From an optimization exercise on the open Yosys and OpenROAD flow, aimed at small area; shortcuts taken in it are not production practice.
At most, simulation tests tie the RTL to the original design; equivalence was not proved.
Not every run is shown, and edits may drop behaviour that the tests do not exercise.
No functional check of the RTL was part of runs 2, 4 and 5.
No activity file was given, so power comes from the tool's default toggle rates.

## design.v

```verilog
module AND_gate(A, B, Out);  
  input logic [31:0] A;
  input logic [31:0] B;
  output logic [31:0] Out;
  assign Out = (A & B);
endmodule
module OR_gate(A, B, Out);  
  input logic [31:0] A;
  input logic [31:0] B;
  output logic [31:0] Out;
  assign Out = (A | B);
endmodule
module XOR_gate(A, B, Out);  
  input logic [31:0] A;
  input logic [31:0] B;
  output logic [31:0] Out;
  assign Out = (A ^ B);
endmodule
module NOT_gate(A, Out);  
  input logic [31:0] A;
  output logic [31:0] Out;
  assign Out = ~A;
endmodule
module NAND_gate(A, B, Out);  
  input logic [31:0] A;
  input logic [31:0] B;
  output logic [31:0] Out;
  assign Out = ~(A & B);
endmodule
module NOR_gate(A, B, Out);  
  input logic [31:0] A;
  input logic [31:0] B;
  output logic [31:0] Out;
  assign Out = ~(A | B);
endmodule
module XNOR_gate(A, B, Out);  
  input logic [31:0] A;
  input logic [31:0] B;
  output logic [31:0] Out;
  assign Out = ~(A ^ B);
endmodule
module ADD_er(A, B, SUM, Cout);  
  input logic [31:0] A;
  input logic [31:0] B;
  output logic Cout;
  output logic [31:0] SUM;
  logic [32:0] SUM_local;
  always @(*) begin
    SUM_local = A + B;
  end
  assign SUM = SUM_local[31:0];  
  assign Cout = SUM_local[32];   
endmodule
module SUB_er(A, B, Out);  
  input logic [31:0] A;
  input logic [31:0] B;
  output logic [31:0] Out;
  logic [31:0] SUB_local;
  always @(*) begin
    SUB_local = A - B;
  end
  assign Out = SUB_local[31:0];
endmodule
module MUL_er(A, B, Out);  
  input logic [31:0] A;
  input logic [31:0] B;
  output logic [31:0] Out;
  logic [31:0] MUL_local;
  always @(*) begin
    MUL_local = A * B;
  end
  assign Out = MUL_local[31:0];
endmodule
module DIV_er(A, B, Out, Remainder);  
  input logic [31:0] A;
  input logic [31:0] B;
  output logic [31:0] Out;
  output logic [31:0] Remainder;
  logic [31:0] DIV_local;
  logic [31:0] REMAIN_local;
  always @(*) begin
    if (B == 32'b0) begin  
      DIV_local = 32'hFFFFFFFF;
      REMAIN_local = A;
    end else begin
      DIV_local = A / B;
      REMAIN_local = A % B;
    end
  end
  assign Out = DIV_local[31:0];
  assign Remainder = REMAIN_local[31:0];
endmodule
module SHL_Logic(A, Out);  
  input logic [31:0] A;
  output logic [31:0] Out;
  logic [31:0] SHL_local;
  always @(*) begin
    SHL_local = (A << 1);
  end
  assign Out = SHL_local[31:0];
endmodule
module SHR_Logic(A, Out);  
  input logic [31:0] A;
  output logic [31:0] Out;
  logic [31:0] SHR_local;
  always @(*) begin
    SHR_local = (A >> 1);
  end
  assign Out = SHR_local[31:0];
endmodule
module DFF(input logic clk, input logic inputA, output logic Out);  
  always @(posedge clk) begin
    Out = inputA;
  end
endmodule
module DFF_register(input logic clk, input logic reset, input logic [31:0] inputA, output logic [31:0] Out);  
  logic [31:0] rst;
  always @(posedge clk) begin
    if (reset == 1) begin
      rst = 0;
    end else begin
      rst = inputA;
    end
  end
  assign Out = rst;
endmodule
module ERROR_Check(input logic clk, input logic rst, input logic add_of, output logic LED);  
  wire Overflow_ERR;
  assign Overflow_ERR = add_of;
  wire ERROR_wire;
  logic ERROR_value;
  DFF ERROR_CHECKER(clk, Overflow_ERR, ERROR_wire);
  always @(*) begin
    ERROR_value = ERROR_wire;
    if (rst == 0) begin
      ERROR_value = 0;
    end
  end
  assign LED = ERROR_wire;
endmodule
module MUX(input logic [511:0] channels, input logic [3:0] select, output logic [31:0] Out);  
  assign Out = channels[select*32 +: 32];
endmodule
module breadboard(input logic clk, input logic reset, input logic [31:0] A, input logic [31:0] B, input logic [3:0] opcode, output logic [31:0] C, output logic ERR_out);  
  logic [31:0] curA;
  logic [31:0] curB;
  logic [31:0] curC;
  logic curERROR;
  logic [31:0] nextA;
  logic [31:0] nextB;
  logic [31:0] nextC;
  logic nextERROR;
  logic [31:0] zeros_wire;
  assign zeros_wire = 32'b0;
  logic [31:0] ADD_out_wire;
  logic carry_error_wire;
  logic [31:0] SUB_out_wire;
  logic [31:0] MUL_out_wire;
  logic [31:0] DIV_out_wire;
  logic [31:0] remainder_wire;
  logic [31:0] AND_out_wire;
  logic [31:0] OR_out_wire;
  logic [31:0] XOR_out_wire;
  logic [31:0] NOT_out_wire;
  logic [31:0] NAND_out_wire;
  logic [31:0] NOR_out_wire;
  logic [31:0] XNOR_out_wire;
  logic [31:0] SHL_out_wire;
  logic [31:0] SHR_out_wire;
  logic [511:0] MUX_channels;
  assign MUX_channels[0*32 +: 32] = curC;
  assign MUX_channels[1*32 +: 32] = ADD_out_wire;
  assign MUX_channels[2*32 +: 32] = SUB_out_wire;
  assign MUX_channels[3*32 +: 32] = MUL_out_wire;
  assign MUX_channels[4*32 +: 32] = DIV_out_wire;
  assign MUX_channels[5*32 +: 32] = remainder_wire;
  assign MUX_channels[6*32 +: 32] = AND_out_wire;
  assign MUX_channels[7*32 +: 32] = OR_out_wire;
  assign MUX_channels[8*32 +: 32] = XOR_out_wire;
  assign MUX_channels[9*32 +: 32] = NOT_out_wire;
  assign MUX_channels[10*32 +: 32] = NAND_out_wire;
  assign MUX_channels[11*32 +: 32] = NOR_out_wire;
  assign MUX_channels[12*32 +: 32] = XNOR_out_wire;
  assign MUX_channels[13*32 +: 32] = SHL_out_wire;
  assign MUX_channels[14*32 +: 32] = SHR_out_wire;
  assign MUX_channels[15*32 +: 32] = zeros_wire;
  logic [31:0] MUX_out_wire;
  logic ERROR_result;
  ADD_er ADD1(A, B, ADD_out_wire, carry_error_wire);
  SUB_er SUB1(A, B, SUB_out_wire);
  MUL_er MUL1(A, B, MUL_out_wire);
  DIV_er DIV1(A, B, DIV_out_wire, remainder_wire);
  AND_gate AND1(A, B, AND_out_wire);
  OR_gate OR1(A, B, OR_out_wire);
  XOR_gate XOR1(A, B, XOR_out_wire);
  NOT_gate NOT1(B, NOT_out_wire);   
  NAND_gate NAND1(A, B, NAND_out_wire);
  NOR_gate NOR1(A, B, NOR_out_wire);
  XNOR_gate XNOR1(A, B, XNOR_out_wire);
  SHL_Logic SHL1(A, SHL_out_wire);
  SHR_Logic SHR1(A, SHR_out_wire);
  MUX MUX1(MUX_channels, opcode, MUX_out_wire);
  DFF_register DFF_ACC(clk, reset, MUX_out_wire, curC);
  ERROR_Check ERR1(clk, reset, carry_error_wire, ERROR_result);
  always @(*) begin
    nextA = A;
    nextB = B;
    nextC = MUX_out_wire;
    nextERROR = carry_error_wire;
  end
  assign C = curC;
  assign ERR_out = ERROR_result;
endmodule
```

## run.sh

```bash
#!/bin/bash
# synth_recipe.tcl (not shown) runs the flow's synth.tcl, then flattens the netlist and writes it again
# the make line also repeats each setting of config.mk as NAME=value (left out here)
make -C /OpenROAD-flow-scripts/flow DESIGN_CONFIG=/design/flow/config.mk WORK_HOME=/design/flow/orfs CLKGATE_MAP_FILE= SYNTH_SCRIPT=/design/flow/synth_recipe.tcl finish
```

## config.mk

```make
export PLATFORM = sky130hd
export DESIGN_NAME = breadboard
export DESIGN_NICKNAME = breadboard
export VERILOG_FILES = /design/flow/design.v
export SDC_FILE = /design/flow/constraint.sdc
export NUM_CORES = 4
export LEC_CHECK = 0
export CAP_MARGIN = 20
export CORE_MARGIN = 2
export CORE_UTILIZATION = 40
export SLEW_MARGIN = 20
```

## constraint.sdc

```tcl
create_clock -name core_clock -period 150.0 [get_ports {clk}]
set_input_delay 30.0000 -clock core_clock [delete_from_list [all_inputs] [get_ports {clk}]]
set_output_delay 30.0000 -clock core_clock [all_outputs]
set_load 0.01 [all_outputs]
```

Figure 1. Congestion heat map (run 1).
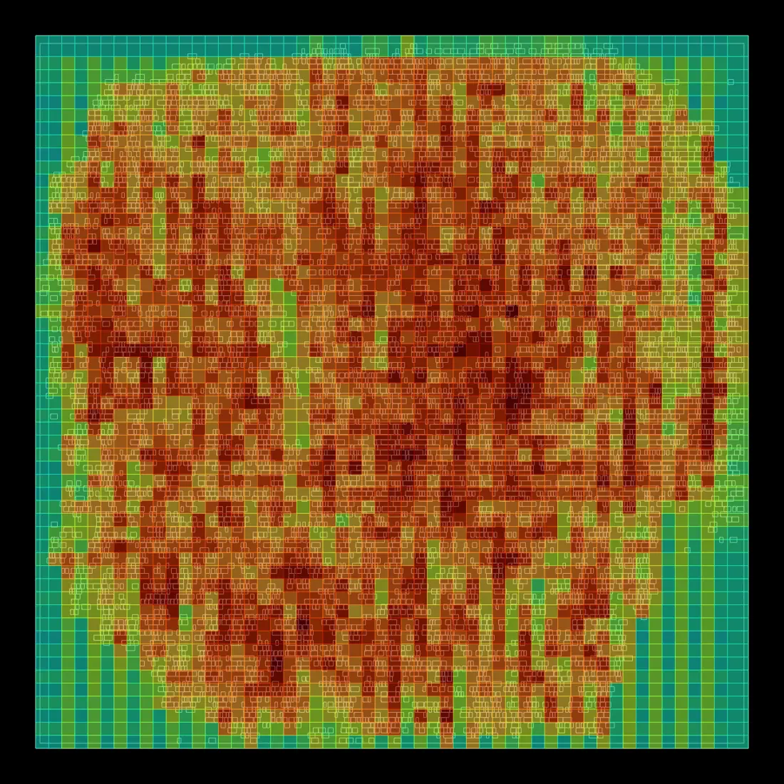
GRT Util Overall: 0.391
drt wl/cell: 29.8 µm
post-layout util: 0.429

Figure 2. I/O nets highlighted (run 1).
Drawn at 2 px/µm.
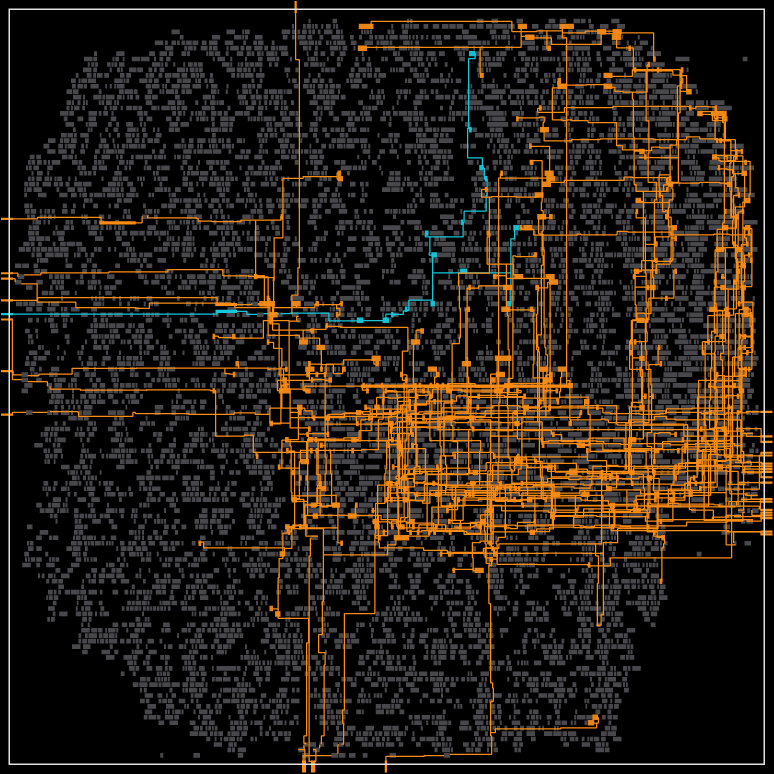
B: marked orange, direction input, edge 19 east, 7 west, 5 south, 1 north, end cells 541, buffers 58, wire 18700 µm. reset: marked cyan, direction input, edge west, end cells 15, buffers 2, wire 484 µm.

Figure 3. Metal 3 (run 1).
Drawn at 1 px/µm.
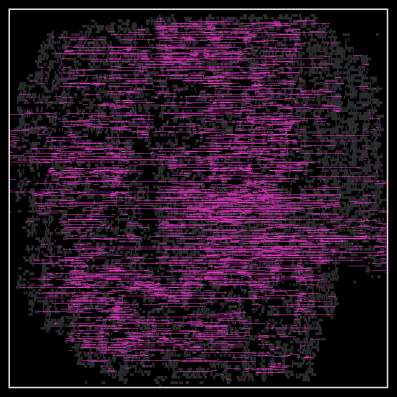
The layer holds 12% of the routed length. The longest straight run is 183 µm. The wires run mostly horizontal.

==> run summary, run 1 <==
setup TNS=0 ns; most frequent cell after synthesis=nand2_1; Vias/cell=6.62; Die Ht=377 µm; GPL Wtd Cong=1.09; #MultiIn Comb=6788; number of global-route vias before repair=59937; hold crit path type=reg2reg; GR Layer Usage met3=0.0957; Residual DRC=0; CTS Root Cell=clkbuf_16; clk latency of the worst-skew pair=0.30 ns; largest family of logic cells by synthesized area=adder cells; Setup crit start kind=input port; post-synthesis sequential area ratio=0.0119; Syn Inst Count=7943; most used routing layer=met2; total internal power=465 µW; fin crit period=118.77 ns; Post-CTS Setup Bufs=0; FFs & Latches=33; cts repair resizes=0; largest area contributor in the netlist=ha_1; htree depth=2; count of input and output buffers=102; Clock Skews=0 ns; Repair and plain buffers=291; number of DRC markers in iteration 0=8972; met1 Use GR=0.512; CTS tree=done; Worst Setup Path Type=in2reg; Clk network pwr share=0.011; EDFF count, synth=0; clk buf depth=2; Slew @ Worst Pin=1.23 ns; CTS clk-pin slew, worst paths=0.06 ns; unrepaired setup endpoints after global routing=no; number of antenna violations at the first check in global routing=20; status=no timing/DRC/antenna violations; Simple-Gate Fraction of Synth Area=0.219; share of layout cells above drive strength 1=0.0554; Ant. Diodes=9; clock sinks=33; FF+latch area=661 µm²; P_sw=701 µW; GR Overflow Total=0; Synth top cells by count=1027 x nand2_1, 749 x ha_1, 732 x nor2_1; Biggest Area Class=multi-input combinational cells; adder-cell share of the synthesized area=0.317; Yosys top cell area share=0.169; initial core utilization=0.404; Die Width=377 µm; Reg2Reg Depth=4; xor/xnor cell area share of the yosys netlist=0.0698
## run 1: metrics by stage
stage | worst slack (ns) | hold slack (ns) | instances | area, µm²
3_5_place_dp | 34.14 | 0.508 | 9641 | 58800
6_report | 31.23 | 0.525 | 9658 | 59000
2_1_floorplan | 50.15 | 0.497 | 7943 | 55600
3_3_place_gp | 34.29 | 0.501 | 9639 | 58800
5_1_grt | 27.48 | 0.535 | 9650 | 59000
4_1_cts | 34.14 | 0.518 | 9649 | 59000
## run 1: kinds of logic after synthesis
family,after synthesis
compound gates,2398
xor+xnor,443
fa+ha+maj,1160
buf+inv,1122
flops,33
mux,109
simple gates,2678
## run 1: critical path, delay by kind of cell
kind	cells	cell delay, ns
AND/OR/NAND/NOR	86	25.98
AO/OA/AOI/OAI	136	46.09
XOR/XNOR	1	0.20
multiplexers	4	1.74
adder cells (fa/ha/maj)	31	9.65
buffers and inverters	20	4.99
## run 1: layout by cell type, fill, tap and decap left out, types with 56 or more instances in the layout
cell and count:
a211oi_1 113, a21o_1 196, a21oi_1 571, a31oi_1 127, and2_1 69, buf_4 187, clkdlybuf4s50_1 86, fa_1 411
ha_1 749, inv_1 714, mux2_2 61, nand2_1 1027, nand2b_1 79, nand3_1 176, nand4_1 77, nor2_1 726
nor3_1 167, o211ai_1 90, o21a_1 140, o21ai_0 486, o21bai_1 63, o31ai_1 56, or3_1 64, xnor2_1 270
xor2_1 173
## run 1: power by group through the flow
stage / Clock, µW / Sequential, µW / Combinational, µW
after floorplan: 0 / 14.0 / 781
after global placement: 0 / 17.3 / 1090
after detailed placement: 0 / 17.1 / 1090
after CTS: 13.2 / 17.0 / 1100
after global routing: 13.6 / 17.2 / 1240
final: 13.3 / 17.8 / 1130
## run 1: per-layer routing
| metal | part of all wire | wire length, µm |
|---|---|---|
| met1 | 0.39 | 113000 |
| met2 | 0.41 | 117000 |
| met3 | 0.12 | 35600 |
| met4 | 0.076 | 22000 |
| met5 | 0.00078 | 225 |
## run 1: worst max path at each step
stage           from  slack, ns  depth (start not counted)  endpoint
2_1_floorplan   B[0]      50.15                        297  register
3_3_place_gp   B[26]      34.29                        277  register
3_5_place_dp   B[26]      34.14                        279  register
4_1_cts        B[26]      34.14                        279  register
5_1_grt        B[26]      27.48                        280  register
6_report       B[26]      31.23                        278  register
Figure 4. Placed cells, one colour a class (run 1).
Drawn at 1 px/µm.
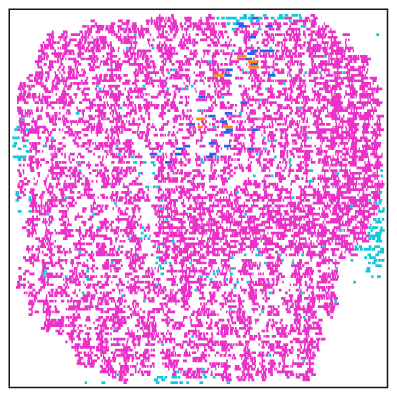

==> run 2, diff against run 1 <==
==> design.v (replaced) <==
module g_nand2(input logic a, input logic b, output logic y);
  assign y = ~(a & b);
endmodule
module g_nor2(input logic a, input logic b, output logic y);
  assign y = ~(a | b);
endmodule
module g_xor2(input logic a, input logic b, output logic y);
  assign y = a ^ b;
endmodule
module g_xnor2(input logic a, input logic b, output logic y);
  assign y = ~(a ^ b);
endmodule
module g_oai21(input logic a1, input logic a2, input logic b1, output logic y);
  assign y = ~((a1 | a2) & b1);
endmodule
module cell_p(input logic xn, input logic yn, input logic c, input logic sel,
              output logic nco, output logic m);
  logic g, p, h, u;
  g_nor2  u_g(.a(xn), .b(yn), .y(g));             
  g_nand2 u_p(.a(xn), .b(yn), .y(p));             
  g_oai21 u_c(.a1(c), .a2(g), .b1(p), .y(nco));   
  g_xnor2 u_h(.a(yn), .b(c), .y(h));              
  g_nand2 u_u(.a(sel), .b(h), .y(u));
  g_xor2  u_m(.a(xn), .b(u), .y(m));              
endmodule
module cell_n(input logic x, input logic y, input logic nc, input logic sel,
              output logic co, output logic mn);
  logic gn, pn, h, u;
  g_nand2 u_g(.a(x), .b(y), .y(gn));              
  g_nor2  u_p(.a(x), .b(y), .y(pn));              
  g_oai21 u_c(.a1(pn), .a2(nc), .b1(gn), .y(co));  
  g_xnor2 u_h(.a(y), .b(nc), .y(h));              
  g_nand2 u_u(.a(sel), .b(h), .y(u));
  g_xor2  u_m(.a(x), .b(u), .y(mn));              
endmodule
module breadboard(input logic clk, input logic reset, input logic [31:0] A, input logic [31:0] B,
                  input logic [3:0] opcode, output logic [31:0] C, output logic ERR_out);
  logic op_hold, op_add, op_sub, op_mul, op_quo, op_rem, op_div, op_shl, op_shr;
  assign op_hold = opcode == 4'h0;
  assign op_add  = opcode == 4'h1;
  assign op_sub  = opcode == 4'h2;
  assign op_mul  = opcode == 4'h3;
  assign op_quo  = opcode == 4'h4;
  assign op_rem  = opcode == 4'h5;
  assign op_div  = op_quo | op_rem;
  assign op_shl  = opcode == 4'hD;
  assign op_shr  = opcode == 4'hE;
  logic [3:0] tt;   
  always_comb begin
    case (opcode)
      4'h1, 4'h2, 4'h4, 4'h5, 4'hD: tt = 4'b1100;  
      4'h6: tt = 4'b1000;   
      4'h7: tt = 4'b1110;   
      4'h8: tt = 4'b0110;   
      4'h9: tt = 4'b0101;   
      4'hA: tt = 4'b0111;   
      4'hB: tt = 4'b0001;   
      4'hC: tt = 4'b1001;   
      default: tt = 4'b0000;
    endcase
  end
  logic [31:0] A_hi;
  assign A_hi = {1'b0, A[31:1]};
  logic [31:0] x0n;
  always_comb begin
    for (int i = 0; i < 32; i++)
      x0n[i] = ~(tt[{A[i], B[i]}] | (op_shr & A_hi[i]) | (op_hold & C[i]));
  end
  logic [31:0] Y, Yv;
  logic cin;
  assign Y   = (op_mul | op_shl) ? A : (B ^ {32{op_div | op_sub}});
  assign Yv  = Y ^ 32'h55555555;
  assign cin = op_div | op_sub;
  logic [31:0] bz;
  assign bz[0] = 1'b1;
  genvar k, i;
  generate
    for (k = 1; k < 32; k++) begin : g_bz
      assign bz[k] = bz[k-1] & ~B[32-k];
    end
  endgenerate
  logic [31:0] r [0:32];
  logic [31:0] sel;
  assign r[32] = x0n;
  generate
    for (k = 31; k >= 0; k--) begin : g_row
      localparam int W = 32 - k;
      logic [W:0] c;      
      logic co;
      assign c[0] = cin;
      for (i = 0; i < W; i++) begin : g_bit
        if (i % 2 == 0) begin : g_e
          cell_p u(.xn(r[k+1][k+i]), .yn(Yv[i]), .c(c[i]), .sel(sel[k]), .nco(c[i+1]), .m(r[k][k+i]));
        end else begin : g_o
          cell_n u(.x(r[k+1][k+i]), .y(Yv[i]), .nc(c[i]), .sel(sel[k]), .co(c[i+1]), .mn(r[k][k+i]));
        end
      end
      if (W % 2 == 0) begin : g_ce
        assign co = c[W];
      end else begin : g_co
        assign co = ~c[W];
      end
      if (k == 0) begin : g_last
        assign sel[k] = (op_mul & B[k]) | (op_div & co) | op_add | op_sub | op_shl;
      end else begin : g_mid
        assign sel[k] = (op_mul & B[k]) | (op_div & bz[k] & co);
      end
      if (k > 0) begin : g_low
        assign r[k][k-1:0] = r[k+1][k-1:0];
      end
    end
  endgenerate
  logic [31:0] rem;
  assign rem = r[0] ^ 32'hAAAAAAAA;
  logic [31:0] result;
  assign result = op_quo ? sel : rem;
  logic [32:0] ec;
  assign ec[0] = 1'b0;
  generate
    for (i = 0; i < 32; i++) begin : g_err
      assign ec[i+1] = (A[i] & B[i]) | (A[i] & ec[i]) | (B[i] & ec[i]);
    end
  endgenerate
  always_ff @(posedge clk) begin
    if (reset) C <= 32'b0;
    else       C <= result;
    ERR_out <= ec[32];
  end
endmodule
--- a/config.mk
+++ b/config.mk
@@ -9,3 +9,4 @@
 export CORE_MARGIN = 2
 export CORE_UTILIZATION = 40
 export SLEW_MARGIN = 20
+export SYNTH_HIERARCHICAL = 1
Figure 5. Placed cells, one colour a class (run 2).
Drawn at 1.5 px/µm.
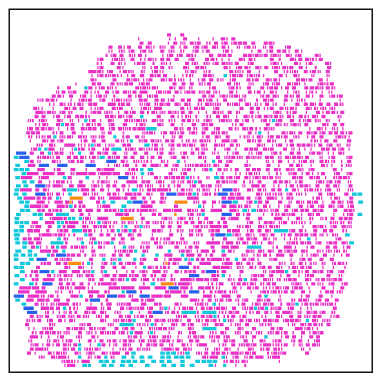
remaining buffers and delay cells: marked cyan, cells 232, share of their area 8.7%. sequential cells: marked blue, cells 33, share of their area 2.6%. combinational and other logic: marked magenta, cells 3619, share of their area 88%. clock drivers and dummy loads: marked orange, cells 8, share of their area 0.53%.

==> run 2 against run 1 <==
Still clean on timing, DRC and antenna. Power shrank 64%. Global-route usage shrank 15 points. Via count shrank 62%. Die area shrank 59%. Wire length shrank 75%. Register-to-register slack lost 110 ns. Non-clock buffer count shrank 59. Sequential cell count is the same. Synthesized cell count shrank 53%. Design area shrank 55%. Synthesized area shrank 60%. First-iteration DRC count shrank 82%. Critical path type unchanged.
==> run summary, run 2 <==
Worst Setup Path Type=in2reg (unchanged); initial core utilization=0.406 (was 0.404); CP Capture Point=C[29]; Non-Filler Instances=4640 (was 9658); P_sw=237 µW (was 701 µW); CP top delay family=compound AO/OA/AOI/OAI gates (unchanged); CTS clk-pin slew, worst paths=0.06 ns (about the same); Final Worst Setup Slack=10.64 ns (was 31.23 ns); hold crit path type=reg2reg (unchanged); largest area contributor in the netlist=xnor2_1 (was ha_1); most frequent cells in the layout=1107 x nand2_1, 574 x nor2_1, 560 x xnor2_1, 494 x xor2_1, 391 x o21ai_1 (was 1027 x nand2_1, 749 x ha_1, 726 x nor2_1, 714 x inv_1, 571 x a21oi_1); Clock Skews=0.00442 ns (was 0 ns); Slew @ Worst Pin=1.20 ns (was 1.23 ns); Clk power=11.0 µW; count of input and output buffers=102 (unchanged); setup TNS=0 ns (unchanged); post-layout util=0.483 (was 0.429); Die Width=241 µm (was 377 µm); Buf+Inv Stages, Crit Path=18 (was 20); most frequent cell after synthesis=nand2_1 (unchanged); post-synthesis sequential area ratio=0.0294 (was 0.0119); Syn Inst Count=3727 (was 7943); most used routing layer=met2 (unchanged); Yosys top cell area share=0.218 (was 0.169); number of DRC markers in iteration 0=1585 (was 8972); share of layout cells above drive strength 1=0.114 (was 0.0554); Synth top cells by count=1110 x nand2_1, 576 x nor2_1, 560 x xnor2_1 (was 1027 x nand2_1, 749 x ha_1, 732 x nor2_1); CTS Root Cell=clkbuf_16 (unchanged); Setup crit start=opcode[0] (was B[26]); EDFF count, synth=0 (unchanged); Die Ht=241 µm (was 377 µm); dpl ws=1.50 ns (was 34.14 ns); drt wl/cell=15.7 µm (was 29.8 µm); GRT Util Overall=0.243 (was 0.391); number of antenna violations at the first check in global routing=2 (was 20); clk latency of the worst-skew pair=0.30 ns (about the same); Clk network pwr share=0.026 (was 0.011); Ant. Diodes=0 (was 9); met1 Use GR=0.330 (was 0.512); total internal power=181 µW (was 465 µW); Vias/cell=5.21 (was 6.62); Setup crit start kind=input port (unchanged); combinational cell power=390 µW (was 1130 µW); status=no timing/DRC/antenna violations (unchanged); placed cell count=4594 (was 9641); Max power group=combinational logic (unchanged)
Figure 6. Metal 3 (run 2).
Drawn at 1.5 px/µm.
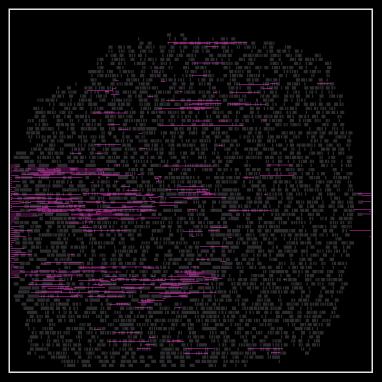
The longest straight run is 55.9 µm. 224 nets have wire on it. The layer holds 4.9% of the routed length. The wires run mostly horizontal. The layer carries 3560 µm of wire.
WL final: 73100 µm
total vias in the final route: 24182
GR Layer Usage met3: 0.0225

run 2: metal layers:
metal	share of wire	up-vias
li1	-	12550
met1	0.47	11017
met2	0.47	535
met3	0.049	76
met4	0.018	4
met5	0.00041	-
run 2: final cells by class:
type | instances | area, µm²
tap | 748 | 936
sequential | 33 | 661
inverter | 8 | 30.0
fill | 5803 | 28600
clock buffer | 8 | 136
timing repair buffer | 232 | 2240
multi-input combinational | 3611 | 22700
run 2: logic make-up after synthesis:
logic type | after synthesis | synth area share
buffers and inverters | 83 | 0.0177
DFF | 33 | 0.0294
and+or+nand+nor | 1760 | 0.305
muxes | 34 | 0.0329
AOI/OAI and AO/OA | 723 | 0.187
adders and majority gates | 6 | 0.00323
xor gates and xnor gates | 1088 | 0.424
run 2: modules after synthesis, one instance, submodules excluded, excerpt:
module | copies in the design | flops+latches
breadboard | 1 | 33
g_nand2 | 1056 | 0
g_nor2 | 528 | 0
g_oai21 | 528 | 0
g_xnor2 | 528 | 0
g_xor2 | 528 | 0
run 2: what timing repair did:
action / in CTS / in global routing
gates resized for setup: 0 / 224
buffers inserted: 0 / 30
setup endpoints to repair: 0 / 32
hold buffers: 0 / 0
run 2: metrics by stage:
step / instance area (µm²) / hold WS (ns)
after floorplan: 22500 / 0.801
after CTS: 25300 / 0.805
after detailed placement: 25200 / 0.783
after global placement: 25200 / 0.800
final: 26700 / 0.821
after global routing: 26700 / 0.890
Figure 7. Congestion heat map (run 2).
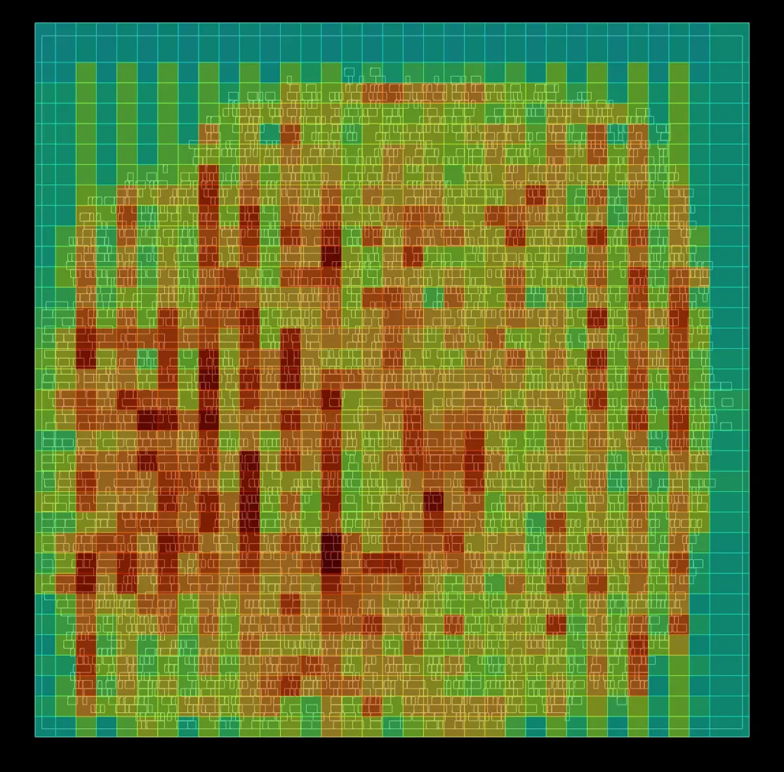

==> run 3, diff against run 2 <==
--- a/design.v
+++ b/design.v
@@ -10,6 +10,9 @@
 module g_xnor2(input logic a, input logic b, output logic y);
   assign y = ~(a ^ b);
 endmodule
+module g_aoi21(input logic a1, input logic a2, input logic b1, output logic y);
+  assign y = ~((a1 & a2) | b1);
+endmodule
 module g_oai21(input logic a1, input logic a2, input logic b1, output logic y);
   assign y = ~((a1 | a2) & b1);
 endmodule
@@ -18,7 +21,7 @@
   logic g, p, h, u;
   g_nor2  u_g(.a(xn), .b(yn), .y(g));             
   g_nand2 u_p(.a(xn), .b(yn), .y(p));             
-  g_oai21 u_c(.a1(c), .a2(g), .b1(p), .y(nco));   
+  g_aoi21 u_c(.a1(p), .a2(c), .b1(g), .y(nco));   
   g_xnor2 u_h(.a(yn), .b(c), .y(h));              
   g_nand2 u_u(.a(sel), .b(h), .y(u));
   g_xor2  u_m(.a(xn), .b(u), .y(m));              
Figure 8. Congestion heat map (run 3).
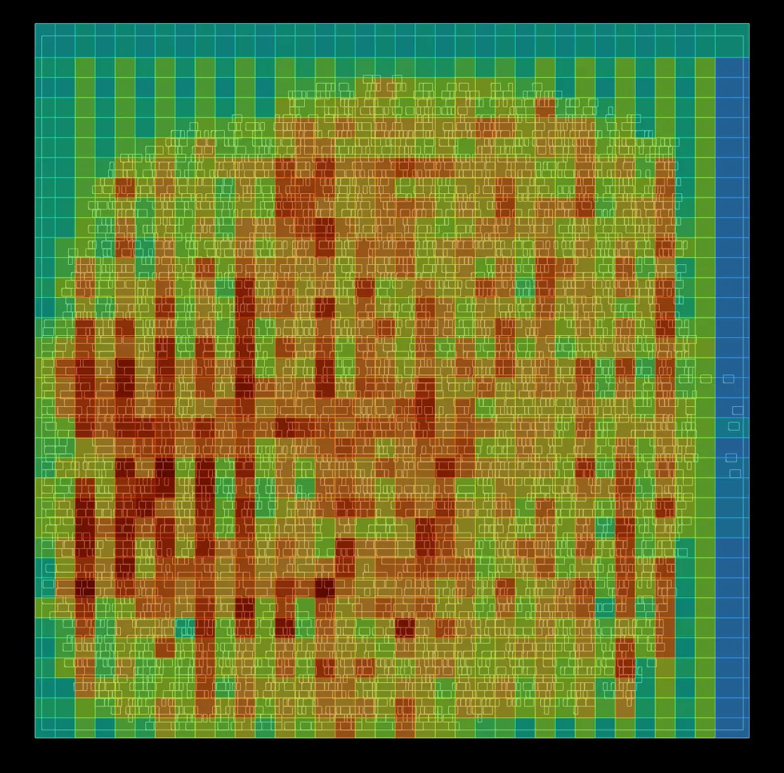
post-layout util: 0.482
GRT Util Overall: 0.244
GR Layer Usage met3: 0.0297
most used routing layer: met2

Figure 9. Metal 3 (run 3).
Drawn at 1.5 px/µm.
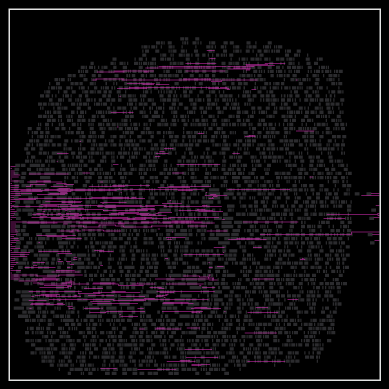
The wires run mostly horizontal. The layer holds 5.9% of the routed length. 232 nets have wire on it.

==> run 3 against run 2 <==
Still clean on timing, DRC and antenna. Critical path depth rose by 2. Synthesized cell count did not move. Via count rose by 2.1%. Non-clock buffer count up 85. Sequential power hardly changed. Critical path type unchanged.
==> run summary, run 3 <==
status=no timing/DRC/antenna violations (unchanged); Synth top cells by count=1110 x nand2_1, 576 x nor2_1, 560 x xnor2_1 (unchanged); fin crit period=139.25 ns (was 139.36 ns); Clk power=12.1 µW (was 11.0 µW); combinational cell power=432 µW (was 390 µW); Yosys top cell area share=0.209 (was 0.218); sequential power=16.6 µW (was 16.5 µW); total internal power=205 µW (was 181 µW); Hold Slack=0.883 ns (was 0.821 ns); Reg2Reg Depth=658 (was 657); most frequent cells in the layout=1107 x nand2_1, 574 x nor2_1, 560 x xnor2_1, 509 x xor2_1, 276 x a21oi_2 (was 1107 x nand2_1, 574 x nor2_1, 560 x xnor2_1, 494 x xor2_1, 391 x o21ai_1); Setup crit start kind=input port (unchanged); share of layout cells above drive strength 1=0.181 (was 0.114); clk latency of the worst-skew pair=0.30 ns (about the same); Max power group=combinational logic (unchanged); htree depth=2 (unchanged); CP top delay family=compound AO/OA/AOI/OAI gates (unchanged); WP depth=665 (was 663); drt wl/cell=16.0 µm (was 15.7 µm); Clock Skews=0.00668 ns (was 0.00442 ns); EDFF count, synth=0 (unchanged); Die Ht=246 µm (was 241 µm); dpl ws=1.59 ns (was 1.50 ns); post-place instance area=0.0270 mm² (was 0.0252 mm²); number of DRC markers in iteration 0=1586 (was 1585); Slew @ Worst Pin=1.12 ns (was 1.20 ns); Setup crit start=opcode[0] (unchanged); initial core utilization=0.406 (about the same); Buf+Inv Stages, Crit Path=15 (was 18); commonest non-fill, non-tap cell in the layout=nand2_1 (unchanged); largest area contributor in the netlist=xnor2_1 (unchanged); total vias in the final route=24691 (was 24182); Vias/cell=5.21 (about the same); Syn Inst Count=3727 (unchanged); clk buf depth=2 (unchanged); most frequent cell after synthesis=nand2_1 (unchanged); Final period util=0.928 (was 0.929); Final Worst Setup Slack=10.75 ns (was 10.64 ns); GR Overflow Total=0 (unchanged); Clk network pwr share=0.026 (about the same); CTS Root Cell=clkbuf_16 (unchanged); CP Capture Point=C[16] (was C[29]); number of global-route vias before repair=21984 (was 20846); WL final=75700 µm (was 73100 µm); CTS tree=done (unchanged); count of input and output buffers=102 (unchanged); Residual DRC=0 (unchanged); GPL Wtd Cong=0.860 (was 0.862); fillers=6093 (was 5803); P_sw=255 µW (was 237 µW)
-- run 3: cell count changes after synthesis --
cell     before  now
o21ai_1     528  256
a21oi_2       1  273
-- run 3: through the flow --
step | std cells | utilization | total power, µW | TNS, ns
floorplan | 3727 | - | 342 | 0
global placement | 4719 | 0.466 | 431 | 0
detailed placement | 4720 | 0.466 | 435 | 0
CTS | 4728 | 0.469 | 450 | 0
global route | 4742 | 0.482 | 505 | -0.0615
finish | 4743 | 0.482 | 460 | 0
-- run 3: cell families (layout without fill, tap and decap cells) --
logic type               Yosys count  after routing  share of synthesized area
multiplexers                      34             34                     0.0314
AND/OR/NAND/NOR                 1760           1760                      0.292
XOR/XNOR                        1088           1088                      0.406
flip-flops                        33             33                     0.0281
adder cells (fa/ha/maj)            6              6                    0.00309
buffers and inverters             83            333                     0.0169
AO/OA/AOI/OAI                    723            723                      0.223
other                              0              1                          0
-- run 3: modules after synthesis (local to each module, per instance), a selection --
module	copies in the design	flip-flops and latches	area [µm²]
g_xor2	528	0	8.76
g_nor2	528	0	3.75
g_nand2	1056	0	3.75
g_aoi21	272	0	8.76
breadboard	1	33	4630
g_xnor2	528	0	8.76
g_oai21	256	0	5.00
-- run 3: final cells by class --
| class | count | area (µm²) | share of cell area |
|---|---|---|---|
| clock inverter | 1 | 5.00 | 0.000179 |
| multi-input combinational | 3611 | 23300 | 0.836 |
| inverter | 8 | 30.0 | 0.00108 |
| tap | 765 | 957 | 0.0343 |
| timing repair buffer | 317 | 2780 | 0.0995 |
| sequential | 33 | 661 | 0.0237 |
| clock buffer | 7 | 153 | 0.00547 |
| antenna | 1 | 2.50 | 0.0000897 |
-- run 3: timing repair --
item	CTS	global route
buffers inserted	0	12
resized for setup	0	142
endpoints found under the setup margin	0	32
-- run 3: layer usage --
metal	vias up	GRT usage	wire (µm)	part of all wire
li1	12691	-	-	-
met1	11310	0.330	34700	0.46
met2	596	0.418	35300	0.47
met3	90	0.0297	4480	0.059
met4	4	0.0432	1270	0.017
met5	-	0	30	0.00040
Figure 10. Path with the least slack (run 3).
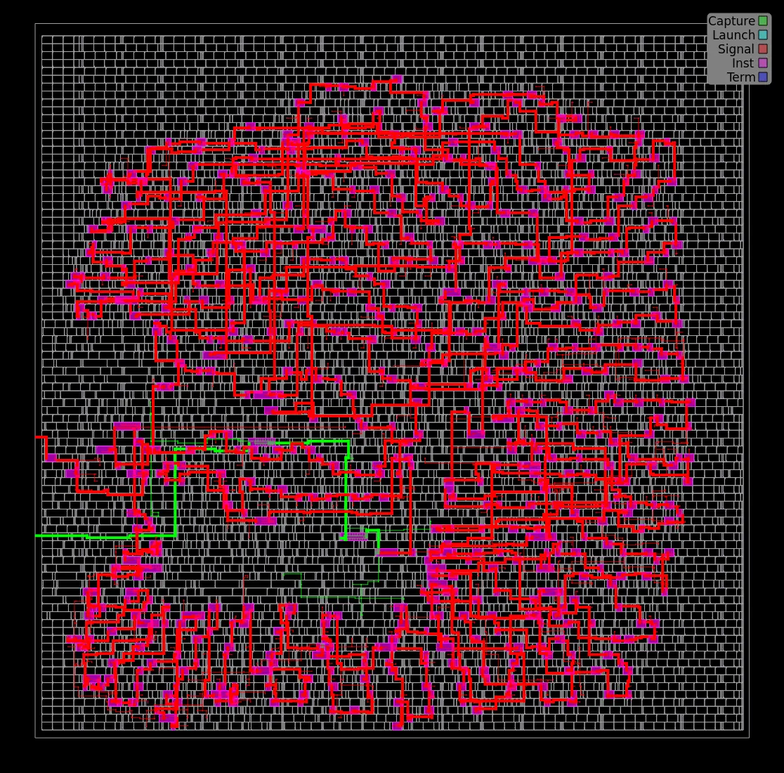

--- run 4 (changed files replaced; the others as in run 3) ---
==> design.v <==
module g_nand2(input logic a, input logic b, output logic y);
  assign y = ~(a & b);
endmodule
module g_nor2(input logic a, input logic b, output logic y);
  assign y = ~(a | b);
endmodule
module g_xor2(input logic a, input logic b, output logic y);
  assign y = a ^ b;
endmodule
module g_xnor2(input logic a, input logic b, output logic y);
  assign y = ~(a ^ b);
endmodule
module g_oai21(input logic a1, input logic a2, input logic b1, output logic y);
  assign y = ~((a1 | a2) & b1);
endmodule
module cell_p(input logic xn, input logic yn, input logic c, input logic sel,
              output logic nco, output logic m);
  logic g, p, h, u;
  g_nor2  u_g(.a(xn), .b(yn), .y(g));             
  g_nand2 u_p(.a(xn), .b(yn), .y(p));             
  g_oai21 u_c(.a1(c), .a2(g), .b1(p), .y(nco));   
  g_xnor2 u_h(.a(yn), .b(c), .y(h));              
  g_nand2 u_u(.a(sel), .b(h), .y(u));
  g_xor2  u_m(.a(xn), .b(u), .y(m));              
endmodule
module cell_n(input logic x, input logic y, input logic nc, input logic sel,
              output logic co, output logic mn);
  logic gn, pn, h, u;
  g_nand2 u_g(.a(x), .b(y), .y(gn));              
  g_nor2  u_p(.a(x), .b(y), .y(pn));              
  g_oai21 u_c(.a1(pn), .a2(nc), .b1(gn), .y(co));  
  g_xnor2 u_h(.a(y), .b(nc), .y(h));              
  g_nand2 u_u(.a(sel), .b(h), .y(u));
  g_xor2  u_m(.a(x), .b(u), .y(mn));              
endmodule
module col_x0(input logic a, input logic b, input logic a1, input logic c, input logic [3:0] t,
              input logic shr, input logic hold, output logic xn);
  assign xn = ~(t[{a, b}] | (shr & a1) | (hold & c));
endmodule
module col_y(input logic a, input logic b, input logic ma, input logic mb, input logic mnb,
             output logic y);
  assign y = (ma & a) | (mb & b) | (mnb & ~b);
endmodule
module col_yn(input logic a, input logic b, input logic ma, input logic mb, input logic mnb,
              output logic yn);
  assign yn = ~((ma & a) | (mb & b) | (mnb & ~b));
endmodule
module row_sel(input logic mb, input logic dz, input logic co, output logic sel);
  assign sel = mb | (dz & co);
endmodule
module out_d(input logic q, input logic r, input logic qs, input logic rs, output logic d);
  assign d = (qs & q) | (rs & r);
endmodule
module g_maj3(input logic a, input logic b, input logic c, output logic y);
  assign y = (a & b) | (c & (a | b));
endmodule
module breadboard(input logic clk, input logic reset, input logic [31:0] A, input logic [31:0] B,
                  input logic [3:0] opcode, output logic [31:0] C, output logic ERR_out);
  logic op_hold, op_add, op_sub, op_mul, op_quo, op_rem, op_div, op_shl, op_shr;
  assign op_hold = opcode == 4'h0;
  assign op_add  = opcode == 4'h1;
  assign op_sub  = opcode == 4'h2;
  assign op_mul  = opcode == 4'h3;
  assign op_quo  = opcode == 4'h4;
  assign op_rem  = opcode == 4'h5;
  assign op_div  = op_quo | op_rem;
  assign op_shl  = opcode == 4'hD;
  assign op_shr  = opcode == 4'hE;
  logic [3:0] tt;   
  always_comb begin
    case (opcode)
      4'h1, 4'h2, 4'h4, 4'h5, 4'hD: tt = 4'b1100;  
      4'h6: tt = 4'b1000;   
      4'h7: tt = 4'b1110;   
      4'h8: tt = 4'b0110;   
      4'h9: tt = 4'b0101;   
      4'hA: tt = 4'b0111;   
      4'hB: tt = 4'b0001;   
      4'hC: tt = 4'b1001;   
      default: tt = 4'b0000;
    endcase
  end
  logic [31:0] A_hi;
  assign A_hi = {1'b0, A[31:1]};
  logic [31:0] x0n;
  genvar k, i;
  generate
    for (i = 0; i < 32; i++) begin : g_x0
      col_x0 u(.a(A[i]), .b(B[i]), .a1(A_hi[i]), .c(C[i]), .t(tt), .shr(op_shr), .hold(op_hold),
               .xn(x0n[i]));
    end
  endgenerate
  logic [31:0] Yv;
  logic cin, y_a, y_b, y_nb;
  assign y_a  = op_mul | op_shl;
  assign y_nb = op_div | op_sub;
  assign y_b  = ~y_a & ~y_nb;
  assign cin  = y_nb;
  generate
    for (i = 0; i < 32; i++) begin : g_y
      if (i % 2 == 0) begin : g_e
        col_yn u(.a(A[i]), .b(B[i]), .ma(y_a), .mb(y_b), .mnb(y_nb), .yn(Yv[i]));
      end else begin : g_o
        col_y  u(.a(A[i]), .b(B[i]), .ma(y_a), .mb(y_b), .mnb(y_nb), .y(Yv[i]));
      end
    end
  endgenerate
  logic [31:0] bz;
  assign bz[0] = 1'b1;
  generate
    for (k = 1; k < 32; k++) begin : g_bz
      assign bz[k] = bz[k-1] & ~B[32-k];
    end
  endgenerate
  logic [31:0] r [0:32];
  logic [31:0] sel;
  assign r[32] = x0n;
  generate
    for (k = 31; k >= 0; k--) begin : g_row
      localparam int W = 32 - k;
      logic [W:0] c;      
      logic co;
      assign c[0] = cin;
      for (i = 0; i < W; i++) begin : g_bit
        if (i % 2 == 0) begin : g_e
          cell_p u(.xn(r[k+1][k+i]), .yn(Yv[i]), .c(c[i]), .sel(sel[k]), .nco(c[i+1]), .m(r[k][k+i]));
        end else begin : g_o
          cell_n u(.x(r[k+1][k+i]), .y(Yv[i]), .nc(c[i]), .sel(sel[k]), .co(c[i+1]), .mn(r[k][k+i]));
        end
      end
      if (W % 2 == 0) begin : g_ce
        assign co = c[W];
      end else begin : g_co
        assign co = ~c[W];
      end
      if (k == 0) begin : g_last
        row_sel u_sel(.mb((op_mul & B[k]) | op_add | op_sub | op_shl), .dz(op_div), .co(co), .sel(sel[k]));
      end else begin : g_mid
        row_sel u_sel(.mb(op_mul & B[k]), .dz(op_div & bz[k]), .co(co), .sel(sel[k]));
      end
      if (k > 0) begin : g_low
        assign r[k][k-1:0] = r[k+1][k-1:0];
      end
    end
  endgenerate
  logic [31:0] rem;
  assign rem = r[0] ^ 32'hAAAAAAAA;
  logic [31:0] d;
  logic q_s, r_s;
  assign q_s = op_quo & ~reset;
  assign r_s = ~op_quo & ~reset;
  generate
    for (i = 0; i < 32; i++) begin : g_d
      out_d u(.q(sel[i]), .r(rem[i]), .qs(q_s), .rs(r_s), .d(d[i]));
    end
  endgenerate
  logic [32:0] ec;
  assign ec[0] = 1'b0;
  generate
    for (i = 0; i < 32; i++) begin : g_err
      g_maj3 u(.a(A[i]), .b(B[i]), .c(ec[i]), .y(ec[i+1]));
    end
  endgenerate
  always_ff @(posedge clk) begin
    C <= d;
    ERR_out <= ec[32];
  end
endmodule
Figure 11. Path with the least slack (run 4).
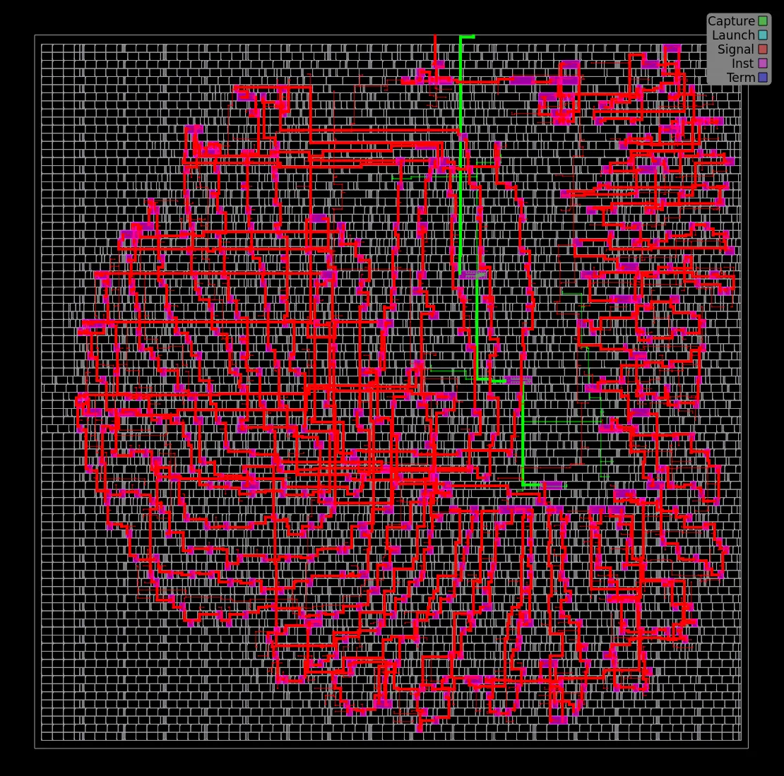
fin crit period: 137.97 ns
Final Worst Setup Slack: 12.03 ns
Non-Filler Instances: 4545
post-layout util: 0.470

==> run 4 against run 3 <==
Setup slack better by 1.3 ns. Critical endpoint is now C[15]. Highest routed layer is now met4. First-iteration DRC count down 11%. Critical path type unchanged. Clock-buffer cell count down 2. Still clean.
==> run summary, run 4 <==
fillers=5683 (was 6093); Clock Skews=0.0112 ns (was 0.00668 ns); GR Overflow Total=0 (unchanged); hold crit path type=reg2reg (unchanged); Clk power=10.8 µW (was 12.1 µW); most frequent cell after synthesis=nand2_1 (unchanged); Yosys top cell area share=0.208 (was 0.209); CTS Root Cell=clkbuf_16 (unchanged); Syn Inst Count=3593 (was 3727); commonest non-fill, non-tap cell in the layout=nand2_1 (unchanged); Final period util=0.920 (was 0.928); GRT Util Overall=0.237 (was 0.244); count of input and output buffers=102 (unchanged); status=no timing/DRC/antenna violations (unchanged); placed cell count=4536 (was 4720); number of global-route vias before repair=20388 (was 21984); area of the multi-input gates=0.0221 mm² (was 0.0233 mm²); WL final=69700 µm (was 75700 µm); sequential power=15.9 µW (was 16.6 µW); number of antenna violations at the first check in global routing=0 (was 3); P_sw=195 µW (was 255 µW); Vias/cell=5.11 (was 5.21); Die Ht=240 µm (was 246 µm); clk buf depth=2 (unchanged); CP top delay family=compound AO/OA/AOI/OAI gates (unchanged); WP depth=658 (was 665); Worst Setup Path Type=in2reg (unchanged); post-place instance area=0.0252 mm² (was 0.0270 mm²); Setup crit start kind=input port (unchanged); initial core utilization=0.404 (was 0.406); Reg2Reg Depth=650 (was 658); Setup crit start=opcode[0] (unchanged); FF+latch area=661 µm² (unchanged); htree depth=2 (unchanged); CTS tree=done (unchanged); clock sinks=33 (unchanged); CP Capture Point=C[15] (was C[16]); Slew @ Worst Pin=1.01 ns (was 1.12 ns); most frequent cells in the layout=1060 x nand2_1, 540 x nor2_1, 528 x xnor2_1, 499 x xor2_1, 486 x o21ai_1 (was 1107 x nand2_1, 574 x nor2_1, 560 x xnor2_1, 509 x xor2_1, 276 x a21oi_2)
Figure 12. Placed cells, one colour a class (run 4).
Drawn at 1.5 px/µm.
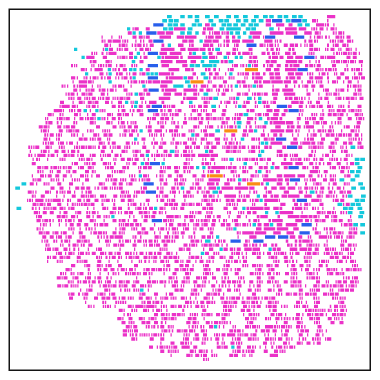
clock drivers and dummy loads: marked orange, cells 6, share of their area 0.52%. remaining buffers and delay cells: marked cyan, cells 206, share of their area 7.5%. combinational and other logic: marked magenta, cells 3551, share of their area 89%. sequential cells: marked blue, cells 33, share of their area 2.7%.
# rows: 86
sequential portion of the cell area: 0.0256

## run 4: per-stage QoR
step / setup TNS (ns) / hold WS (ns) / total power (µW)
floorplan: 0 / 0.720 / 266
global placement: 0 / 0.703 / 331
detailed placement: 0 / 0.711 / 332
CTS: 0 / 0.730 / 345
global route: -6.40 / 0.778 / 390
finish: 0 / 0.748 / 351
## run 4: per-module statistics from Yosys (local to each module, per instance), a selection
module	area [µm²]	flip-flops and latches
g_nand2	3.75	0
col_x0	37.5	0
out_d	8.76	0
g_oai21	5.00	0
col_y	16.3	0
col_yn	21.3	0
g_xnor2	8.76	0
g_xor2	8.76	0
row_sel	7.51	0
g_maj3	11.3	0
breadboard	1710	33
g_nor2	3.75	0
## run 4: kinds of logic after synthesis
kind of cell	after synthesis	synth area share
compound gates	667	0.185
xor+xnor	1056	0.416
fa+ha+maj	38	0.0196
buf+inv	47	0.00833
flops	33	0.0297
mux	33	0.0329
other cells	1	0.000169
simple gates	1718	0.308
## run 4: final cells by class
cell class / instances / share of cell area
Tap cell: 748 / 0.0362
Clock buffer: 5 / 0.00484
Antenna cell: 1 / 0.0000968
Sequential cell: 33 / 0.0256
Clock inverter: 1 / 0.000194
Multi-Input combinational cell: 3514 / 0.855
Timing Repair Buffer: 206 / 0.0724
Inverter: 37 / 0.00537
## run 4: per-layer routing
metal / part of all wire / global-route usage / wire, µm
met1: 0.48 / 0.326 / 33300
met2: 0.46 / 0.402 / 31800
met3: 0.046 / 0.0179 / 3220
met4: 0.020 / 0.0491 / 1380
met5: 0 / 0 / 0
## run 4: timing repair
action                                  CTS  global route
endpoints found under the setup margin    0            32
buffers inserted                          0             1
hold buffers                              0             0
gates resized for setup                   0           110
Figure 13. I/O nets highlighted (run 4).
Drawn at 3 px/µm.
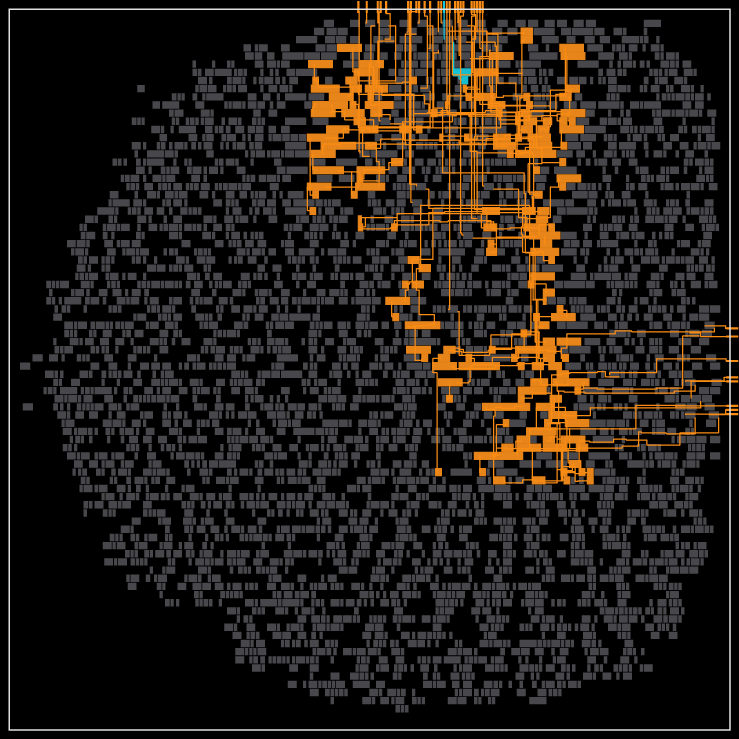

==> run 5, diff against run 4 <==
--- a/config.mk
+++ b/config.mk
@@ -7,6 +7,7 @@
 export LEC_CHECK = 0
 export CAP_MARGIN = 20
 export CORE_MARGIN = 2
-export CORE_UTILIZATION = 40
+export CORE_UTILIZATION = 65
+export PLACE_DENSITY = 0.75
 export SLEW_MARGIN = 20
 export SYNTH_HIERARCHICAL = 1
Figure 14. I/O nets highlighted (run 5).
Drawn at 4 px/µm.
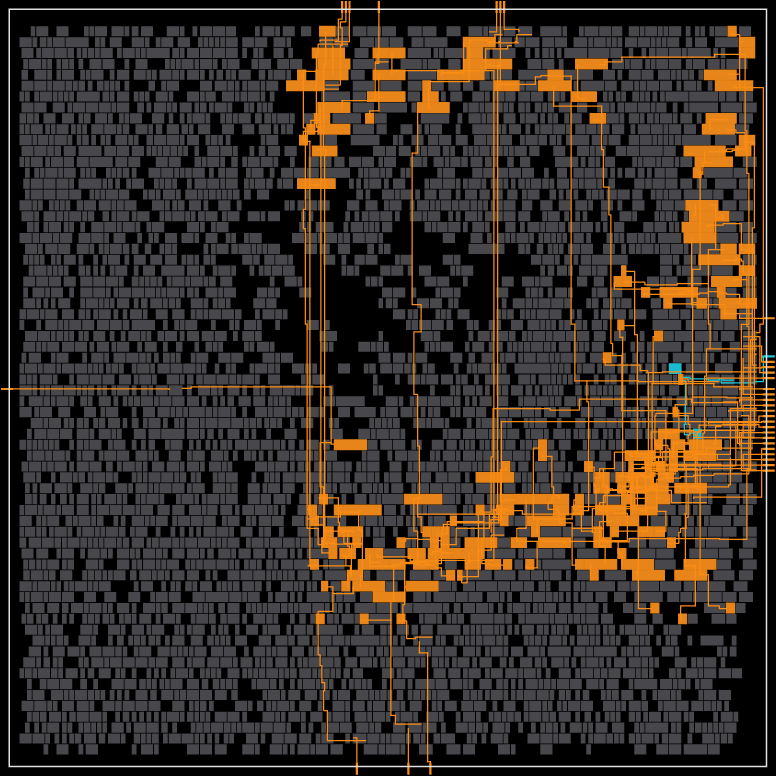
reset: marked cyan, direction input, edge east, end cells 2, buffers 1, wire 53.6 µm. B: marked orange, direction input, edge 21 east, 7 north, 3 south, 1 west, end cells 195, buffers 33, wire 4720 µm.

Figure 15. Congestion heat map (run 5).
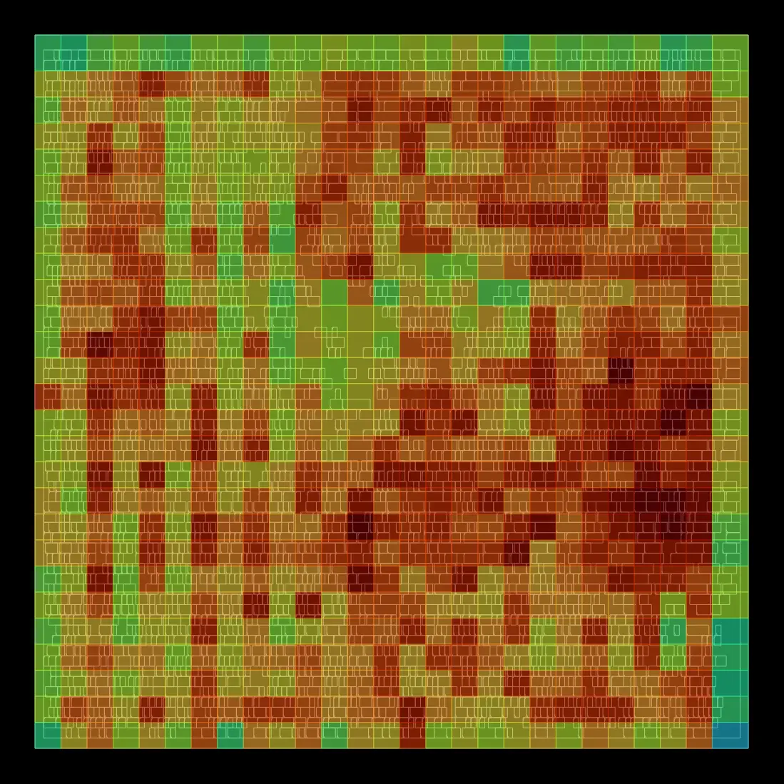
GRT Util Overall: 0.387
met1 Use GR: 0.462
GR Util met2: 0.669
drt wl/cell: 17.1 µm
GR Layer Usage met3: 0.0575

==> run 5 against run 4 <==
Largest power group unchanged. Synthesized cell count did not move. Power rose by 3.7%. First-iteration DRC count rose by 65%. Sequential power fell by 6%. Combinational power rose by 4%. Clock skew fell by 0.0053 ns. Worst hold slack got worse by 0.024 ns. Die area fell by 38%. Critical endpoint is now C[18]. Maximum frequency fell by 1.9%.
==> run summary, run 5 <==
total vias in the final route=25456 (was 23223); total power=364 µW (was 351 µW); Residual DRC=0 (unchanged); clk latency of the worst-skew pair=0.30 ns (about the same); GPL Wtd Cong=0.996 (was 0.877); status=no timing/DRC/antenna violations (unchanged); CTS tree=done (unchanged); # rows=67 (was 86); Yosys top cell area share=0.208 (unchanged); Clk power=11.3 µW (was 10.8 µW); fin crit period=140.63 ns (was 137.97 ns); sequential power=15.0 µW (was 15.9 µW); Ant. Diodes=0 (was 1); Slew @ Worst Pin=1.04 ns (was 1.01 ns); Buf+Inv Stages, Crit Path=28 (unchanged); placed cell count=4264 (was 4536); Syn Inst Count=3593 (unchanged); Setup crit start kind=input port (unchanged); Clk network pwr share=0.031 (about the same); CP top delay family=compound AO/OA/AOI/OAI gates (unchanged); count of input and output buffers=102 (unchanged); CTS Root Cell=clkbuf_16 (unchanged); commonest non-fill, non-tap cell in the layout=nand2_1 (unchanged); Worst Setup Path Type=in2reg (unchanged); htree depth=2 (unchanged)
-- run 5: cell types whose count changed in the layout (fill, tap and decap cells not counted), moves of 3 or more --
| cell | previous run | this run |
|---|---|---|
| buf_4 | 97 | 134 |
| a21o_4 | 11 | 6 |
| a21o_2 | 7 | 12 |
| xor2_2 | 29 | 34 |
| o21ai_1 | 486 | 434 |
| o21ai_2 | 43 | 93 |
| xor2_1 | 499 | 494 |
| buf_8 | 0 | 3 |
-- run 5: logic make-up after synthesis --
family | count (synthesis) | synth area share
fa+ha+maj | 38 | 0.0196
flops | 33 | 0.0297
compound gates | 667 | 0.185
mux | 33 | 0.0329
simple gates | 1718 | 0.308
other cells | 1 | 0.000169
xor+xnor | 1056 | 0.416
buf+inv | 47 | 0.00833
-- run 5: repair_timing --
item	CTS	global route
setup buffers	0	15
endpoints found under the setup margin	0	32
gates resized for setup	0	174
-- run 5: modules after synthesis (local to each module, per instance), a selection --
| module | copies in the design | flops+latches | area (µm²) | cells inside |
|---|---|---|---|---|
| breadboard | 1 | 33 | 1710 | 201 |
| col_x0 | 32 | 0 | 37.5 | 2 |
| col_y | 16 | 0 | 16.3 | 2 |
| col_yn | 16 | 0 | 21.3 | 2 |
| g_maj3 | 32 | 0 | 11.3 | 1 |
| g_nand2 | 1056 | 0 | 3.75 | 1 |
| g_nor2 | 528 | 0 | 3.75 | 1 |
| g_oai21 | 528 | 0 | 5.00 | 1 |
| g_xnor2 | 528 | 0 | 8.76 | 1 |
| g_xor2 | 528 | 0 | 8.76 | 1 |
| out_d | 32 | 0 | 8.76 | 1 |
| row_sel | 32 | 0 | 7.51 | 1 |
-- run 5: routing by layer --
| layer | vias up | wire length (µm) |
|---|---|---|
| met1 | 11832 | 29200 |
| met2 | 1121 | 33700 |
| met3 | 214 | 6400 |
| met4 | 0 | 4050 |
| li1 | 12289 | - |
| met5 | - | 0 |
-- run 5: metrics by stage --
step | setup TNS, ns | util
floorplan | 0 | -
global placement | 0 | 0.743
detailed placement | 0 | 0.743
CTS | 0 | 0.747
global route | -11.49 | 0.774
finish | 0 | 0.774
-- run 5: layout make-up --
type | instances | area share
Timing Repair Buffer | 247 | 0.0841
Inverter | 37 | 0.00534
Tap cell | 448 | 0.0215
Sequential cell | 33 | 0.0254
Multi-Input combinational cell | 3517 | 0.858
Clock buffer | 7 | 0.00548
Figure 16. Path with the least slack (run 5).
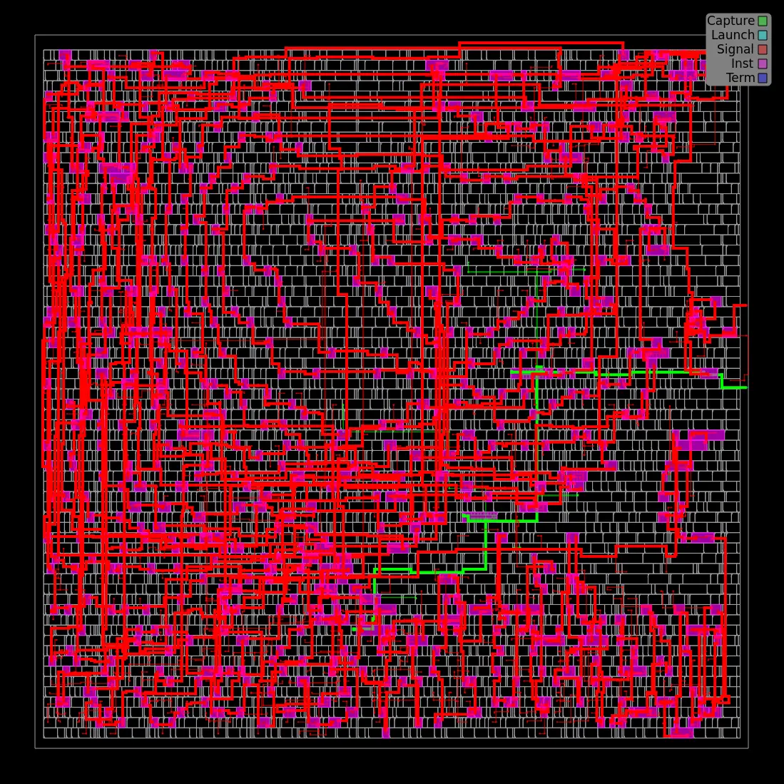

--- run 6 (changed files replaced; the others as in run 5) ---
==> design.v <==
module g_nand2(input logic a, input logic b, output logic y);
  assign y = ~(a & b);
endmodule
module g_nor2(input logic a, input logic b, output logic y);
  assign y = ~(a | b);
endmodule
module g_xor2(input logic a, input logic b, output logic y);
  assign y = a ^ b;
endmodule
module g_xnor2(input logic a, input logic b, output logic y);
  assign y = ~(a ^ b);
endmodule
module g_oai21(input logic a1, input logic a2, input logic b1, output logic y);
  assign y = ~((a1 | a2) & b1);
endmodule
module cell_p(input logic xn, input logic yn, input logic c, input logic sel,
              output logic nco, output logic m);
  logic g, p, h, u;
  g_nor2  u_g(.a(xn), .b(yn), .y(g));             
  g_nand2 u_p(.a(xn), .b(yn), .y(p));             
  g_oai21 u_c(.a1(c), .a2(g), .b1(p), .y(nco));   
  g_xnor2 u_h(.a(yn), .b(c), .y(h));              
  g_nand2 u_u(.a(sel), .b(h), .y(u));
  g_xor2  u_m(.a(xn), .b(u), .y(m));              
endmodule
module cell_n(input logic x, input logic y, input logic nc, input logic sel,
              output logic co, output logic mn);
  logic gn, pn, h, u;
  g_nand2 u_g(.a(x), .b(y), .y(gn));              
  g_nor2  u_p(.a(x), .b(y), .y(pn));              
  g_oai21 u_c(.a1(pn), .a2(nc), .b1(gn), .y(co));  
  g_xnor2 u_h(.a(y), .b(nc), .y(h));              
  g_nand2 u_u(.a(sel), .b(h), .y(u));
  g_xor2  u_m(.a(x), .b(u), .y(mn));              
endmodule
module col_x0(input logic a, input logic b, input logic [3:0] tn, output logic xn);
  assign xn = tn[{a, b}];
endmodule
module col_y(input logic a, input logic a1, input logic b, input logic c, input logic ma,
             input logic ms, input logic mc, input logic mnbn, output logic y);
  logic h1, h2;
  assign h1 = ~((ma & a) | (ms & a1));
  assign h2 = ~((mc & c) | (~b & ~mnbn));
  assign y  = ~(h1 & h2);
endmodule
module col_yn(input logic a, input logic a1, input logic b, input logic c, input logic ma,
              input logic ms, input logic mc, input logic mnbn, output logic yn);
  logic q1, q2, q3;
  g_a22o u_1(.a1(ma), .a2(a), .b1(ms), .b2(a1), .y(q1));
  g_a21o u_2(.a1(mc), .a2(c), .b1(q1), .y(q2));
  g_nor2 u_3(.a(mnbn), .b(b), .y(q3));             
  g_nor2 u_4(.a(q2), .b(q3), .y(yn));
endmodule
module g_a22o(input logic a1, input logic a2, input logic b1, input logic b2, output logic y);
  assign y = (a1 & a2) | (b1 & b2);
endmodule
module g_a21o(input logic a1, input logic a2, input logic b1, output logic y);
  assign y = (a1 & a2) | b1;
endmodule
module row_sel_p(input logic m, input logic b, input logic dz, input logic co, output logic sel);
  assign sel = (m & b) | (dz & co);
endmodule
module out_d(input logic q, input logic r, input logic qs, input logic rs, output logic d);
  assign d = (qs & q) | (rs & r);
endmodule
module g_maj3(input logic a, input logic b, input logic c, output logic y);
  assign y = (a & b) | (c & (a | b));
endmodule
module breadboard(input logic clk, input logic reset, input logic [31:0] A, input logic [31:0] B,
                  input logic [3:0] opcode, output logic [31:0] C, output logic ERR_out);
  logic op_hold, op_add, op_sub, op_mul, op_quo, op_rem, op_div, op_shl, op_shr;
  assign op_hold = opcode == 4'h0;
  assign op_add  = opcode == 4'h1;
  assign op_sub  = opcode == 4'h2;
  assign op_mul  = opcode == 4'h3;
  assign op_quo  = opcode == 4'h4;
  assign op_rem  = opcode == 4'h5;
  assign op_div  = op_quo | op_rem;
  assign op_shl  = opcode == 4'hD;
  assign op_shr  = opcode == 4'hE;
  logic op_ass;   
  assign op_ass  = op_add | op_sub | op_shl | op_hold | op_shr;
  logic [3:0] tt, tn;   
  always_comb begin
    case (opcode)
      4'h2, 4'h4, 4'h5, 4'hD: tt = 4'b1100;  
      4'h1: tt = 4'b1010;   
      4'h6: tt = 4'b1000;   
      4'h7: tt = 4'b1110;   
      4'h8: tt = 4'b0110;   
      4'h9: tt = 4'b0101;   
      4'hA: tt = 4'b0111;   
      4'hB: tt = 4'b0001;   
      4'hC: tt = 4'b1001;   
      default: tt = 4'b0000;
    endcase
  end
  assign tn = ~tt;
  logic [31:0] x0n;
  genvar k, i;
  generate
    for (i = 0; i < 32; i++) begin : g_x0
      col_x0 u(.a(A[i]), .b(B[i]), .tn(tn), .xn(x0n[i]));
    end
  endgenerate
  logic [31:0] A_hi;
  assign A_hi = {1'b0, A[31:1]};
  logic [31:0] Yv;
  logic cin, y_a, y_nb, y_c, y_s;
  assign y_a  = op_mul | op_add | op_shl;
  assign y_nb = op_div | op_sub;
  assign y_c  = op_hold;
  assign y_s  = op_shr;
  assign cin  = y_nb;
  generate
    for (i = 0; i < 32; i++) begin : g_y
      if (i % 2 == 0) begin : g_e
        col_yn u(.a(A[i]), .a1(A_hi[i]), .b(B[i]), .c(C[i]), .ma(y_a), .ms(y_s), .mc(y_c),
                 .mnbn(~y_nb), .yn(Yv[i]));
      end else begin : g_o
        col_y  u(.a(A[i]), .a1(A_hi[i]), .b(B[i]), .c(C[i]), .ma(y_a), .ms(y_s), .mc(y_c),
                 .mnbn(~y_nb), .y(Yv[i]));
      end
    end
  endgenerate
  logic [31:0] dz;
  assign dz[0] = op_div;
  generate
    for (k = 1; k < 32; k++) begin : g_dz
      assign dz[k] = dz[k-1] & ~B[32-k];
    end
  endgenerate
  logic [31:0] r [0:32];
  logic [31:0] sel;
  assign r[32] = x0n;
  generate
    for (k = 31; k >= 0; k--) begin : g_row
      localparam int W = 32 - k;
      logic [W:0] c;      
      assign c[0] = cin;
      for (i = 0; i < W; i++) begin : g_bit
        if (i % 2 == 0) begin : g_e
          cell_p u(.xn(r[k+1][k+i]), .yn(Yv[i]), .c(c[i]), .sel(sel[k]), .nco(c[i+1]), .m(r[k][k+i]));
        end else begin : g_o
          cell_n u(.x(r[k+1][k+i]), .y(Yv[i]), .nc(c[i]), .sel(sel[k]), .co(c[i+1]), .mn(r[k][k+i]));
        end
      end
      if (W % 2 == 0) begin : g_ce
        if (k == 0) begin : g_last
          row_sel_p u_sel(.m(op_mul | op_ass), .b(B[k] | op_ass), .dz(dz[k]), .co(c[W]), .sel(sel[k]));
        end else begin : g_mid
          row_sel_p u_sel(.m(op_mul), .b(B[k]), .dz(dz[k]), .co(c[W]), .sel(sel[k]));
        end
      end else begin : g_co
        logic co;
        g_nor2 u_co(.a(~dz[k]), .b(c[W]), .y(co));      
        g_a21o u_sel(.a1(op_mul), .a2(B[k]), .b1(co), .y(sel[k]));
      end
      if (k > 0) begin : g_low
        assign r[k][k-1:0] = r[k+1][k-1:0];
      end
    end
  endgenerate
  logic [31:0] d;
  logic q_s, r_s;
  assign q_s = op_quo & ~reset;
  assign r_s = ~op_quo & ~reset;
  generate
    for (i = 0; i < 32; i++) begin : g_d
      if (i % 2 == 0) begin : g_e
        out_d  u(.q(sel[i]), .r(r[0][i]), .qs(q_s), .rs(r_s), .d(d[i]));
      end else begin : g_o
        logic rs;
        g_nor2 u_r(.a(~r_s), .b(r[0][i]), .y(rs));
        g_a21o u(.a1(q_s), .a2(sel[i]), .b1(rs), .y(d[i]));
      end
    end
  endgenerate
  logic [32:0] ec;
  assign ec[0] = 1'b0;
  generate
    for (i = 0; i < 32; i++) begin : g_err
      g_maj3 u(.a(A[i]), .b(B[i]), .c(ec[i]), .y(ec[i+1]));
    end
  endgenerate
  always_ff @(posedge clk) begin
    C <= d;
    ERR_out <= ec[32];
  end
endmodule
==> config.mk <==
export PLATFORM = sky130hd
export DESIGN_NAME = breadboard
export DESIGN_NICKNAME = breadboard
export VERILOG_FILES = /design/flow/design.v
export SDC_FILE = /design/flow/constraint.sdc
export NUM_CORES = 4
export LEC_CHECK = 0
export CAP_MARGIN = 20
export CORE_MARGIN = 2
export CORE_UTILIZATION = 40
export SLEW_MARGIN = 20
export SYNTH_HIERARCHICAL = 1
Figure 17. Path with the least slack (run 6).
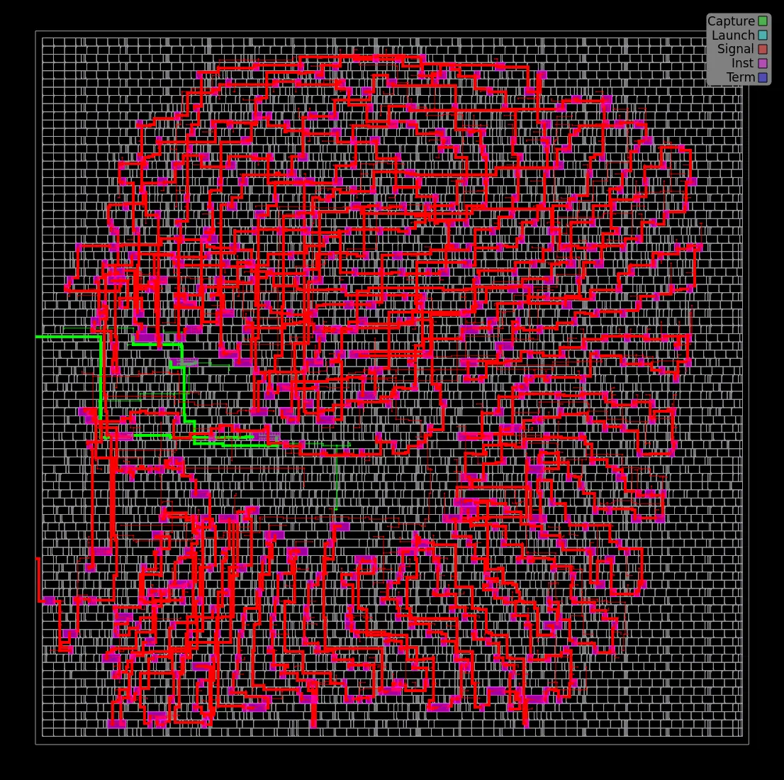
Non-Filler Instances: 4510
post-layout util: 0.476
Final Worst Setup Slack: 11.79 ns

Figure 18. I/O nets highlighted (run 6).
Drawn at 3 px/µm.
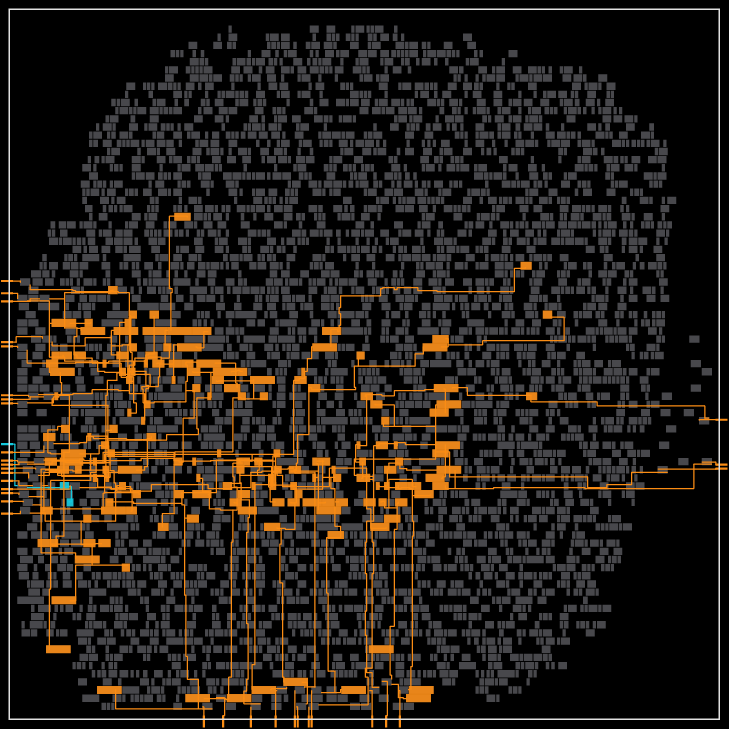
B: marked orange, direction input, edge 18 west, 11 south, 3 east, end cells 167, buffers 33, wire 4230 µm. reset: marked cyan, direction input, edge west, end cells 2, buffers 1, wire 36.9 µm.
I/O pin count: 103
count of input and output buffers: 102

==> run 6 against run 5 <==
Design area decreased by 1.8%. Non-clock buffer count shrank 24. First-iteration DRC count fell by 31%. Sequential cell count stayed put. Combinational power down 47%. Clock skew about the same. Clock-buffer cell count grew 1. Setup slack improved by 2.4 ns. Power shrank 44%. Synthesized cell count shrank 0.19%. Worst hold slack improved by 0.28 ns.
==> run summary, run 6 <==
Max power group=combinational logic (unchanged); Slew @ Worst Pin=1.36 ns (was 1.04 ns); FF+latch area=661 µm² (unchanged); Hold Slack=1.00 ns (was 0.725 ns); Synth top cells by count=1081 x nand2_1, 608 x nor2_1, 528 x o21ai_1, 528 x xnor2_1, 528 x xor2_1 (was 1061 x nand2_1, 541 x nor2_1, 528 x o21ai_1, 528 x xnor2_1, 528 x xor2_1); GRT Util Overall=0.245 (was 0.387); status=no timing/DRC/antenna violations (unchanged); clock sinks=33 (unchanged); fin crit period=138.21 ns (was 140.63 ns); Setup crit start kind=input port (unchanged); Clk power=11.0 µW (was 11.3 µW); P_sw=115 µW (was 202 µW); Worst Setup Path Type=in2reg (unchanged); htree depth=2 (unchanged); CTS clk-pin slew, worst paths=0.06 ns (about the same); largest family of logic cells by synthesized area=XOR/XNOR gates (unchanged); commonest non-fill, non-tap cell in the layout=nand2_1 (unchanged); # rows=85 (was 67); CTS Root Cell=clkbuf_16 (unchanged); clk buf depth=2 (unchanged); WP depth=658 (was 659); mux cell area share after synthesis=0.0334 (was 0.0329); CTS hold repair buffers=0 (unchanged); clk latency of the worst-skew pair=0.29 ns (was 0.30 ns); Final period util=0.921 (was 0.938); initial core utilization=0.402 (was 0.661); Die Ht=236 µm (was 189 µm); most frequent cells in the layout=1081 x nand2_1, 590 x nor2_1, 528 x xnor2_1, 496 x xor2_1, 425 x o21ai_1 (was 1060 x nand2_1, 540 x nor2_1, 528 x xnor2_1, 494 x xor2_1, 434 x o21ai_1); Setup crit start=opcode[1] (unchanged); Clk network pwr share=0.054 (was 0.031); Clock Skews=0.00589 ns (about the same); total internal power=88.6 µW (was 162 µW); xor/xnor cell area share of the yosys netlist=0.429 (was 0.416); WL final=71500 µm (was 73300 µm); number of antenna violations at the first check in global routing=1 (was 0); largest area contributor in the netlist=xnor2_1 (unchanged); hold crit path type=reg2reg (unchanged); CTS tree=done (unchanged); share of layout cells above drive strength 1=0.0994 (was 0.115); combinational cell power=180 µW (was 338 µW); placed cell count=4484 (was 4264); Yosys top cell area share=0.214 (was 0.208); drt wl/cell=15.9 µm (was 17.1 µm); post-synthesis sequential area ratio=0.0306 (was 0.0297)
-- run 6: changes by cell type after synthesis, sizes merged, moves of 15 or more --
cell	previous run	this run
a21o	33	49
a221o	16	0
a221oi	48	0
a22o	33	48
a22oi	0	16
and2	33	2
inv	37	4
nand2	1061	1081
nor2	541	608
nor2b	33	1
o211ai	1	17
-- run 6: stage by stage --
stage                     area (µm²)  power [µW]  TNS [ns]   util
after detailed placement       24400         185         0  0.455
after CTS                      24500         197         0  0.458
after floorplan                21600         147         0      -
after global routing           25500         224     -7.51  0.476
final                          25500         204         0  0.476
after global placement         24400         183         0  0.455
-- run 6: kinds of logic after synthesis --
family | count (synthesis)
and+or+nand+nor | 1747
xor gates and xnor gates | 1056
AOI/OAI and AO/OA | 669
adders and majority gates | 37
DFF | 33
muxes | 32
buffers and inverters | 11
other | 1
-- run 6: final cells by class --
type / instances / area share
multi-input combinational: 3546 / 0.854
timing repair buffer: 223 / 0.0797
tap: 696 / 0.0341
sequential: 33 / 0.0259
clock buffer: 8 / 0.00534
inverter: 4 / 0.000588
-- run 6: repair_timing --
item                       in CTS  in global routing
hold endpoints to repair        0                  0
setup buffers                   0                 13
resized for setup               0                191
setup endpoints to repair       0                 32
-- run 6: layer usage --
metal	share of wire	GRT usage	vias to the layer above	routed length, µm
met2	0.46	0.419	596	32800
met3	0.053	0.0191	79	3810
met1	0.47	0.336	10690	33500
li1	-	-	12203	-
met5	0	0	-	0
met4	0.020	0.0495	0	1440
-- run 6: Yosys stat by module (local to each module, per instance), a selection --
module,flip-flops and latches,cell area (µm²),times used
g_maj3,0,11.3,32
col_x0,0,22.5,32
g_xor2,0,8.76,528
g_a22o,0,8.76,16
g_a21o,0,7.51,48
g_xnor2,0,8.76,528
g_nand2,0,3.75,1056
breadboard,33,1330,1
out_d,0,8.76,16
g_oai21,0,5.00,528
col_y,0,18.8,16
g_nor2,0,3.75,592
row_sel_p,0,8.76,16
Figure 19. Placed cells, one colour a class (run 6).
Drawn at 1.5 px/µm.
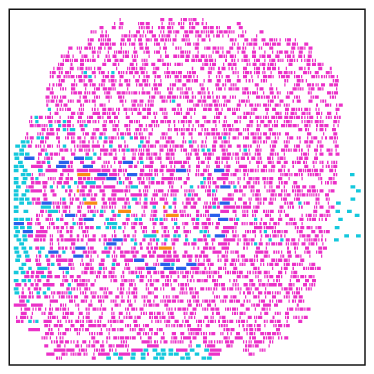

==> run 7, diff against run 6 <==
==> flow/run.sh (new file) <==
#!/bin/bash
# Standard layout, with the timing repair limited to resizing and buffering
# (no pin swaps, no gate cloning), single-drive port buffers, and downsizing
# of gates off the critical paths after global routing.
export SKIP_PIN_SWAP=1
export SKIP_GATE_CLONING=1
export BUFFER_PORTS_ARGS="-buffer_cell sky130_fd_sc_hd__buf_1"
export RECOVER_POWER=100
bash standard.sh > standard.log 2>&1
==> standard.sh (new file) <==
#!/bin/bash
# synth_recipe.tcl (not shown) runs the flow's synth.tcl, then flattens the netlist and writes it again
# the make line also repeats each setting of config.mk as NAME=value (left out here)
make -C /OpenROAD-flow-scripts/flow DESIGN_CONFIG=/design/flow/config.mk WORK_HOME=/design/flow/orfs CLKGATE_MAP_FILE= SYNTH_SCRIPT=/design/flow/synth_recipe.tcl "${@:-finish}"
removed: run.sh
Figure 20. Placed cells, one colour a class (run 7).
Drawn at 1.5 px/µm.
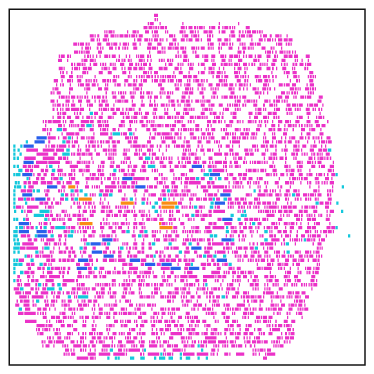
sequential cells: marked blue, cells 33, share of their area 2.8%. combinational and other logic: marked magenta, cells 3547, share of their area 91%. remaining buffers and delay cells: marked cyan, cells 201, share of their area 5.2%. clock drivers and dummy loads: marked orange, cells 8, share of their area 0.73%.

==> run 7 against run 6 <==
Sequential cell count unchanged. Sequential share of layout area up 0.098 points. Power down 3.2%. Register-to-register slack got worse by 0.26 ns. Sequential power is essentially flat. Clock-buffer cell count fell by 1. Worst hold slack worse by 0.017 ns. Critical endpoint is now C[7].
==> run summary, run 7 <==
status=no timing/DRC/antenna violations (unchanged); GPL Wtd Cong=0.917 (was 0.919); Clock Skews=0.00373 ns (was 0.00589 ns); fillers=5744 (was 5694); htree depth=2 (unchanged); count of input and output buffers=102 (unchanged); # rows=85 (unchanged); Synth top cells by count=1081 x nand2_1, 608 x nor2_1, 528 x o21ai_1, 528 x xnor2_1, 528 x xor2_1 (unchanged); largest area contributor in the netlist=xnor2_1 (unchanged); most frequent cell after synthesis=nand2_1 (unchanged); Slew @ Worst Pin=0.890 ns (was 1.36 ns); GR Overflow Total=0 (unchanged); post-synthesis sequential area ratio=0.0306 (unchanged); I/O pin count=103 (unchanged); Final Worst Setup Slack=11.89 ns (was 11.79 ns); total vias in the final route=23339 (was 23568); clk buf depth=2 (unchanged); CTS Root Cell=clkbuf_16 (unchanged); most frequent cells in the layout=1081 x nand2_1, 591 x nor2_1, 528 x xnor2_1, 492 x xor2_1, 457 x o21ai_1 (was 1081 x nand2_1, 590 x nor2_1, 528 x xnor2_1, 496 x xor2_1, 425 x o21ai_1); fin crit period=138.12 ns (was 138.21 ns); area of the multi-input gates=0.0216 mm² (was 0.0218 mm²); Vias/cell=5.20 (was 5.23); Worst Setup Path Type=in2reg (unchanged); setup TNS=0 ns (unchanged); Yosys top cell area share=0.214 (unchanged); Clk network pwr share=0.065 (was 0.054); clk latency of the worst-skew pair=0.28 ns (was 0.29 ns); total power=197 µW (was 204 µW); EDFF count, synth=0 (unchanged); Reg2Reg Depth=654 (was 651); number of global-route vias before repair=20709 (was 20767); Die Ht=236 µm (unchanged); Syn Inst Count=3586 (unchanged); Ant. Diodes=0 (unchanged); Residual DRC=0 (unchanged); commonest non-fill, non-tap cell in the layout=nand2_1 (unchanged); FF+latch area=661 µm² (unchanged); dpl ws=4.31 ns (was 0.594 ns); sequential power=13.2 µW (was 13.1 µW); Die Width=236 µm (unchanged); Setup crit start kind=input port (unchanged); final instance area=0.0246 mm² (was 0.0255 mm²); Clk power=12.9 µW (was 11.0 µW); initial core utilization=0.402 (unchanged); CTS clk-pin slew, worst paths=0.06 ns (about the same); number of antenna violations at the first check in global routing=1 (unchanged); clock sinks=33 (unchanged); hold crit path type=reg2reg (unchanged)
Figure 21. Congestion heat map (run 7).
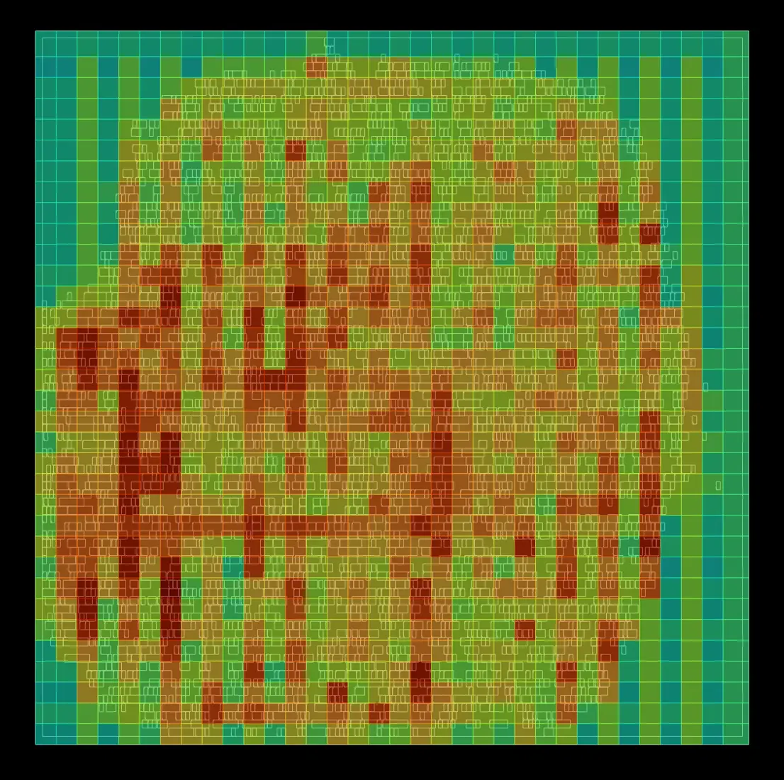
post-layout util: 0.459
GR Util met2: 0.418

-- run 7: cell count changes in the layout (fill, tap and decap cells not counted), sizes merged --
cell and delta:
a21o -1, a22o -2, buf +78, bufinv +1
clkbuf +1, clkdlybuf4s50 -102
-- run 7: cells by family (layout without fill, tap and decap cells) --
| family | count (synthesis) | count (layout) | share of synthesized area |
|---|---|---|---|
| AOI/OAI and AO/OA | 669 | 669 | 0.174 |
| xor gates and xnor gates | 1056 | 1056 | 0.429 |
| adders and majority gates | 37 | 37 | 0.0196 |
| buffers and inverters | 11 | 213 | 0.00191 |
| DFF | 33 | 33 | 0.0306 |
| muxes | 32 | 32 | 0.0334 |
| other | 1 | 2 | 0.000174 |
| and+or+nand+nor | 1747 | 1747 | 0.312 |
-- run 7: what timing repair did --
item,4_1_cts,5_1_grt
endpoints found under the setup margin,0,32
gates resized for setup,0,160
hold buffers,0,0
buffers inserted,0,11
-- run 7: through the flow --
step	hold slack [ns]	utilization
finish	0.984	0.459
CTS	0.978	0.443
detailed placement	0.956	0.440
floorplan	0.940	-
global placement	0.965	0.440
global route	1.10	0.459
-- run 7: final cells by class --
type / instances / share of cell area
clock inverters: 1 / 0.00122
clock buffers: 7 / 0.00580
well taps: 696 / 0.0354
multi-input cells: 3543 / 0.880
inverters: 4 / 0.000610
repair buffers: 201 / 0.0500
flip-flops and latches: 33 / 0.0269
-- run 7: per-module statistics from Yosys, one instance, submodules excluded, excerpt --
module      area (µm²)  cells  flip-flops and latches  copies in the design
row_sel_p         8.76      1                       0                    16
g_nor2            3.75      1                       0                   592
g_oai21           5.00      1                       0                   528
g_nand2           3.75      1                       0                  1056
col_x0            22.5      1                       0                    32
g_a22o            8.76      1                       0                    16
out_d             8.76      1                       0                    16
col_y             18.8      3                       0                    16
g_a21o            7.51      1                       0                    48
g_maj3            11.3      1                       0                    32
g_xnor2           8.76      1                       0                   528
g_xor2            8.76      1                       0                   528
breadboard        1330    146                      33                     1
-- run 7: per-layer routing --
metal	GRT usage	up-vias	share of wire
li1	-	12122	-
met1	0.334	10517	0.47
met2	0.418	612	0.45
met3	0.0171	86	0.053
met4	0.0497	2	0.023
met5	0	-	0.00027
Figure 22. Clock distribution (run 7).
Drawn at 2 px/µm.
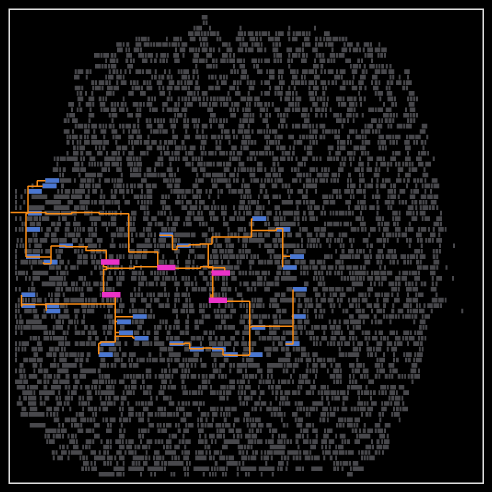

==> run 8, diff against run 7 <==
--- a/design.v
+++ b/design.v
@@ -23,6 +23,15 @@
   g_nand2 u_u(.a(sel), .b(h), .y(u));
   g_xor2  u_m(.a(xn), .b(u), .y(m));              
 endmodule
+module cell_p0(input logic xn, input logic yn, input logic c, input logic h, input logic sel,
+               output logic nco, output logic m);
+  logic g, p, u;
+  g_nor2  u_g(.a(xn), .b(yn), .y(g));             
+  g_nand2 u_p(.a(xn), .b(yn), .y(p));             
+  g_oai21 u_c(.a1(c), .a2(g), .b1(p), .y(nco));   
+  g_nand2 u_u(.a(sel), .b(h), .y(u));
+  g_xor2  u_m(.a(xn), .b(u), .y(m));              
+endmodule
 module cell_n(input logic x, input logic y, input logic nc, input logic sel,
               output logic co, output logic mn);
   logic gn, pn, h, u;
@@ -32,6 +41,16 @@
   g_xnor2 u_h(.a(y), .b(nc), .y(h));              
   g_nand2 u_u(.a(sel), .b(h), .y(u));
   g_xor2  u_m(.a(x), .b(u), .y(mn));              
+endmodule
+module cell_nt(input logic x, input logic y, input logic nc, input logic sel,
+               output logic co, output logic m);
+  logic gn, pn, h, u;
+  g_nand2 u_g(.a(x), .b(y), .y(gn));              
+  g_nor2  u_p(.a(x), .b(y), .y(pn));              
+  g_oai21 u_c(.a1(pn), .a2(nc), .b1(gn), .y(co));  
+  g_xnor2 u_h(.a(y), .b(nc), .y(h));              
+  g_nand2 u_u(.a(sel), .b(h), .y(u));
+  g_xnor2 u_m(.a(x), .b(u), .y(m));               
 endmodule
 module col_x0(input logic a, input logic b, input logic [3:0] tn, output logic xn);
   assign xn = tn[{a, b}];
@@ -131,6 +150,8 @@
     end
   endgenerate
   logic [31:0] r [0:32];
+  logic h0;   
+  g_xnor2 u_h0(.a(Yv[0]), .b(cin), .y(h0));
   logic [31:0] sel;
   assign r[32] = x0n;
   generate
@@ -139,10 +160,14 @@
       logic [W:0] c;      
       assign c[0] = cin;
       for (i = 0; i < W; i++) begin : g_bit
-        if (i % 2 == 0) begin : g_e
+        if (i == 0) begin : g_0
+          cell_p0 u(.xn(r[k+1][k+i]), .yn(Yv[i]), .c(c[i]), .h(h0), .sel(sel[k]), .nco(c[i+1]), .m(r[k][k+i]));
+        end else if (i % 2 == 0) begin : g_e
           cell_p u(.xn(r[k+1][k+i]), .yn(Yv[i]), .c(c[i]), .sel(sel[k]), .nco(c[i+1]), .m(r[k][k+i]));
-        end else begin : g_o
+        end else if (k > 0) begin : g_o
           cell_n u(.x(r[k+1][k+i]), .y(Yv[i]), .nc(c[i]), .sel(sel[k]), .co(c[i+1]), .mn(r[k][k+i]));
+        end else begin : g_ot
+          cell_nt u(.x(r[k+1][k+i]), .y(Yv[i]), .nc(c[i]), .sel(sel[k]), .co(c[i+1]), .m(r[k][k+i]));
         end
       end
       if (W % 2 == 0) begin : g_ce
@@ -167,13 +192,7 @@
   assign r_s = ~op_quo & ~reset;
   generate
     for (i = 0; i < 32; i++) begin : g_d
-      if (i % 2 == 0) begin : g_e
-        out_d  u(.q(sel[i]), .r(r[0][i]), .qs(q_s), .rs(r_s), .d(d[i]));
-      end else begin : g_o
-        logic rs;
-        g_nor2 u_r(.a(~r_s), .b(r[0][i]), .y(rs));
-        g_a21o u(.a1(q_s), .a2(sel[i]), .b1(rs), .y(d[i]));
-      end
+      out_d u(.q(sel[i]), .r(r[0][i]), .qs(q_s), .rs(r_s), .d(d[i]));
     end
   endgenerate
   logic [32:0] ec;
==> flow/run.sh (replaced) <==
#!/bin/bash
export SKIP_PIN_SWAP=1
export SKIP_GATE_CLONING=1
export BUFFER_PORTS_ARGS="-buffer_cell sky130_fd_sc_hd__buf_1"
export SETUP_SLACK_MARGIN=-5
bash standard.sh > standard.log 2>&1
Figure 23. Clock distribution (run 8).
Drawn at 2 px/µm.
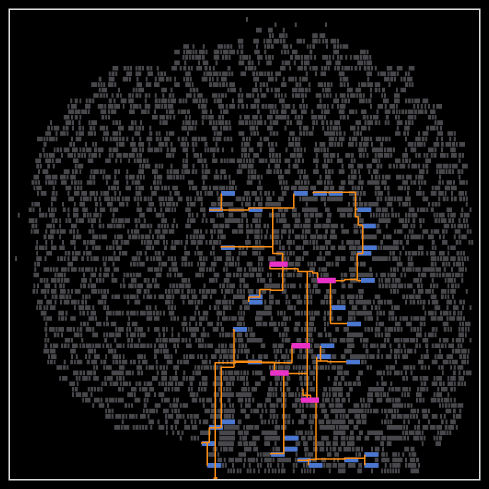
flip-flops: marked blue, count 33. clock wires: marked orange, length 786 µm. clock drivers: marked magenta, count 5.
There are 6 routed clock nets.

==> run 8 against run 7 <==
Synthesized cell count is 1.3% lower. Register-to-register slack worse by 3.8 ns. Utilization is 1.1 points lower. Maximum frequency is 2.7% lower. Sequential cell count stayed put. First-iteration DRC count is 7.9% higher. Worst hold slack better by 0.014 ns. Global-route usage is 0.21 points higher. Critical endpoint is now C[27]. Largest cell class unchanged.
==> run summary, run 8 <==
I/O pin count=103 (unchanged); GRT Util Overall=0.246 (was 0.244); WL final=69700 µm (was 70100 µm); CP Capture Point=C[27] (was C[7]); number of antenna violations at the first check in global routing=1 (unchanged); P_sw=110 µW (was 113 µW); post-synthesis sequential area ratio=0.0311 (was 0.0306); placed cell count=4392 (was 4465); status=no timing/DRC/antenna violations (unchanged); GR Util met2=0.400 (was 0.418); total power=190 µW (was 197 µW); hold crit path type=reg2reg (unchanged); Worst Setup Path Type=in2reg (unchanged); Vias/cell=5.23 (was 5.20); Buf+Inv Stages, Crit Path=9 (was 14); Synth top cells by count=1081 x nand2_1, 592 x nor2_1, 528 x o21ai_1 (was 1081 x nand2_1, 608 x nor2_1, 528 x o21ai_1, 528 x xnor2_1, 528 x xor2_1); total internal power=80.1 µW (was 84.6 µW); number of DRC markers in iteration 0=1823 (was 1689); most frequent cells in the layout=1081 x nand2_1, 577 x nor2_1, 526 x o21ai_1, 512 x xnor2_1, 505 x xor2_1 (was 1081 x nand2_1, 591 x nor2_1, 528 x xnor2_1, 492 x xor2_1, 457 x o21ai_1); largest area contributor in the netlist=xnor2_1 (unchanged); post-place instance area=0.0231 mm² (was 0.0236 mm²); initial core utilization=0.404 (was 0.402); Setup crit start=opcode[0] (was opcode[1]); GR Overflow Total=0 (unchanged); dpl ws=2.68 ns (was 4.31 ns); EDFF count, synth=0 (unchanged); Clock Skews=0.00830 ns (was 0.00373 ns); CTS hold repair buffers=0 (unchanged)
Figure 24. Path with the least slack (run 8).
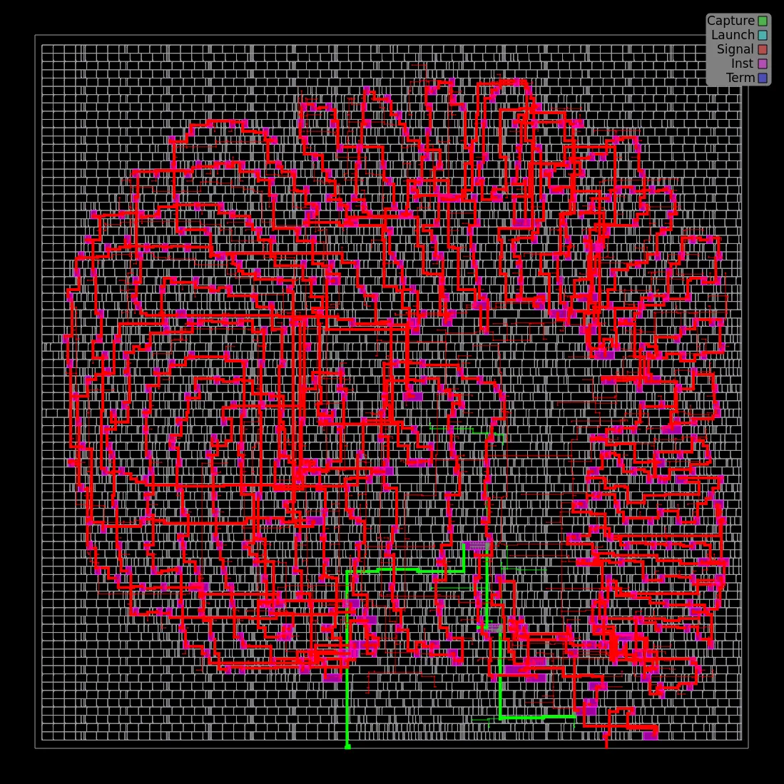
Final Worst Setup Slack: 7.99 ns
fin crit period: 142.01 ns
Non-Filler Instances: 4405

[run 8: cell types whose count changed in the layout (fill, tap and decap cells not counted), sizes merged, moves of 3 or more]
cell	previous run	this run
a22o	48	64
clkbuf	10	7
nor2	608	592
xor2	528	512
buf	198	177
xnor2	528	513
a21o	49	33
[run 8: kinds of logic after synthesis]
group           Yosys count  synth area share
compound gates          669             0.177
xor+xnor               1025             0.422
fa+ha+maj                37            0.0199
buf+inv                  10           0.00177
flops                    33            0.0311
mux                      32            0.0339
other cells               1          0.000176
simple gates           1731             0.314
[run 8: Yosys stat by module, one instance, submodules excluded, excerpt]
module,copies in the design,area [µm²],flops+latches
g_a21o,32,7.51,0
col_y,16,18.8,0
g_maj3,32,11.3,0
g_xor2,512,8.76,0
g_xnor2,513,8.76,0
g_nor2,576,3.75,0
breadboard,1,1320,33
g_nand2,1056,3.75,0
row_sel_p,16,8.76,0
col_x0,32,22.5,0
g_oai21,528,5.00,0
out_d,32,8.76,0
g_a22o,16,8.76,0
[run 8: what timing repair did]
action                     in CTS  in global routing
setup buffers                   0                  8
setup endpoints to repair       0                 32
gates resized for setup         0                 48
[run 8: through the flow]
step / hold slack, ns / TNS (ns)
floorplan: 0.926 / 0
global placement: 0.954 / 0
detailed placement: 0.968 / 0
CTS: 0.988 / 0
global route: 1.06 / -165.81
finish: 0.999 / 0
[run 8: cell type report]
type	instances	area, µm²	share of cell area
Antenna cell	1	2.50	0.000106
Clock buffer	7	143	0.00606
Inverter	3	11.3	0.000478
Multi-Input combinational cell	3496	20900	0.886
Sequential cell	33	661	0.0281
Tap cell	688	861	0.0366
Timing Repair Buffer	177	993	0.0422
[run 8: routing by layer]
metal,part of all wire,vias to the layer above
li1,-,11977
met1,0.49,10464
met2,0.44,529
met3,0.056,54
met4,0.015,2
met5,0.00014,-
Figure 25. Placed cells, one colour a class (run 8).
Drawn at 1.5 px/µm.
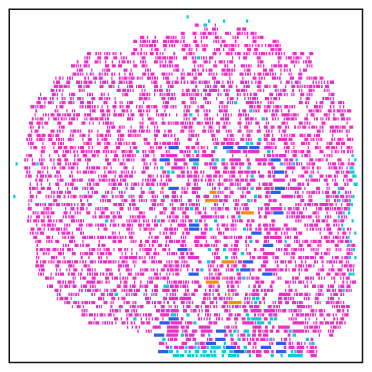

==> run 9, diff against run 8 <==
==> flow/run.sh (replaced) <==
#!/bin/bash
export SKIP_PIN_SWAP=1
export SKIP_GATE_CLONING=1
export BUFFER_PORTS_ARGS="-buffer_cell sky130_fd_sc_hd__buf_1"
export SETUP_SLACK_MARGIN=-6
bash standard.sh > standard.log 2>&1
--- a/config.mk
+++ b/config.mk
@@ -5,8 +5,8 @@
 export SDC_FILE = /design/flow/constraint.sdc
 export NUM_CORES = 4
 export LEC_CHECK = 0
-export CAP_MARGIN = 20
+export CAP_MARGIN = 5
 export CORE_MARGIN = 2
 export CORE_UTILIZATION = 40
-export SLEW_MARGIN = 20
+export SLEW_MARGIN = 5
 export SYNTH_HIERARCHICAL = 1
Figure 26. Placed cells, one colour a class (run 9).
Drawn at 1.5 px/µm.
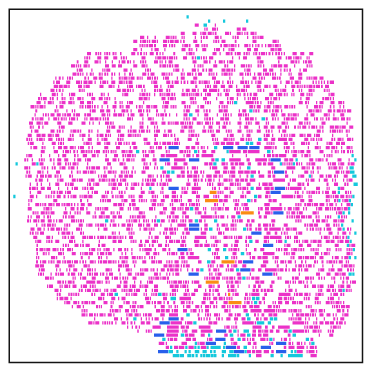
remaining buffers and delay cells: marked cyan, cells 175, share of their area 4.2%. sequential cells: marked blue, cells 33, share of their area 2.9%. clock drivers and dummy loads: marked orange, cells 7, share of their area 0.63%. combinational and other logic: marked magenta, cells 3499, share of their area 92%.
# rows: 84
post-layout util: 0.446

==> run 9 against run 8 <==
Sequential power is essentially flat. Clock power is essentially flat. Clock skew shrank 0.00072 ns. Worst hold slack gained 0.0014 ns. Utilization shrank 0.19 points. Still clean. Combinational power is essentially flat. Sequential share of layout area is essentially flat. Largest power group unchanged.
==> run summary, run 9 <==
most frequent cell after synthesis=nand2_1 (unchanged); total power=189 µW (was 190 µW); fin crit period=142.85 ns (was 142.01 ns); clk latency of the worst-skew pair=0.29 ns (about the same); Hold Slack=1.00 ns (was 0.999 ns); Die Ht=234 µm (unchanged); met3 WL=4050 µm (was 3870 µm); Syn Inst Count=3538 (unchanged); clock sinks=33 (unchanged); Synth top cells by count=1081 x nand2_1, 592 x nor2_1, 528 x o21ai_1 (unchanged); Clk network pwr share=0.059 (was 0.058); status=no timing/DRC/antenna violations (unchanged); top sig layer=met5 (unchanged); CP top delay family=compound AO/OA/AOI/OAI gates (unchanged); I/O pin count=103 (unchanged); Non-Filler Instances=4403 (was 4405); Vias/cell=5.23 (about the same); initial core utilization=0.404 (unchanged); most frequent cells in the layout=1081 x nand2_1, 577 x nor2_1, 527 x o21ai_1, 512 x xnor2_1, 509 x xor2_1 (was 1081 x nand2_1, 577 x nor2_1, 526 x o21ai_1, 512 x xnor2_1, 505 x xor2_1); dpl ws=2.68 ns (unchanged); Setup crit start=opcode[0] (unchanged); CTS Root Cell=clkbuf_16 (unchanged); total vias in the final route=23014 (was 23026); EDFF count, synth=0 (unchanged); hold crit path type=reg2reg (unchanged); WL final=69400 µm (was 69700 µm); CTS hold repair buffers=0 (unchanged); CTS clk-pin slew, worst paths=0.06 ns (about the same); Final period util=0.952 (was 0.947); Top Registers=C (32), ERR_out (1) (unchanged); number of DRC markers in iteration 0=1835 (was 1823); total internal power=79.9 µW (was 80.1 µW); Max power group=combinational logic (unchanged); GRT Util Overall=0.246 (unchanged); wire length on met2=30400 µm (was 30700 µm); Residual DRC=0 (unchanged); Setup crit start kind=input port (unchanged); combinational cell power=165 µW (was 166 µW); count of input and output buffers=102 (unchanged); DRT met1 WL=33900 µm (was 34200 µm); Worst Setup Path Type=in2reg (unchanged); share of layout cells above drive strength 1=0.0522 (was 0.0546); Slew @ Worst Pin=1.01 ns (was 1.02 ns); CP Capture Point=C[26] (was C[27]); CTS tree=done (unchanged); largest area contributor in the netlist=xnor2_1 (unchanged); Buf+Inv Stages, Crit Path=10 (was 9); WP depth=656 (was 655); Clk power=11.1 µW (about the same); drt wl/cell=15.8 µm (about the same); Yosys top cell area share=0.211 (unchanged); placed cell count=4392 (unchanged); htree depth=2 (unchanged); GR Overflow Total=0 (unchanged); Final Worst Setup Slack=7.15 ns (was 7.99 ns); post-synthesis sequential area ratio=0.0311 (unchanged); clk buf depth=2 (unchanged); number of antenna violations at the first check in global routing=1 (unchanged); P_sw=109 µW (was 110 µW)
Figure 27. I/O nets highlighted (run 9).
Drawn at 3 px/µm.
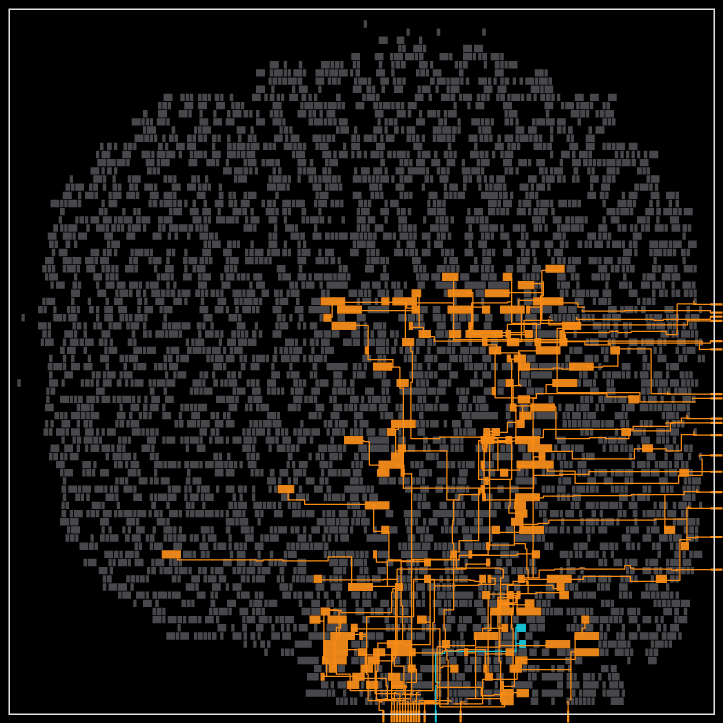
B: marked orange, direction input, edge 17 east, 15 south, end cells 164, buffers 34, wire 4240 µm. reset: marked cyan, direction input, edge south, end cells 2, buffers 1, wire 60.8 µm.

-- run 9: cell count changes in the layout (fill, tap and decap cells not counted), sizes merged --
cell  before  now
buf      177  175
-- run 9: repair_timing --
action,in CTS,in global routing
buffers inserted,0,5
setup endpoints to repair,0,32
gates resized for setup,0,37
-- run 9: cell type report --
type                       count  area [µm²]
sequential                    33         661
timing repair buffer         175         958
antenna                        1        2.50
tap                          688         861
fill                        5647       29100
inverter                       3        11.3
clock buffer                   7         143
multi-input combinational   3496       20800
-- run 9: logic make-up (layout without fill, tap and decap cells) --
family | after synthesis | count (layout) | synth area share
XOR/XNOR | 1025 | 1025 | 0.422
multiplexers | 32 | 32 | 0.0339
buffers and inverters | 10 | 185 | 0.00177
other | 1 | 3 | 0.000176
adder cells (fa/ha/maj) | 37 | 37 | 0.0199
AO/OA/AOI/OAI | 669 | 669 | 0.177
AND/OR/NAND/NOR | 1731 | 1731 | 0.314
flip-flops | 33 | 33 | 0.0311
-- run 9: routing by layer --
layer / vias to the layer above / global-route usage
li1: 11978 / -
met1: 10401 / 0.356
met2: 579 / 0.400
met3: 54 / 0.0193
met4: 2 / 0.0411
met5: - / 0
-- run 9: metrics by stage --
step	area [µm²]	setup TNS [ns]
2_1_floorplan	21300	0
3_3_place_gp	23100	0
3_5_place_dp	23100	0
4_1_cts	23300	0
5_1_grt	23400	-192.61
6_report	23400	0
-- run 9: per-module statistics from Yosys (local to each module, per instance), excerpt --
module / flip-flops and latches / cells / copies in the design / cell area (µm²)
breadboard: 33 / 145 / 1 / 1320
col_x0: 0 / 1 / 32 / 22.5
col_y: 0 / 3 / 16 / 18.8
g_a21o: 0 / 1 / 32 / 7.51
g_maj3: 0 / 1 / 32 / 11.3
g_oai21: 0 / 1 / 528 / 5.00
g_xnor2: 0 / 1 / 513 / 8.76
out_d: 0 / 1 / 32 / 8.76
row_sel_p: 0 / 1 / 16 / 8.76
Figure 28. Metal 3 (run 9).
Drawn at 1.5 px/µm.
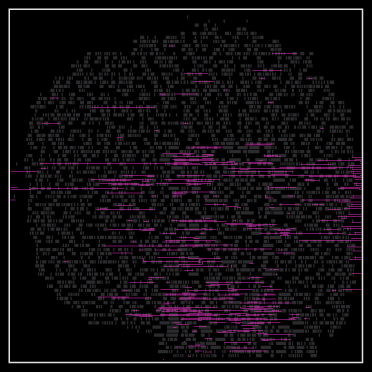

==> run 10, diff against run 9 <==
--- a/config.mk
+++ b/config.mk
@@ -8,5 +8,6 @@
 export CAP_MARGIN = 5
 export CORE_MARGIN = 2
 export CORE_UTILIZATION = 40
+export CTS_BUF_LIST = sky130_fd_sc_hd__clkbuf_8
 export SLEW_MARGIN = 5
 export SYNTH_HIERARCHICAL = 1
Figure 29. Metal 3 (run 10).
Drawn at 1.5 px/µm.
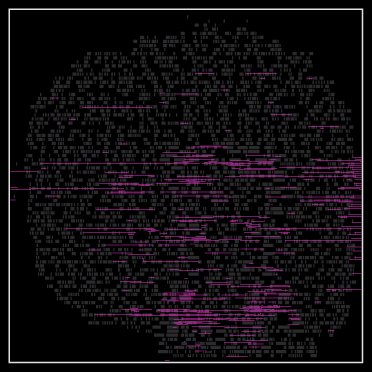
The layer carries 4040 µm of wire. The longest straight run is 106 µm.

==> run 10 against run 9 <==
Synthesized cell count unchanged. Worst hold slack improved by 0.0052 ns. Power decreased by 1.7%. Design area decreased by 0.23%. First-iteration DRC count decreased by 0.54%. Largest power group unchanged. Clock power decreased by 29%. Utilization decreased by 0.10 points.
==> run summary, run 10 <==
post-synthesis sequential area ratio=0.0311 (unchanged); Clk network pwr share=0.042 (was 0.059); WL final=69500 µm (was 69400 µm); WP depth=656 (unchanged); number of antenna violations at the first check in global routing=1 (unchanged); GRT Util Overall=0.246 (unchanged); htree depth=2 (unchanged); Non-Filler Instances=4404 (was 4403); Top Registers=C (32), ERR_out (1) (unchanged); placed cell count=4392 (unchanged); CP Capture Point=C[26] (unchanged); I/O pin count=103 (unchanged); Die Ht=234 µm (unchanged); Clock Skews=0.0101 ns (was 0.00758 ns); Worst Setup Path Type=in2reg (unchanged); Buf+Inv Stages, Crit Path=10 (unchanged); Die Width=234 µm (unchanged); EDFF count, synth=0 (unchanged); number of global-route vias before repair=19842 (was 19822); CP top delay family=compound AO/OA/AOI/OAI gates (unchanged); P_sw=109 µW (about the same); Reg2Reg Depth=650 (unchanged); CTS clk-pin slew, worst paths=0.09 ns (was 0.06 ns); CP max-delay cell=mux4_2 (unchanged); fin crit period=143.00 ns (was 142.85 ns); total vias in the final route=22966 (was 23014); post-place instance area=0.0231 mm² (unchanged); Vias/cell=5.21 (was 5.23); final instance area=0.0234 mm² (about the same); total internal power=76.9 µW (was 79.9 µW); # rows=84 (unchanged); commonest non-fill, non-tap cell in the layout=nand2_1 (unchanged); Yosys top cell area share=0.211 (unchanged); Synth top cells by count=1081 x nand2_1, 592 x nor2_1, 528 x o21ai_1 (unchanged); CTS Root Cell=clkbuf_8 (was clkbuf_16); fillers=5654 (was 5647); clk buf depth=2 (unchanged); most frequent cells in the layout=1081 x nand2_1, 577 x nor2_1, 527 x o21ai_1, 512 x xnor2_1, 509 x xor2_1 (unchanged); Hold Slack=1.01 ns (was 1.00 ns); Clk power=7.85 µW (was 11.1 µW); Syn Inst Count=3538 (unchanged); GR Overflow Total=0 (unchanged); most frequent cell after synthesis=nand2_1 (unchanged); CTS tree=done (unchanged); Setup crit start=opcode[0] (unchanged); clock sinks=33 (unchanged); GPL Wtd Cong=0.887 (unchanged); status=no timing/DRC/antenna violations (unchanged); Max power group=combinational logic (unchanged); largest area contributor in the netlist=xnor2_1 (unchanged); DR pass1 iterations=5 (unchanged); Final Worst Setup Slack=7.00 ns (was 7.15 ns); clk latency of the worst-skew pair=0.30 ns (was 0.29 ns); Residual DRC=0 (unchanged); Setup crit start kind=input port (unchanged); combinational cell power=165 µW (about the same); Slew @ Worst Pin=1.01 ns (about the same); dpl ws=2.68 ns (unchanged); hold crit path type=reg2reg (unchanged); initial core utilization=0.404 (unchanged)
Figure 30. Congestion heat map (run 10).
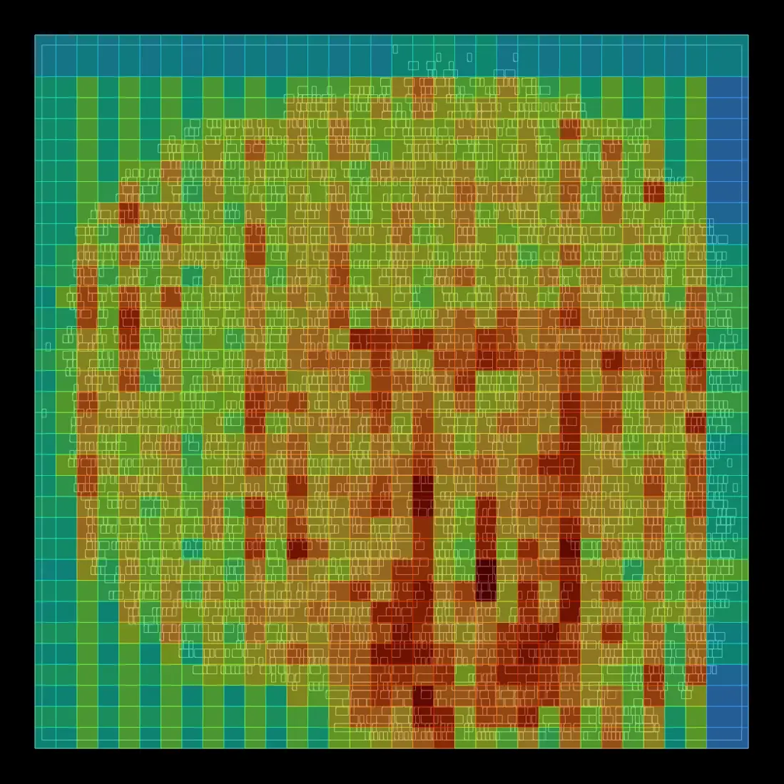
post-layout util: 0.445
GR Util met2: 0.400
drt wl/cell: 15.8 µm

==> run 10: kinds of logic after synthesis <==
| kind of cell | Yosys count | synth area share |
|---|---|---|
| compound gates | 669 | 0.177 |
| xor+xnor | 1025 | 0.422 |
| fa+ha+maj | 37 | 0.0199 |
| buf+inv | 10 | 0.00177 |
| flops | 33 | 0.0311 |
| mux | 32 | 0.0339 |
| other cells | 1 | 0.000176 |
| simple gates | 1731 | 0.314 |
==> run 10: per-stage QoR <==
stage	setup TNS [ns]	total power (µW)
global placement	0	175
detailed placement	0	176
CTS	0	185
finish	0	186
global route	-191.83	206
floorplan	0	146
==> run 10: timing repair <==
| action | in CTS | in global routing |
|---|---|---|
| resized for setup | 0 | 37 |
| hold buffers | 0 | 0 |
| endpoints found under the setup margin | 0 | 32 |
| setup buffers | 0 | 5 |
==> run 10: cell type report <==
| type | instances | area (µm²) | share of cell area |
|---|---|---|---|
| antenna | 2 | 5.00 | 0.000214 |
| clock buffer | 6 | 82.6 | 0.00353 |
| clock inverter | 1 | 3.75 | 0.000161 |
| inverter | 3 | 11.3 | 0.000482 |
| multi-input combinational | 3496 | 20800 | 0.890 |
| sequential | 33 | 661 | 0.0283 |
| tap | 688 | 861 | 0.0368 |
| timing repair buffer | 175 | 958 | 0.0410 |
==> run 10: Yosys stat by module, one instance, submodules excluded, a selection <==
module / cells inside / area [µm²] / flops+latches
g_nor2: 1 / 3.75 / 0
out_d: 1 / 8.76 / 0
g_xnor2: 1 / 8.76 / 0
col_y: 3 / 18.8 / 0
g_xor2: 1 / 8.76 / 0
col_x0: 1 / 22.5 / 0
g_a22o: 1 / 8.76 / 0
g_maj3: 1 / 11.3 / 0
g_oai21: 1 / 5.00 / 0
row_sel_p: 1 / 8.76 / 0
breadboard: 145 / 1320 / 33
g_a21o: 1 / 7.51 / 0
g_nand2: 1 / 3.75 / 0
==> run 10: routing by layer <==
metal,share of wire,up-vias,global-route usage
met3,0.058,44,0.0196
met2,0.44,567,0.400
met1,0.49,10381,0.356
met4,0.014,2,0.0413
li1,-,11972,-
met5,0.00014,-,0
Figure 31. I/O nets highlighted (run 10).
Drawn at 3 px/µm.
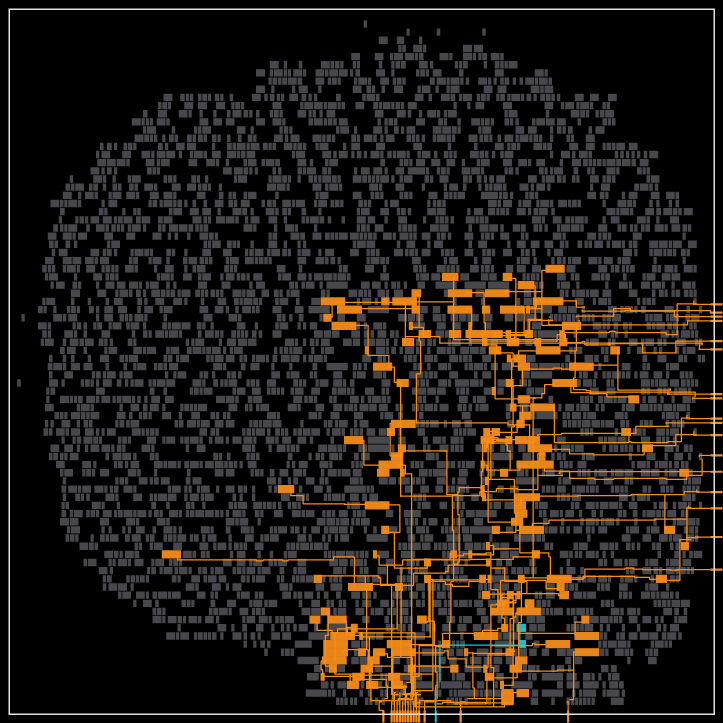

==> run 11, diff against run 10 <==
--- a/config.mk
+++ b/config.mk
@@ -7,7 +7,7 @@
 export LEC_CHECK = 0
 export CAP_MARGIN = 5
 export CORE_MARGIN = 2
-export CORE_UTILIZATION = 40
+export CORE_UTILIZATION = 50
 export CTS_BUF_LIST = sky130_fd_sc_hd__clkbuf_8
 export SLEW_MARGIN = 5
 export SYNTH_HIERARCHICAL = 1
Figure 32. I/O nets highlighted (run 11).
Drawn at 4 px/µm.
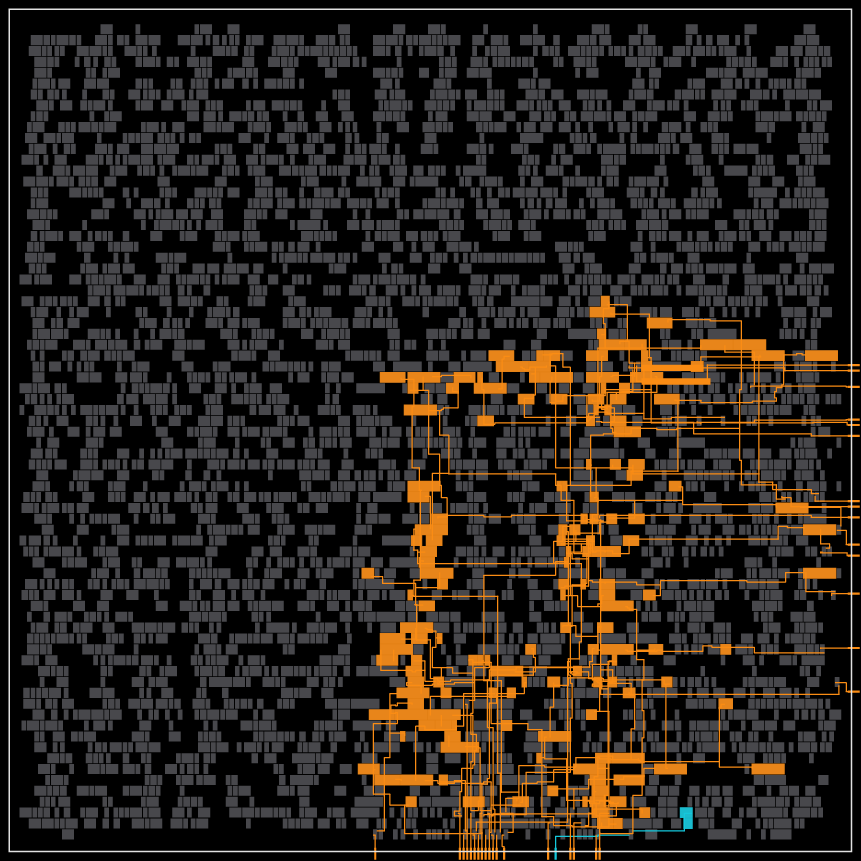
B: marked orange, direction input, edge 18 south, 14 east, end cells 164, buffers 33, wire 4000 µm. reset: marked cyan, direction input, edge south, end cells 2, buffers 1, wire 41.1 µm.

==> run 11 against run 10 <==
Worst hold slack better by 0.057 ns. Synthesized cell count is the same. Clock skew up 0.0010 ns. Utilization increased by 11 points. Non-clock buffer count is 2 lower. Global-route usage grew 7.6 points. Die area fell by 20%. Setup slack worse by 0.69 ns. Critical path depth down 4. Critical endpoint unchanged. Largest cell class unchanged. Largest power group unchanged.
==> run summary, run 11 <==
status=no timing/DRC/antenna violations (unchanged); WP depth=652 (was 656); Syn Inst Count=3538 (unchanged); setup TNS=0 ns (unchanged); clk buf depth=2 (unchanged); total vias in the final route=24037 (was 22966); Final period util=0.958 (was 0.953); Max Slew Vio Count=0 (unchanged); GPL Wtd Cong=0.986 (was 0.887); CP required=150.24 ns (was 150.19 ns); CP Capture Point=C[26] (unchanged); Setup crit start=opcode[0] (unchanged); GR Overflow Total=0 (unchanged); Ant. Diodes=0 (was 2); largest area contributor in the netlist=xnor2_1 (unchanged); Buf+Inv Stages, Crit Path=5 (was 10); Min-Delay Endpoint=C[31] (unchanged); Worst Setup End Kind=register (unchanged); Hold Slack=1.06 ns (was 1.01 ns); htree depth=2 (unchanged); Residual DRC=0 (unchanged); number of DRC markers in iteration 0=2145 (was 1825); CTS hold repair buffers=0 (unchanged); P_sw=113 µW (was 109 µW); CTS Root Cell=clkbuf_8 (unchanged); most frequent cells in the layout=1081 x nand2_1, 576 x nor2_1, 519 x o21ai_1, 511 x xnor2_1, 497 x xor2_1 (was 1081 x nand2_1, 577 x nor2_1, 527 x o21ai_1, 512 x xnor2_1, 509 x xor2_1); Top Registers=C (32), ERR_out (1) (unchanged); CP max-delay cell=mux4_2 (unchanged); Synth top cells by count=1081 x nand2_1, 592 x nor2_1, 528 x o21ai_1 (unchanged); initial core utilization=0.507 (was 0.404); Max power group=combinational logic (unchanged); post-layout util=0.559 (was 0.445); drt wl/cell=17.2 µm (was 15.8 µm); post-synthesis sequential area ratio=0.0311 (unchanged); I/O pin count=103 (unchanged); Syn. warnings=9 (unchanged); CP top delay family=compound AO/OA/AOI/OAI gates (unchanged); number of antenna violations at the first check in global routing=3 (was 1); top fanout value on the critical path=32 (unchanged); GRT Util Overall=0.322 (was 0.246); WL final=73100 µm (was 69500 µm); count of input and output buffers=102 (unchanged); Reg2Reg Depth=646 (was 650); CTS clk-pin slew, worst paths=0.10 ns (was 0.09 ns); total internal power=79.3 µW (was 76.9 µW); fin crit period=143.69 ns (was 143.00 ns); hold crit path type=reg2reg (unchanged); commonest non-fill, non-tap cell in the layout=nand2_1 (unchanged); total power=192 µW (was 186 µW); Die Width=210 µm (was 234 µm); clock sinks=33 (unchanged); Die Ht=210 µm (was 234 µm); fillers=4347 (was 5654); Slew @ Worst Pin=1.22 ns (was 1.01 ns); Vias/cell=5.65 (was 5.21); Setup crit start kind=input port (unchanged); number of global-route vias before repair=21439 (was 19842); # rows=75 (was 84)
Figure 33. Clock distribution (run 11).
Drawn at 3 px/µm.
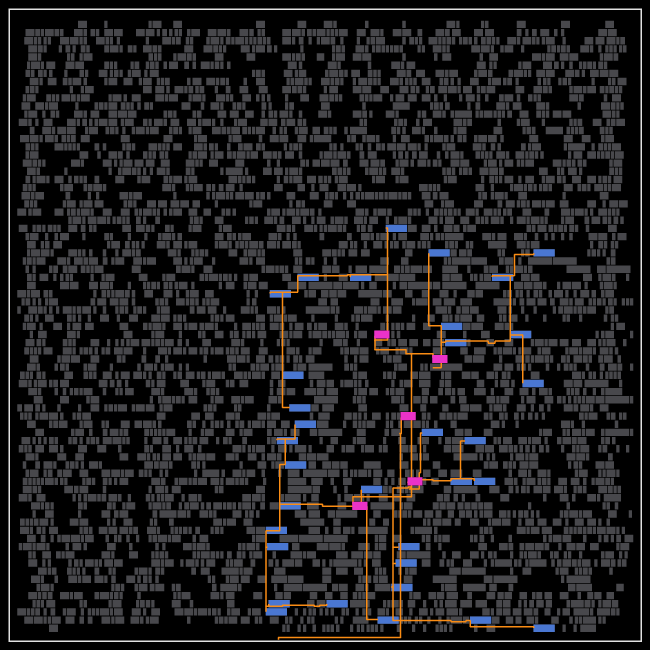
clock drivers: marked magenta, count 5. flip-flops: marked blue, count 33. clock wires: marked orange, length 811 µm.
There are 6 routed clock nets.
clk latency of the worst-skew pair: 0.31 ns
Clk network pwr share: 0.052
Clk power: 10.1 µW
Clock Skews: 0.0112 ns

-- run 11: cell counts after synthesis --
No cell type changed its count.
-- run 11: per-module statistics from Yosys, one instance, submodules excluded, a selection --
module      copies in the design  cells inside  area [µm²]  flops+latches
g_xnor2                      513             1        8.76              0
col_y                         16             3        18.8              0
g_a21o                        32             1        7.51              0
g_nand2                     1056             1        3.75              0
g_xor2                       512             1        8.76              0
col_x0                        32             1        22.5              0
row_sel_p                     16             1        8.76              0
g_a22o                        16             1        8.76              0
g_maj3                        32             1        11.3              0
breadboard                     1           145        1320             33
-- run 11: routing by layer --
layer	part of all wire	vias to the layer above	track usage
met3	0.069	123	0.0289
met1	0.46	11161	0.446
met5	0.00053	-	0
li1	-	11971	-
met2	0.44	776	0.535
met4	0.027	6	0.0834
-- run 11: cells by family after synthesis --
| group | count (synthesis) | synth area share |
|---|---|---|
| AND/OR/NAND/NOR | 1731 | 0.314 |
| other | 1 | 0.000176 |
| adder cells (fa/ha/maj) | 37 | 0.0199 |
| XOR/XNOR | 1025 | 0.422 |
| buffers and inverters | 10 | 0.00177 |
| flip-flops | 33 | 0.0311 |
| multiplexers | 32 | 0.0339 |
| AO/OA/AOI/OAI | 669 | 0.177 |
-- run 11: layout make-up --
| type | instances | area [µm²] | share of cell area |
|---|---|---|---|
| Tap cell | 539 | 674 | 0.0288 |
| Inverter | 3 | 11.3 | 0.000480 |
| Sequential cell | 33 | 661 | 0.0282 |
| Clock inverter | 2 | 37.5 | 0.00160 |
| Clock buffer | 6 | 82.6 | 0.00352 |
| Timing Repair Buffer | 173 | 997 | 0.0425 |
| Multi-Input combinational cell | 3496 | 21000 | 0.895 |
-- run 11: through the flow --
| stage | setup WS (ns) | area (µm²) | instances |
|---|---|---|---|
| floorplan | 5.07 | 21300 | 3539 |
| global placement | 2.29 | 22900 | 4237 |
| detailed placement | -0.914 | 22900 | 4237 |
| CTS | -1.10 | 23000 | 4245 |
| global route | -6.07 | 23500 | 4252 |
| finish | 6.31 | 23500 | 4252 |
-- run 11: repair_timing --
| item | in CTS | in global routing |
|---|---|---|
| buffers inserted | 0 | 12 |
| gates resized for setup | 0 | 74 |
| endpoints found under the setup margin | 0 | 32 |

## Gallery

I/O nets highlighted.
Drawn at 3 px/µm.
image #1
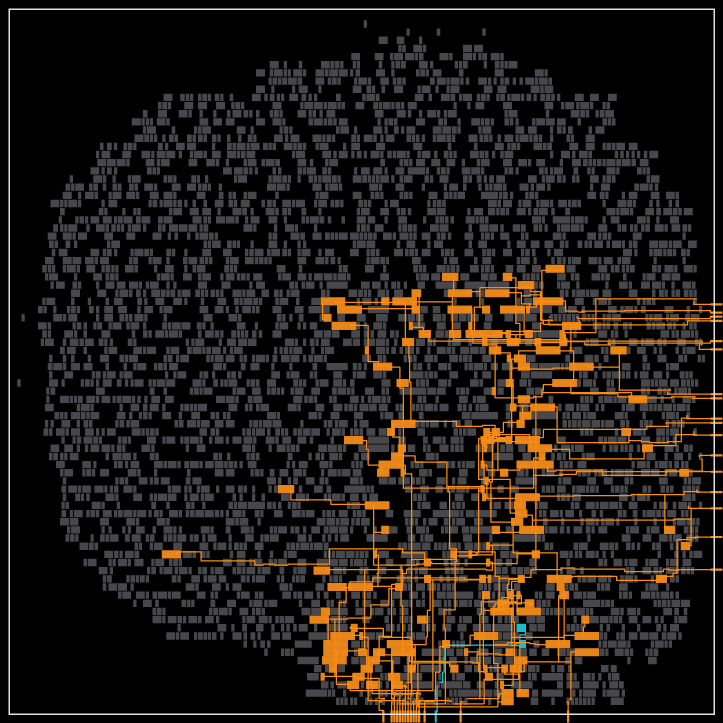
image #2
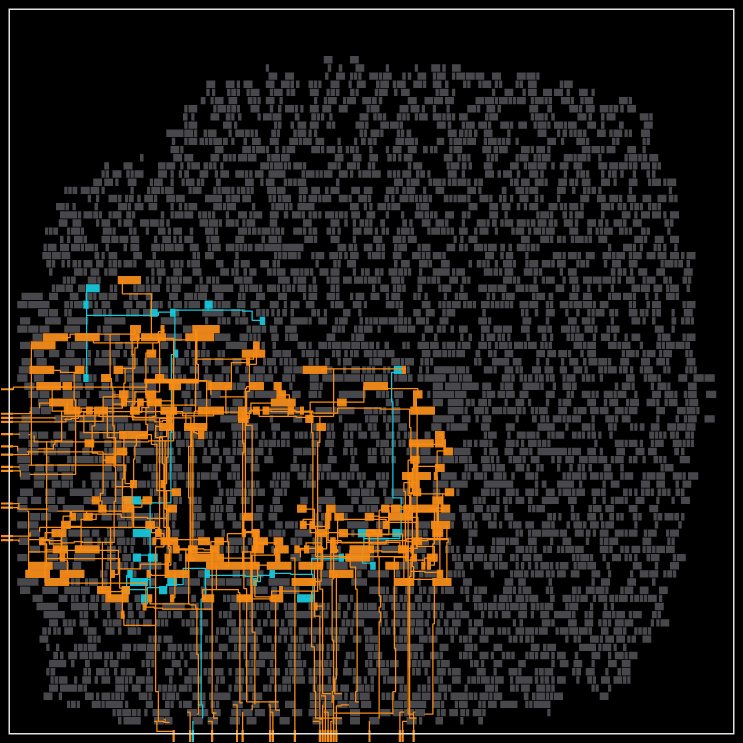
image #3
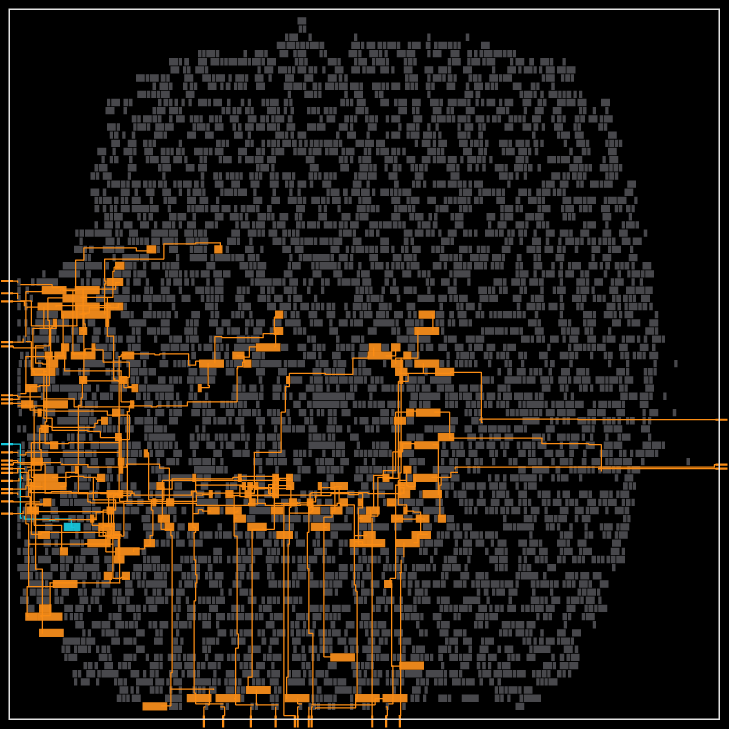
Image #3 is run 7.
Image #1 is run 8.
Image #2 is run 2.

Key to image #3:
reset: marked cyan, direction input, edge west, end cells 2, buffers 1, wire 49.1 µm. B: marked orange, direction input, edge 18 west, 11 south, 3 east, end cells 164, buffers 34, wire 4330 µm.


==> screenshots <==
Congestion heat map.
(a)
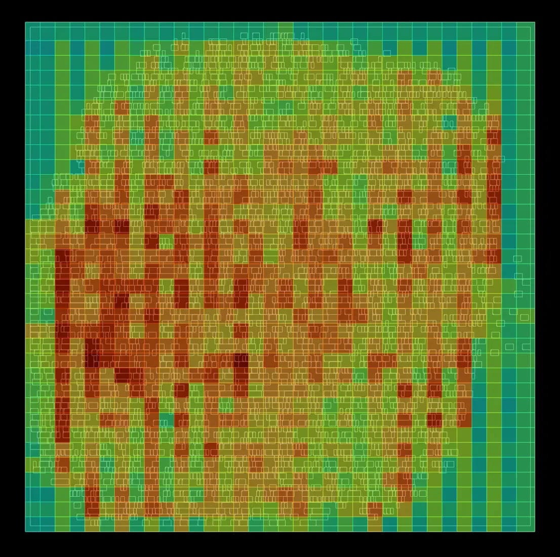
(b)
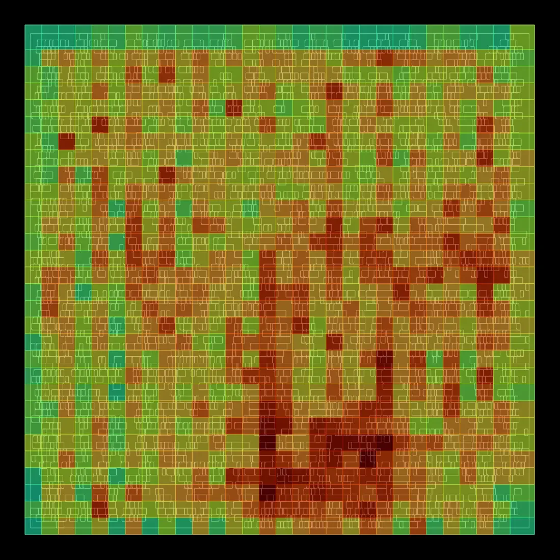
(c)
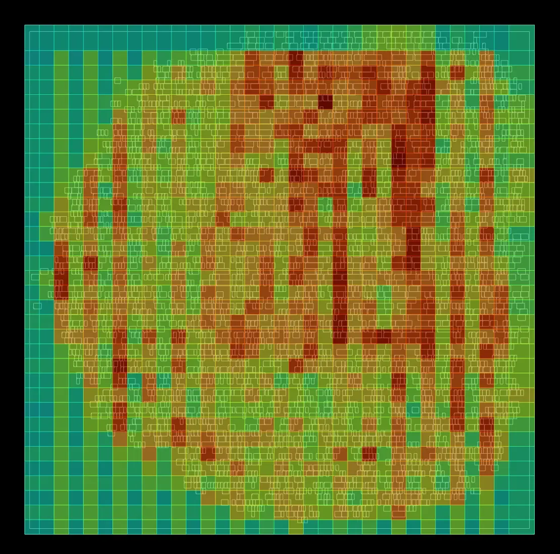
The one with the highest utilization is (b).
| from | picture |
|---|---|
| run 6 | (a) |
| run 11 | (b) |
| run 4 | (c) |

-- port drivers added, routing unchanged --
The flow's constraints put no driver on any port. The routed layouts listed below were extracted and timed again, unchanged, in two steps. Step 1 sets driving cells, clkbuf_16 on the clock port and buf_2 on the other inputs (assumed; they add their load-dependent delay and slew). Step 2 times the ports against the registers' clock, not the clock port: input delays grow and output delays shrink by t, the midpoint of the rising clock arrivals with the driver on. a / b / c = ideal ports / drivers / drivers and shift; a / b = the first two.
run	shift t [ns]	slack for setup (ns)
run 1	0.345	31.228 / 31.247 / 30.903
run 2	0.344	10.642 / 10.661 / 10.317
run 3	0.342	10.747 / 10.766 / 10.424
run 4	0.332	12.029 / 12.041 / 11.709
run 5	0.329	9.374 / 9.377 / 9.048
run 6	0.332	11.790 / 11.805 / 11.473
run 7	0.325	11.885 / 11.906 / 11.582
run 8	0.331	7.990 / 8.014 / 7.683
run 9	0.331	7.152 / 7.174 / 6.844
run 10	0.338	6.997 / 7.017 / 6.679
run 11	0.344	6.309 / 6.326 / 5.983
After both steps every run listed still meets setup and hold.
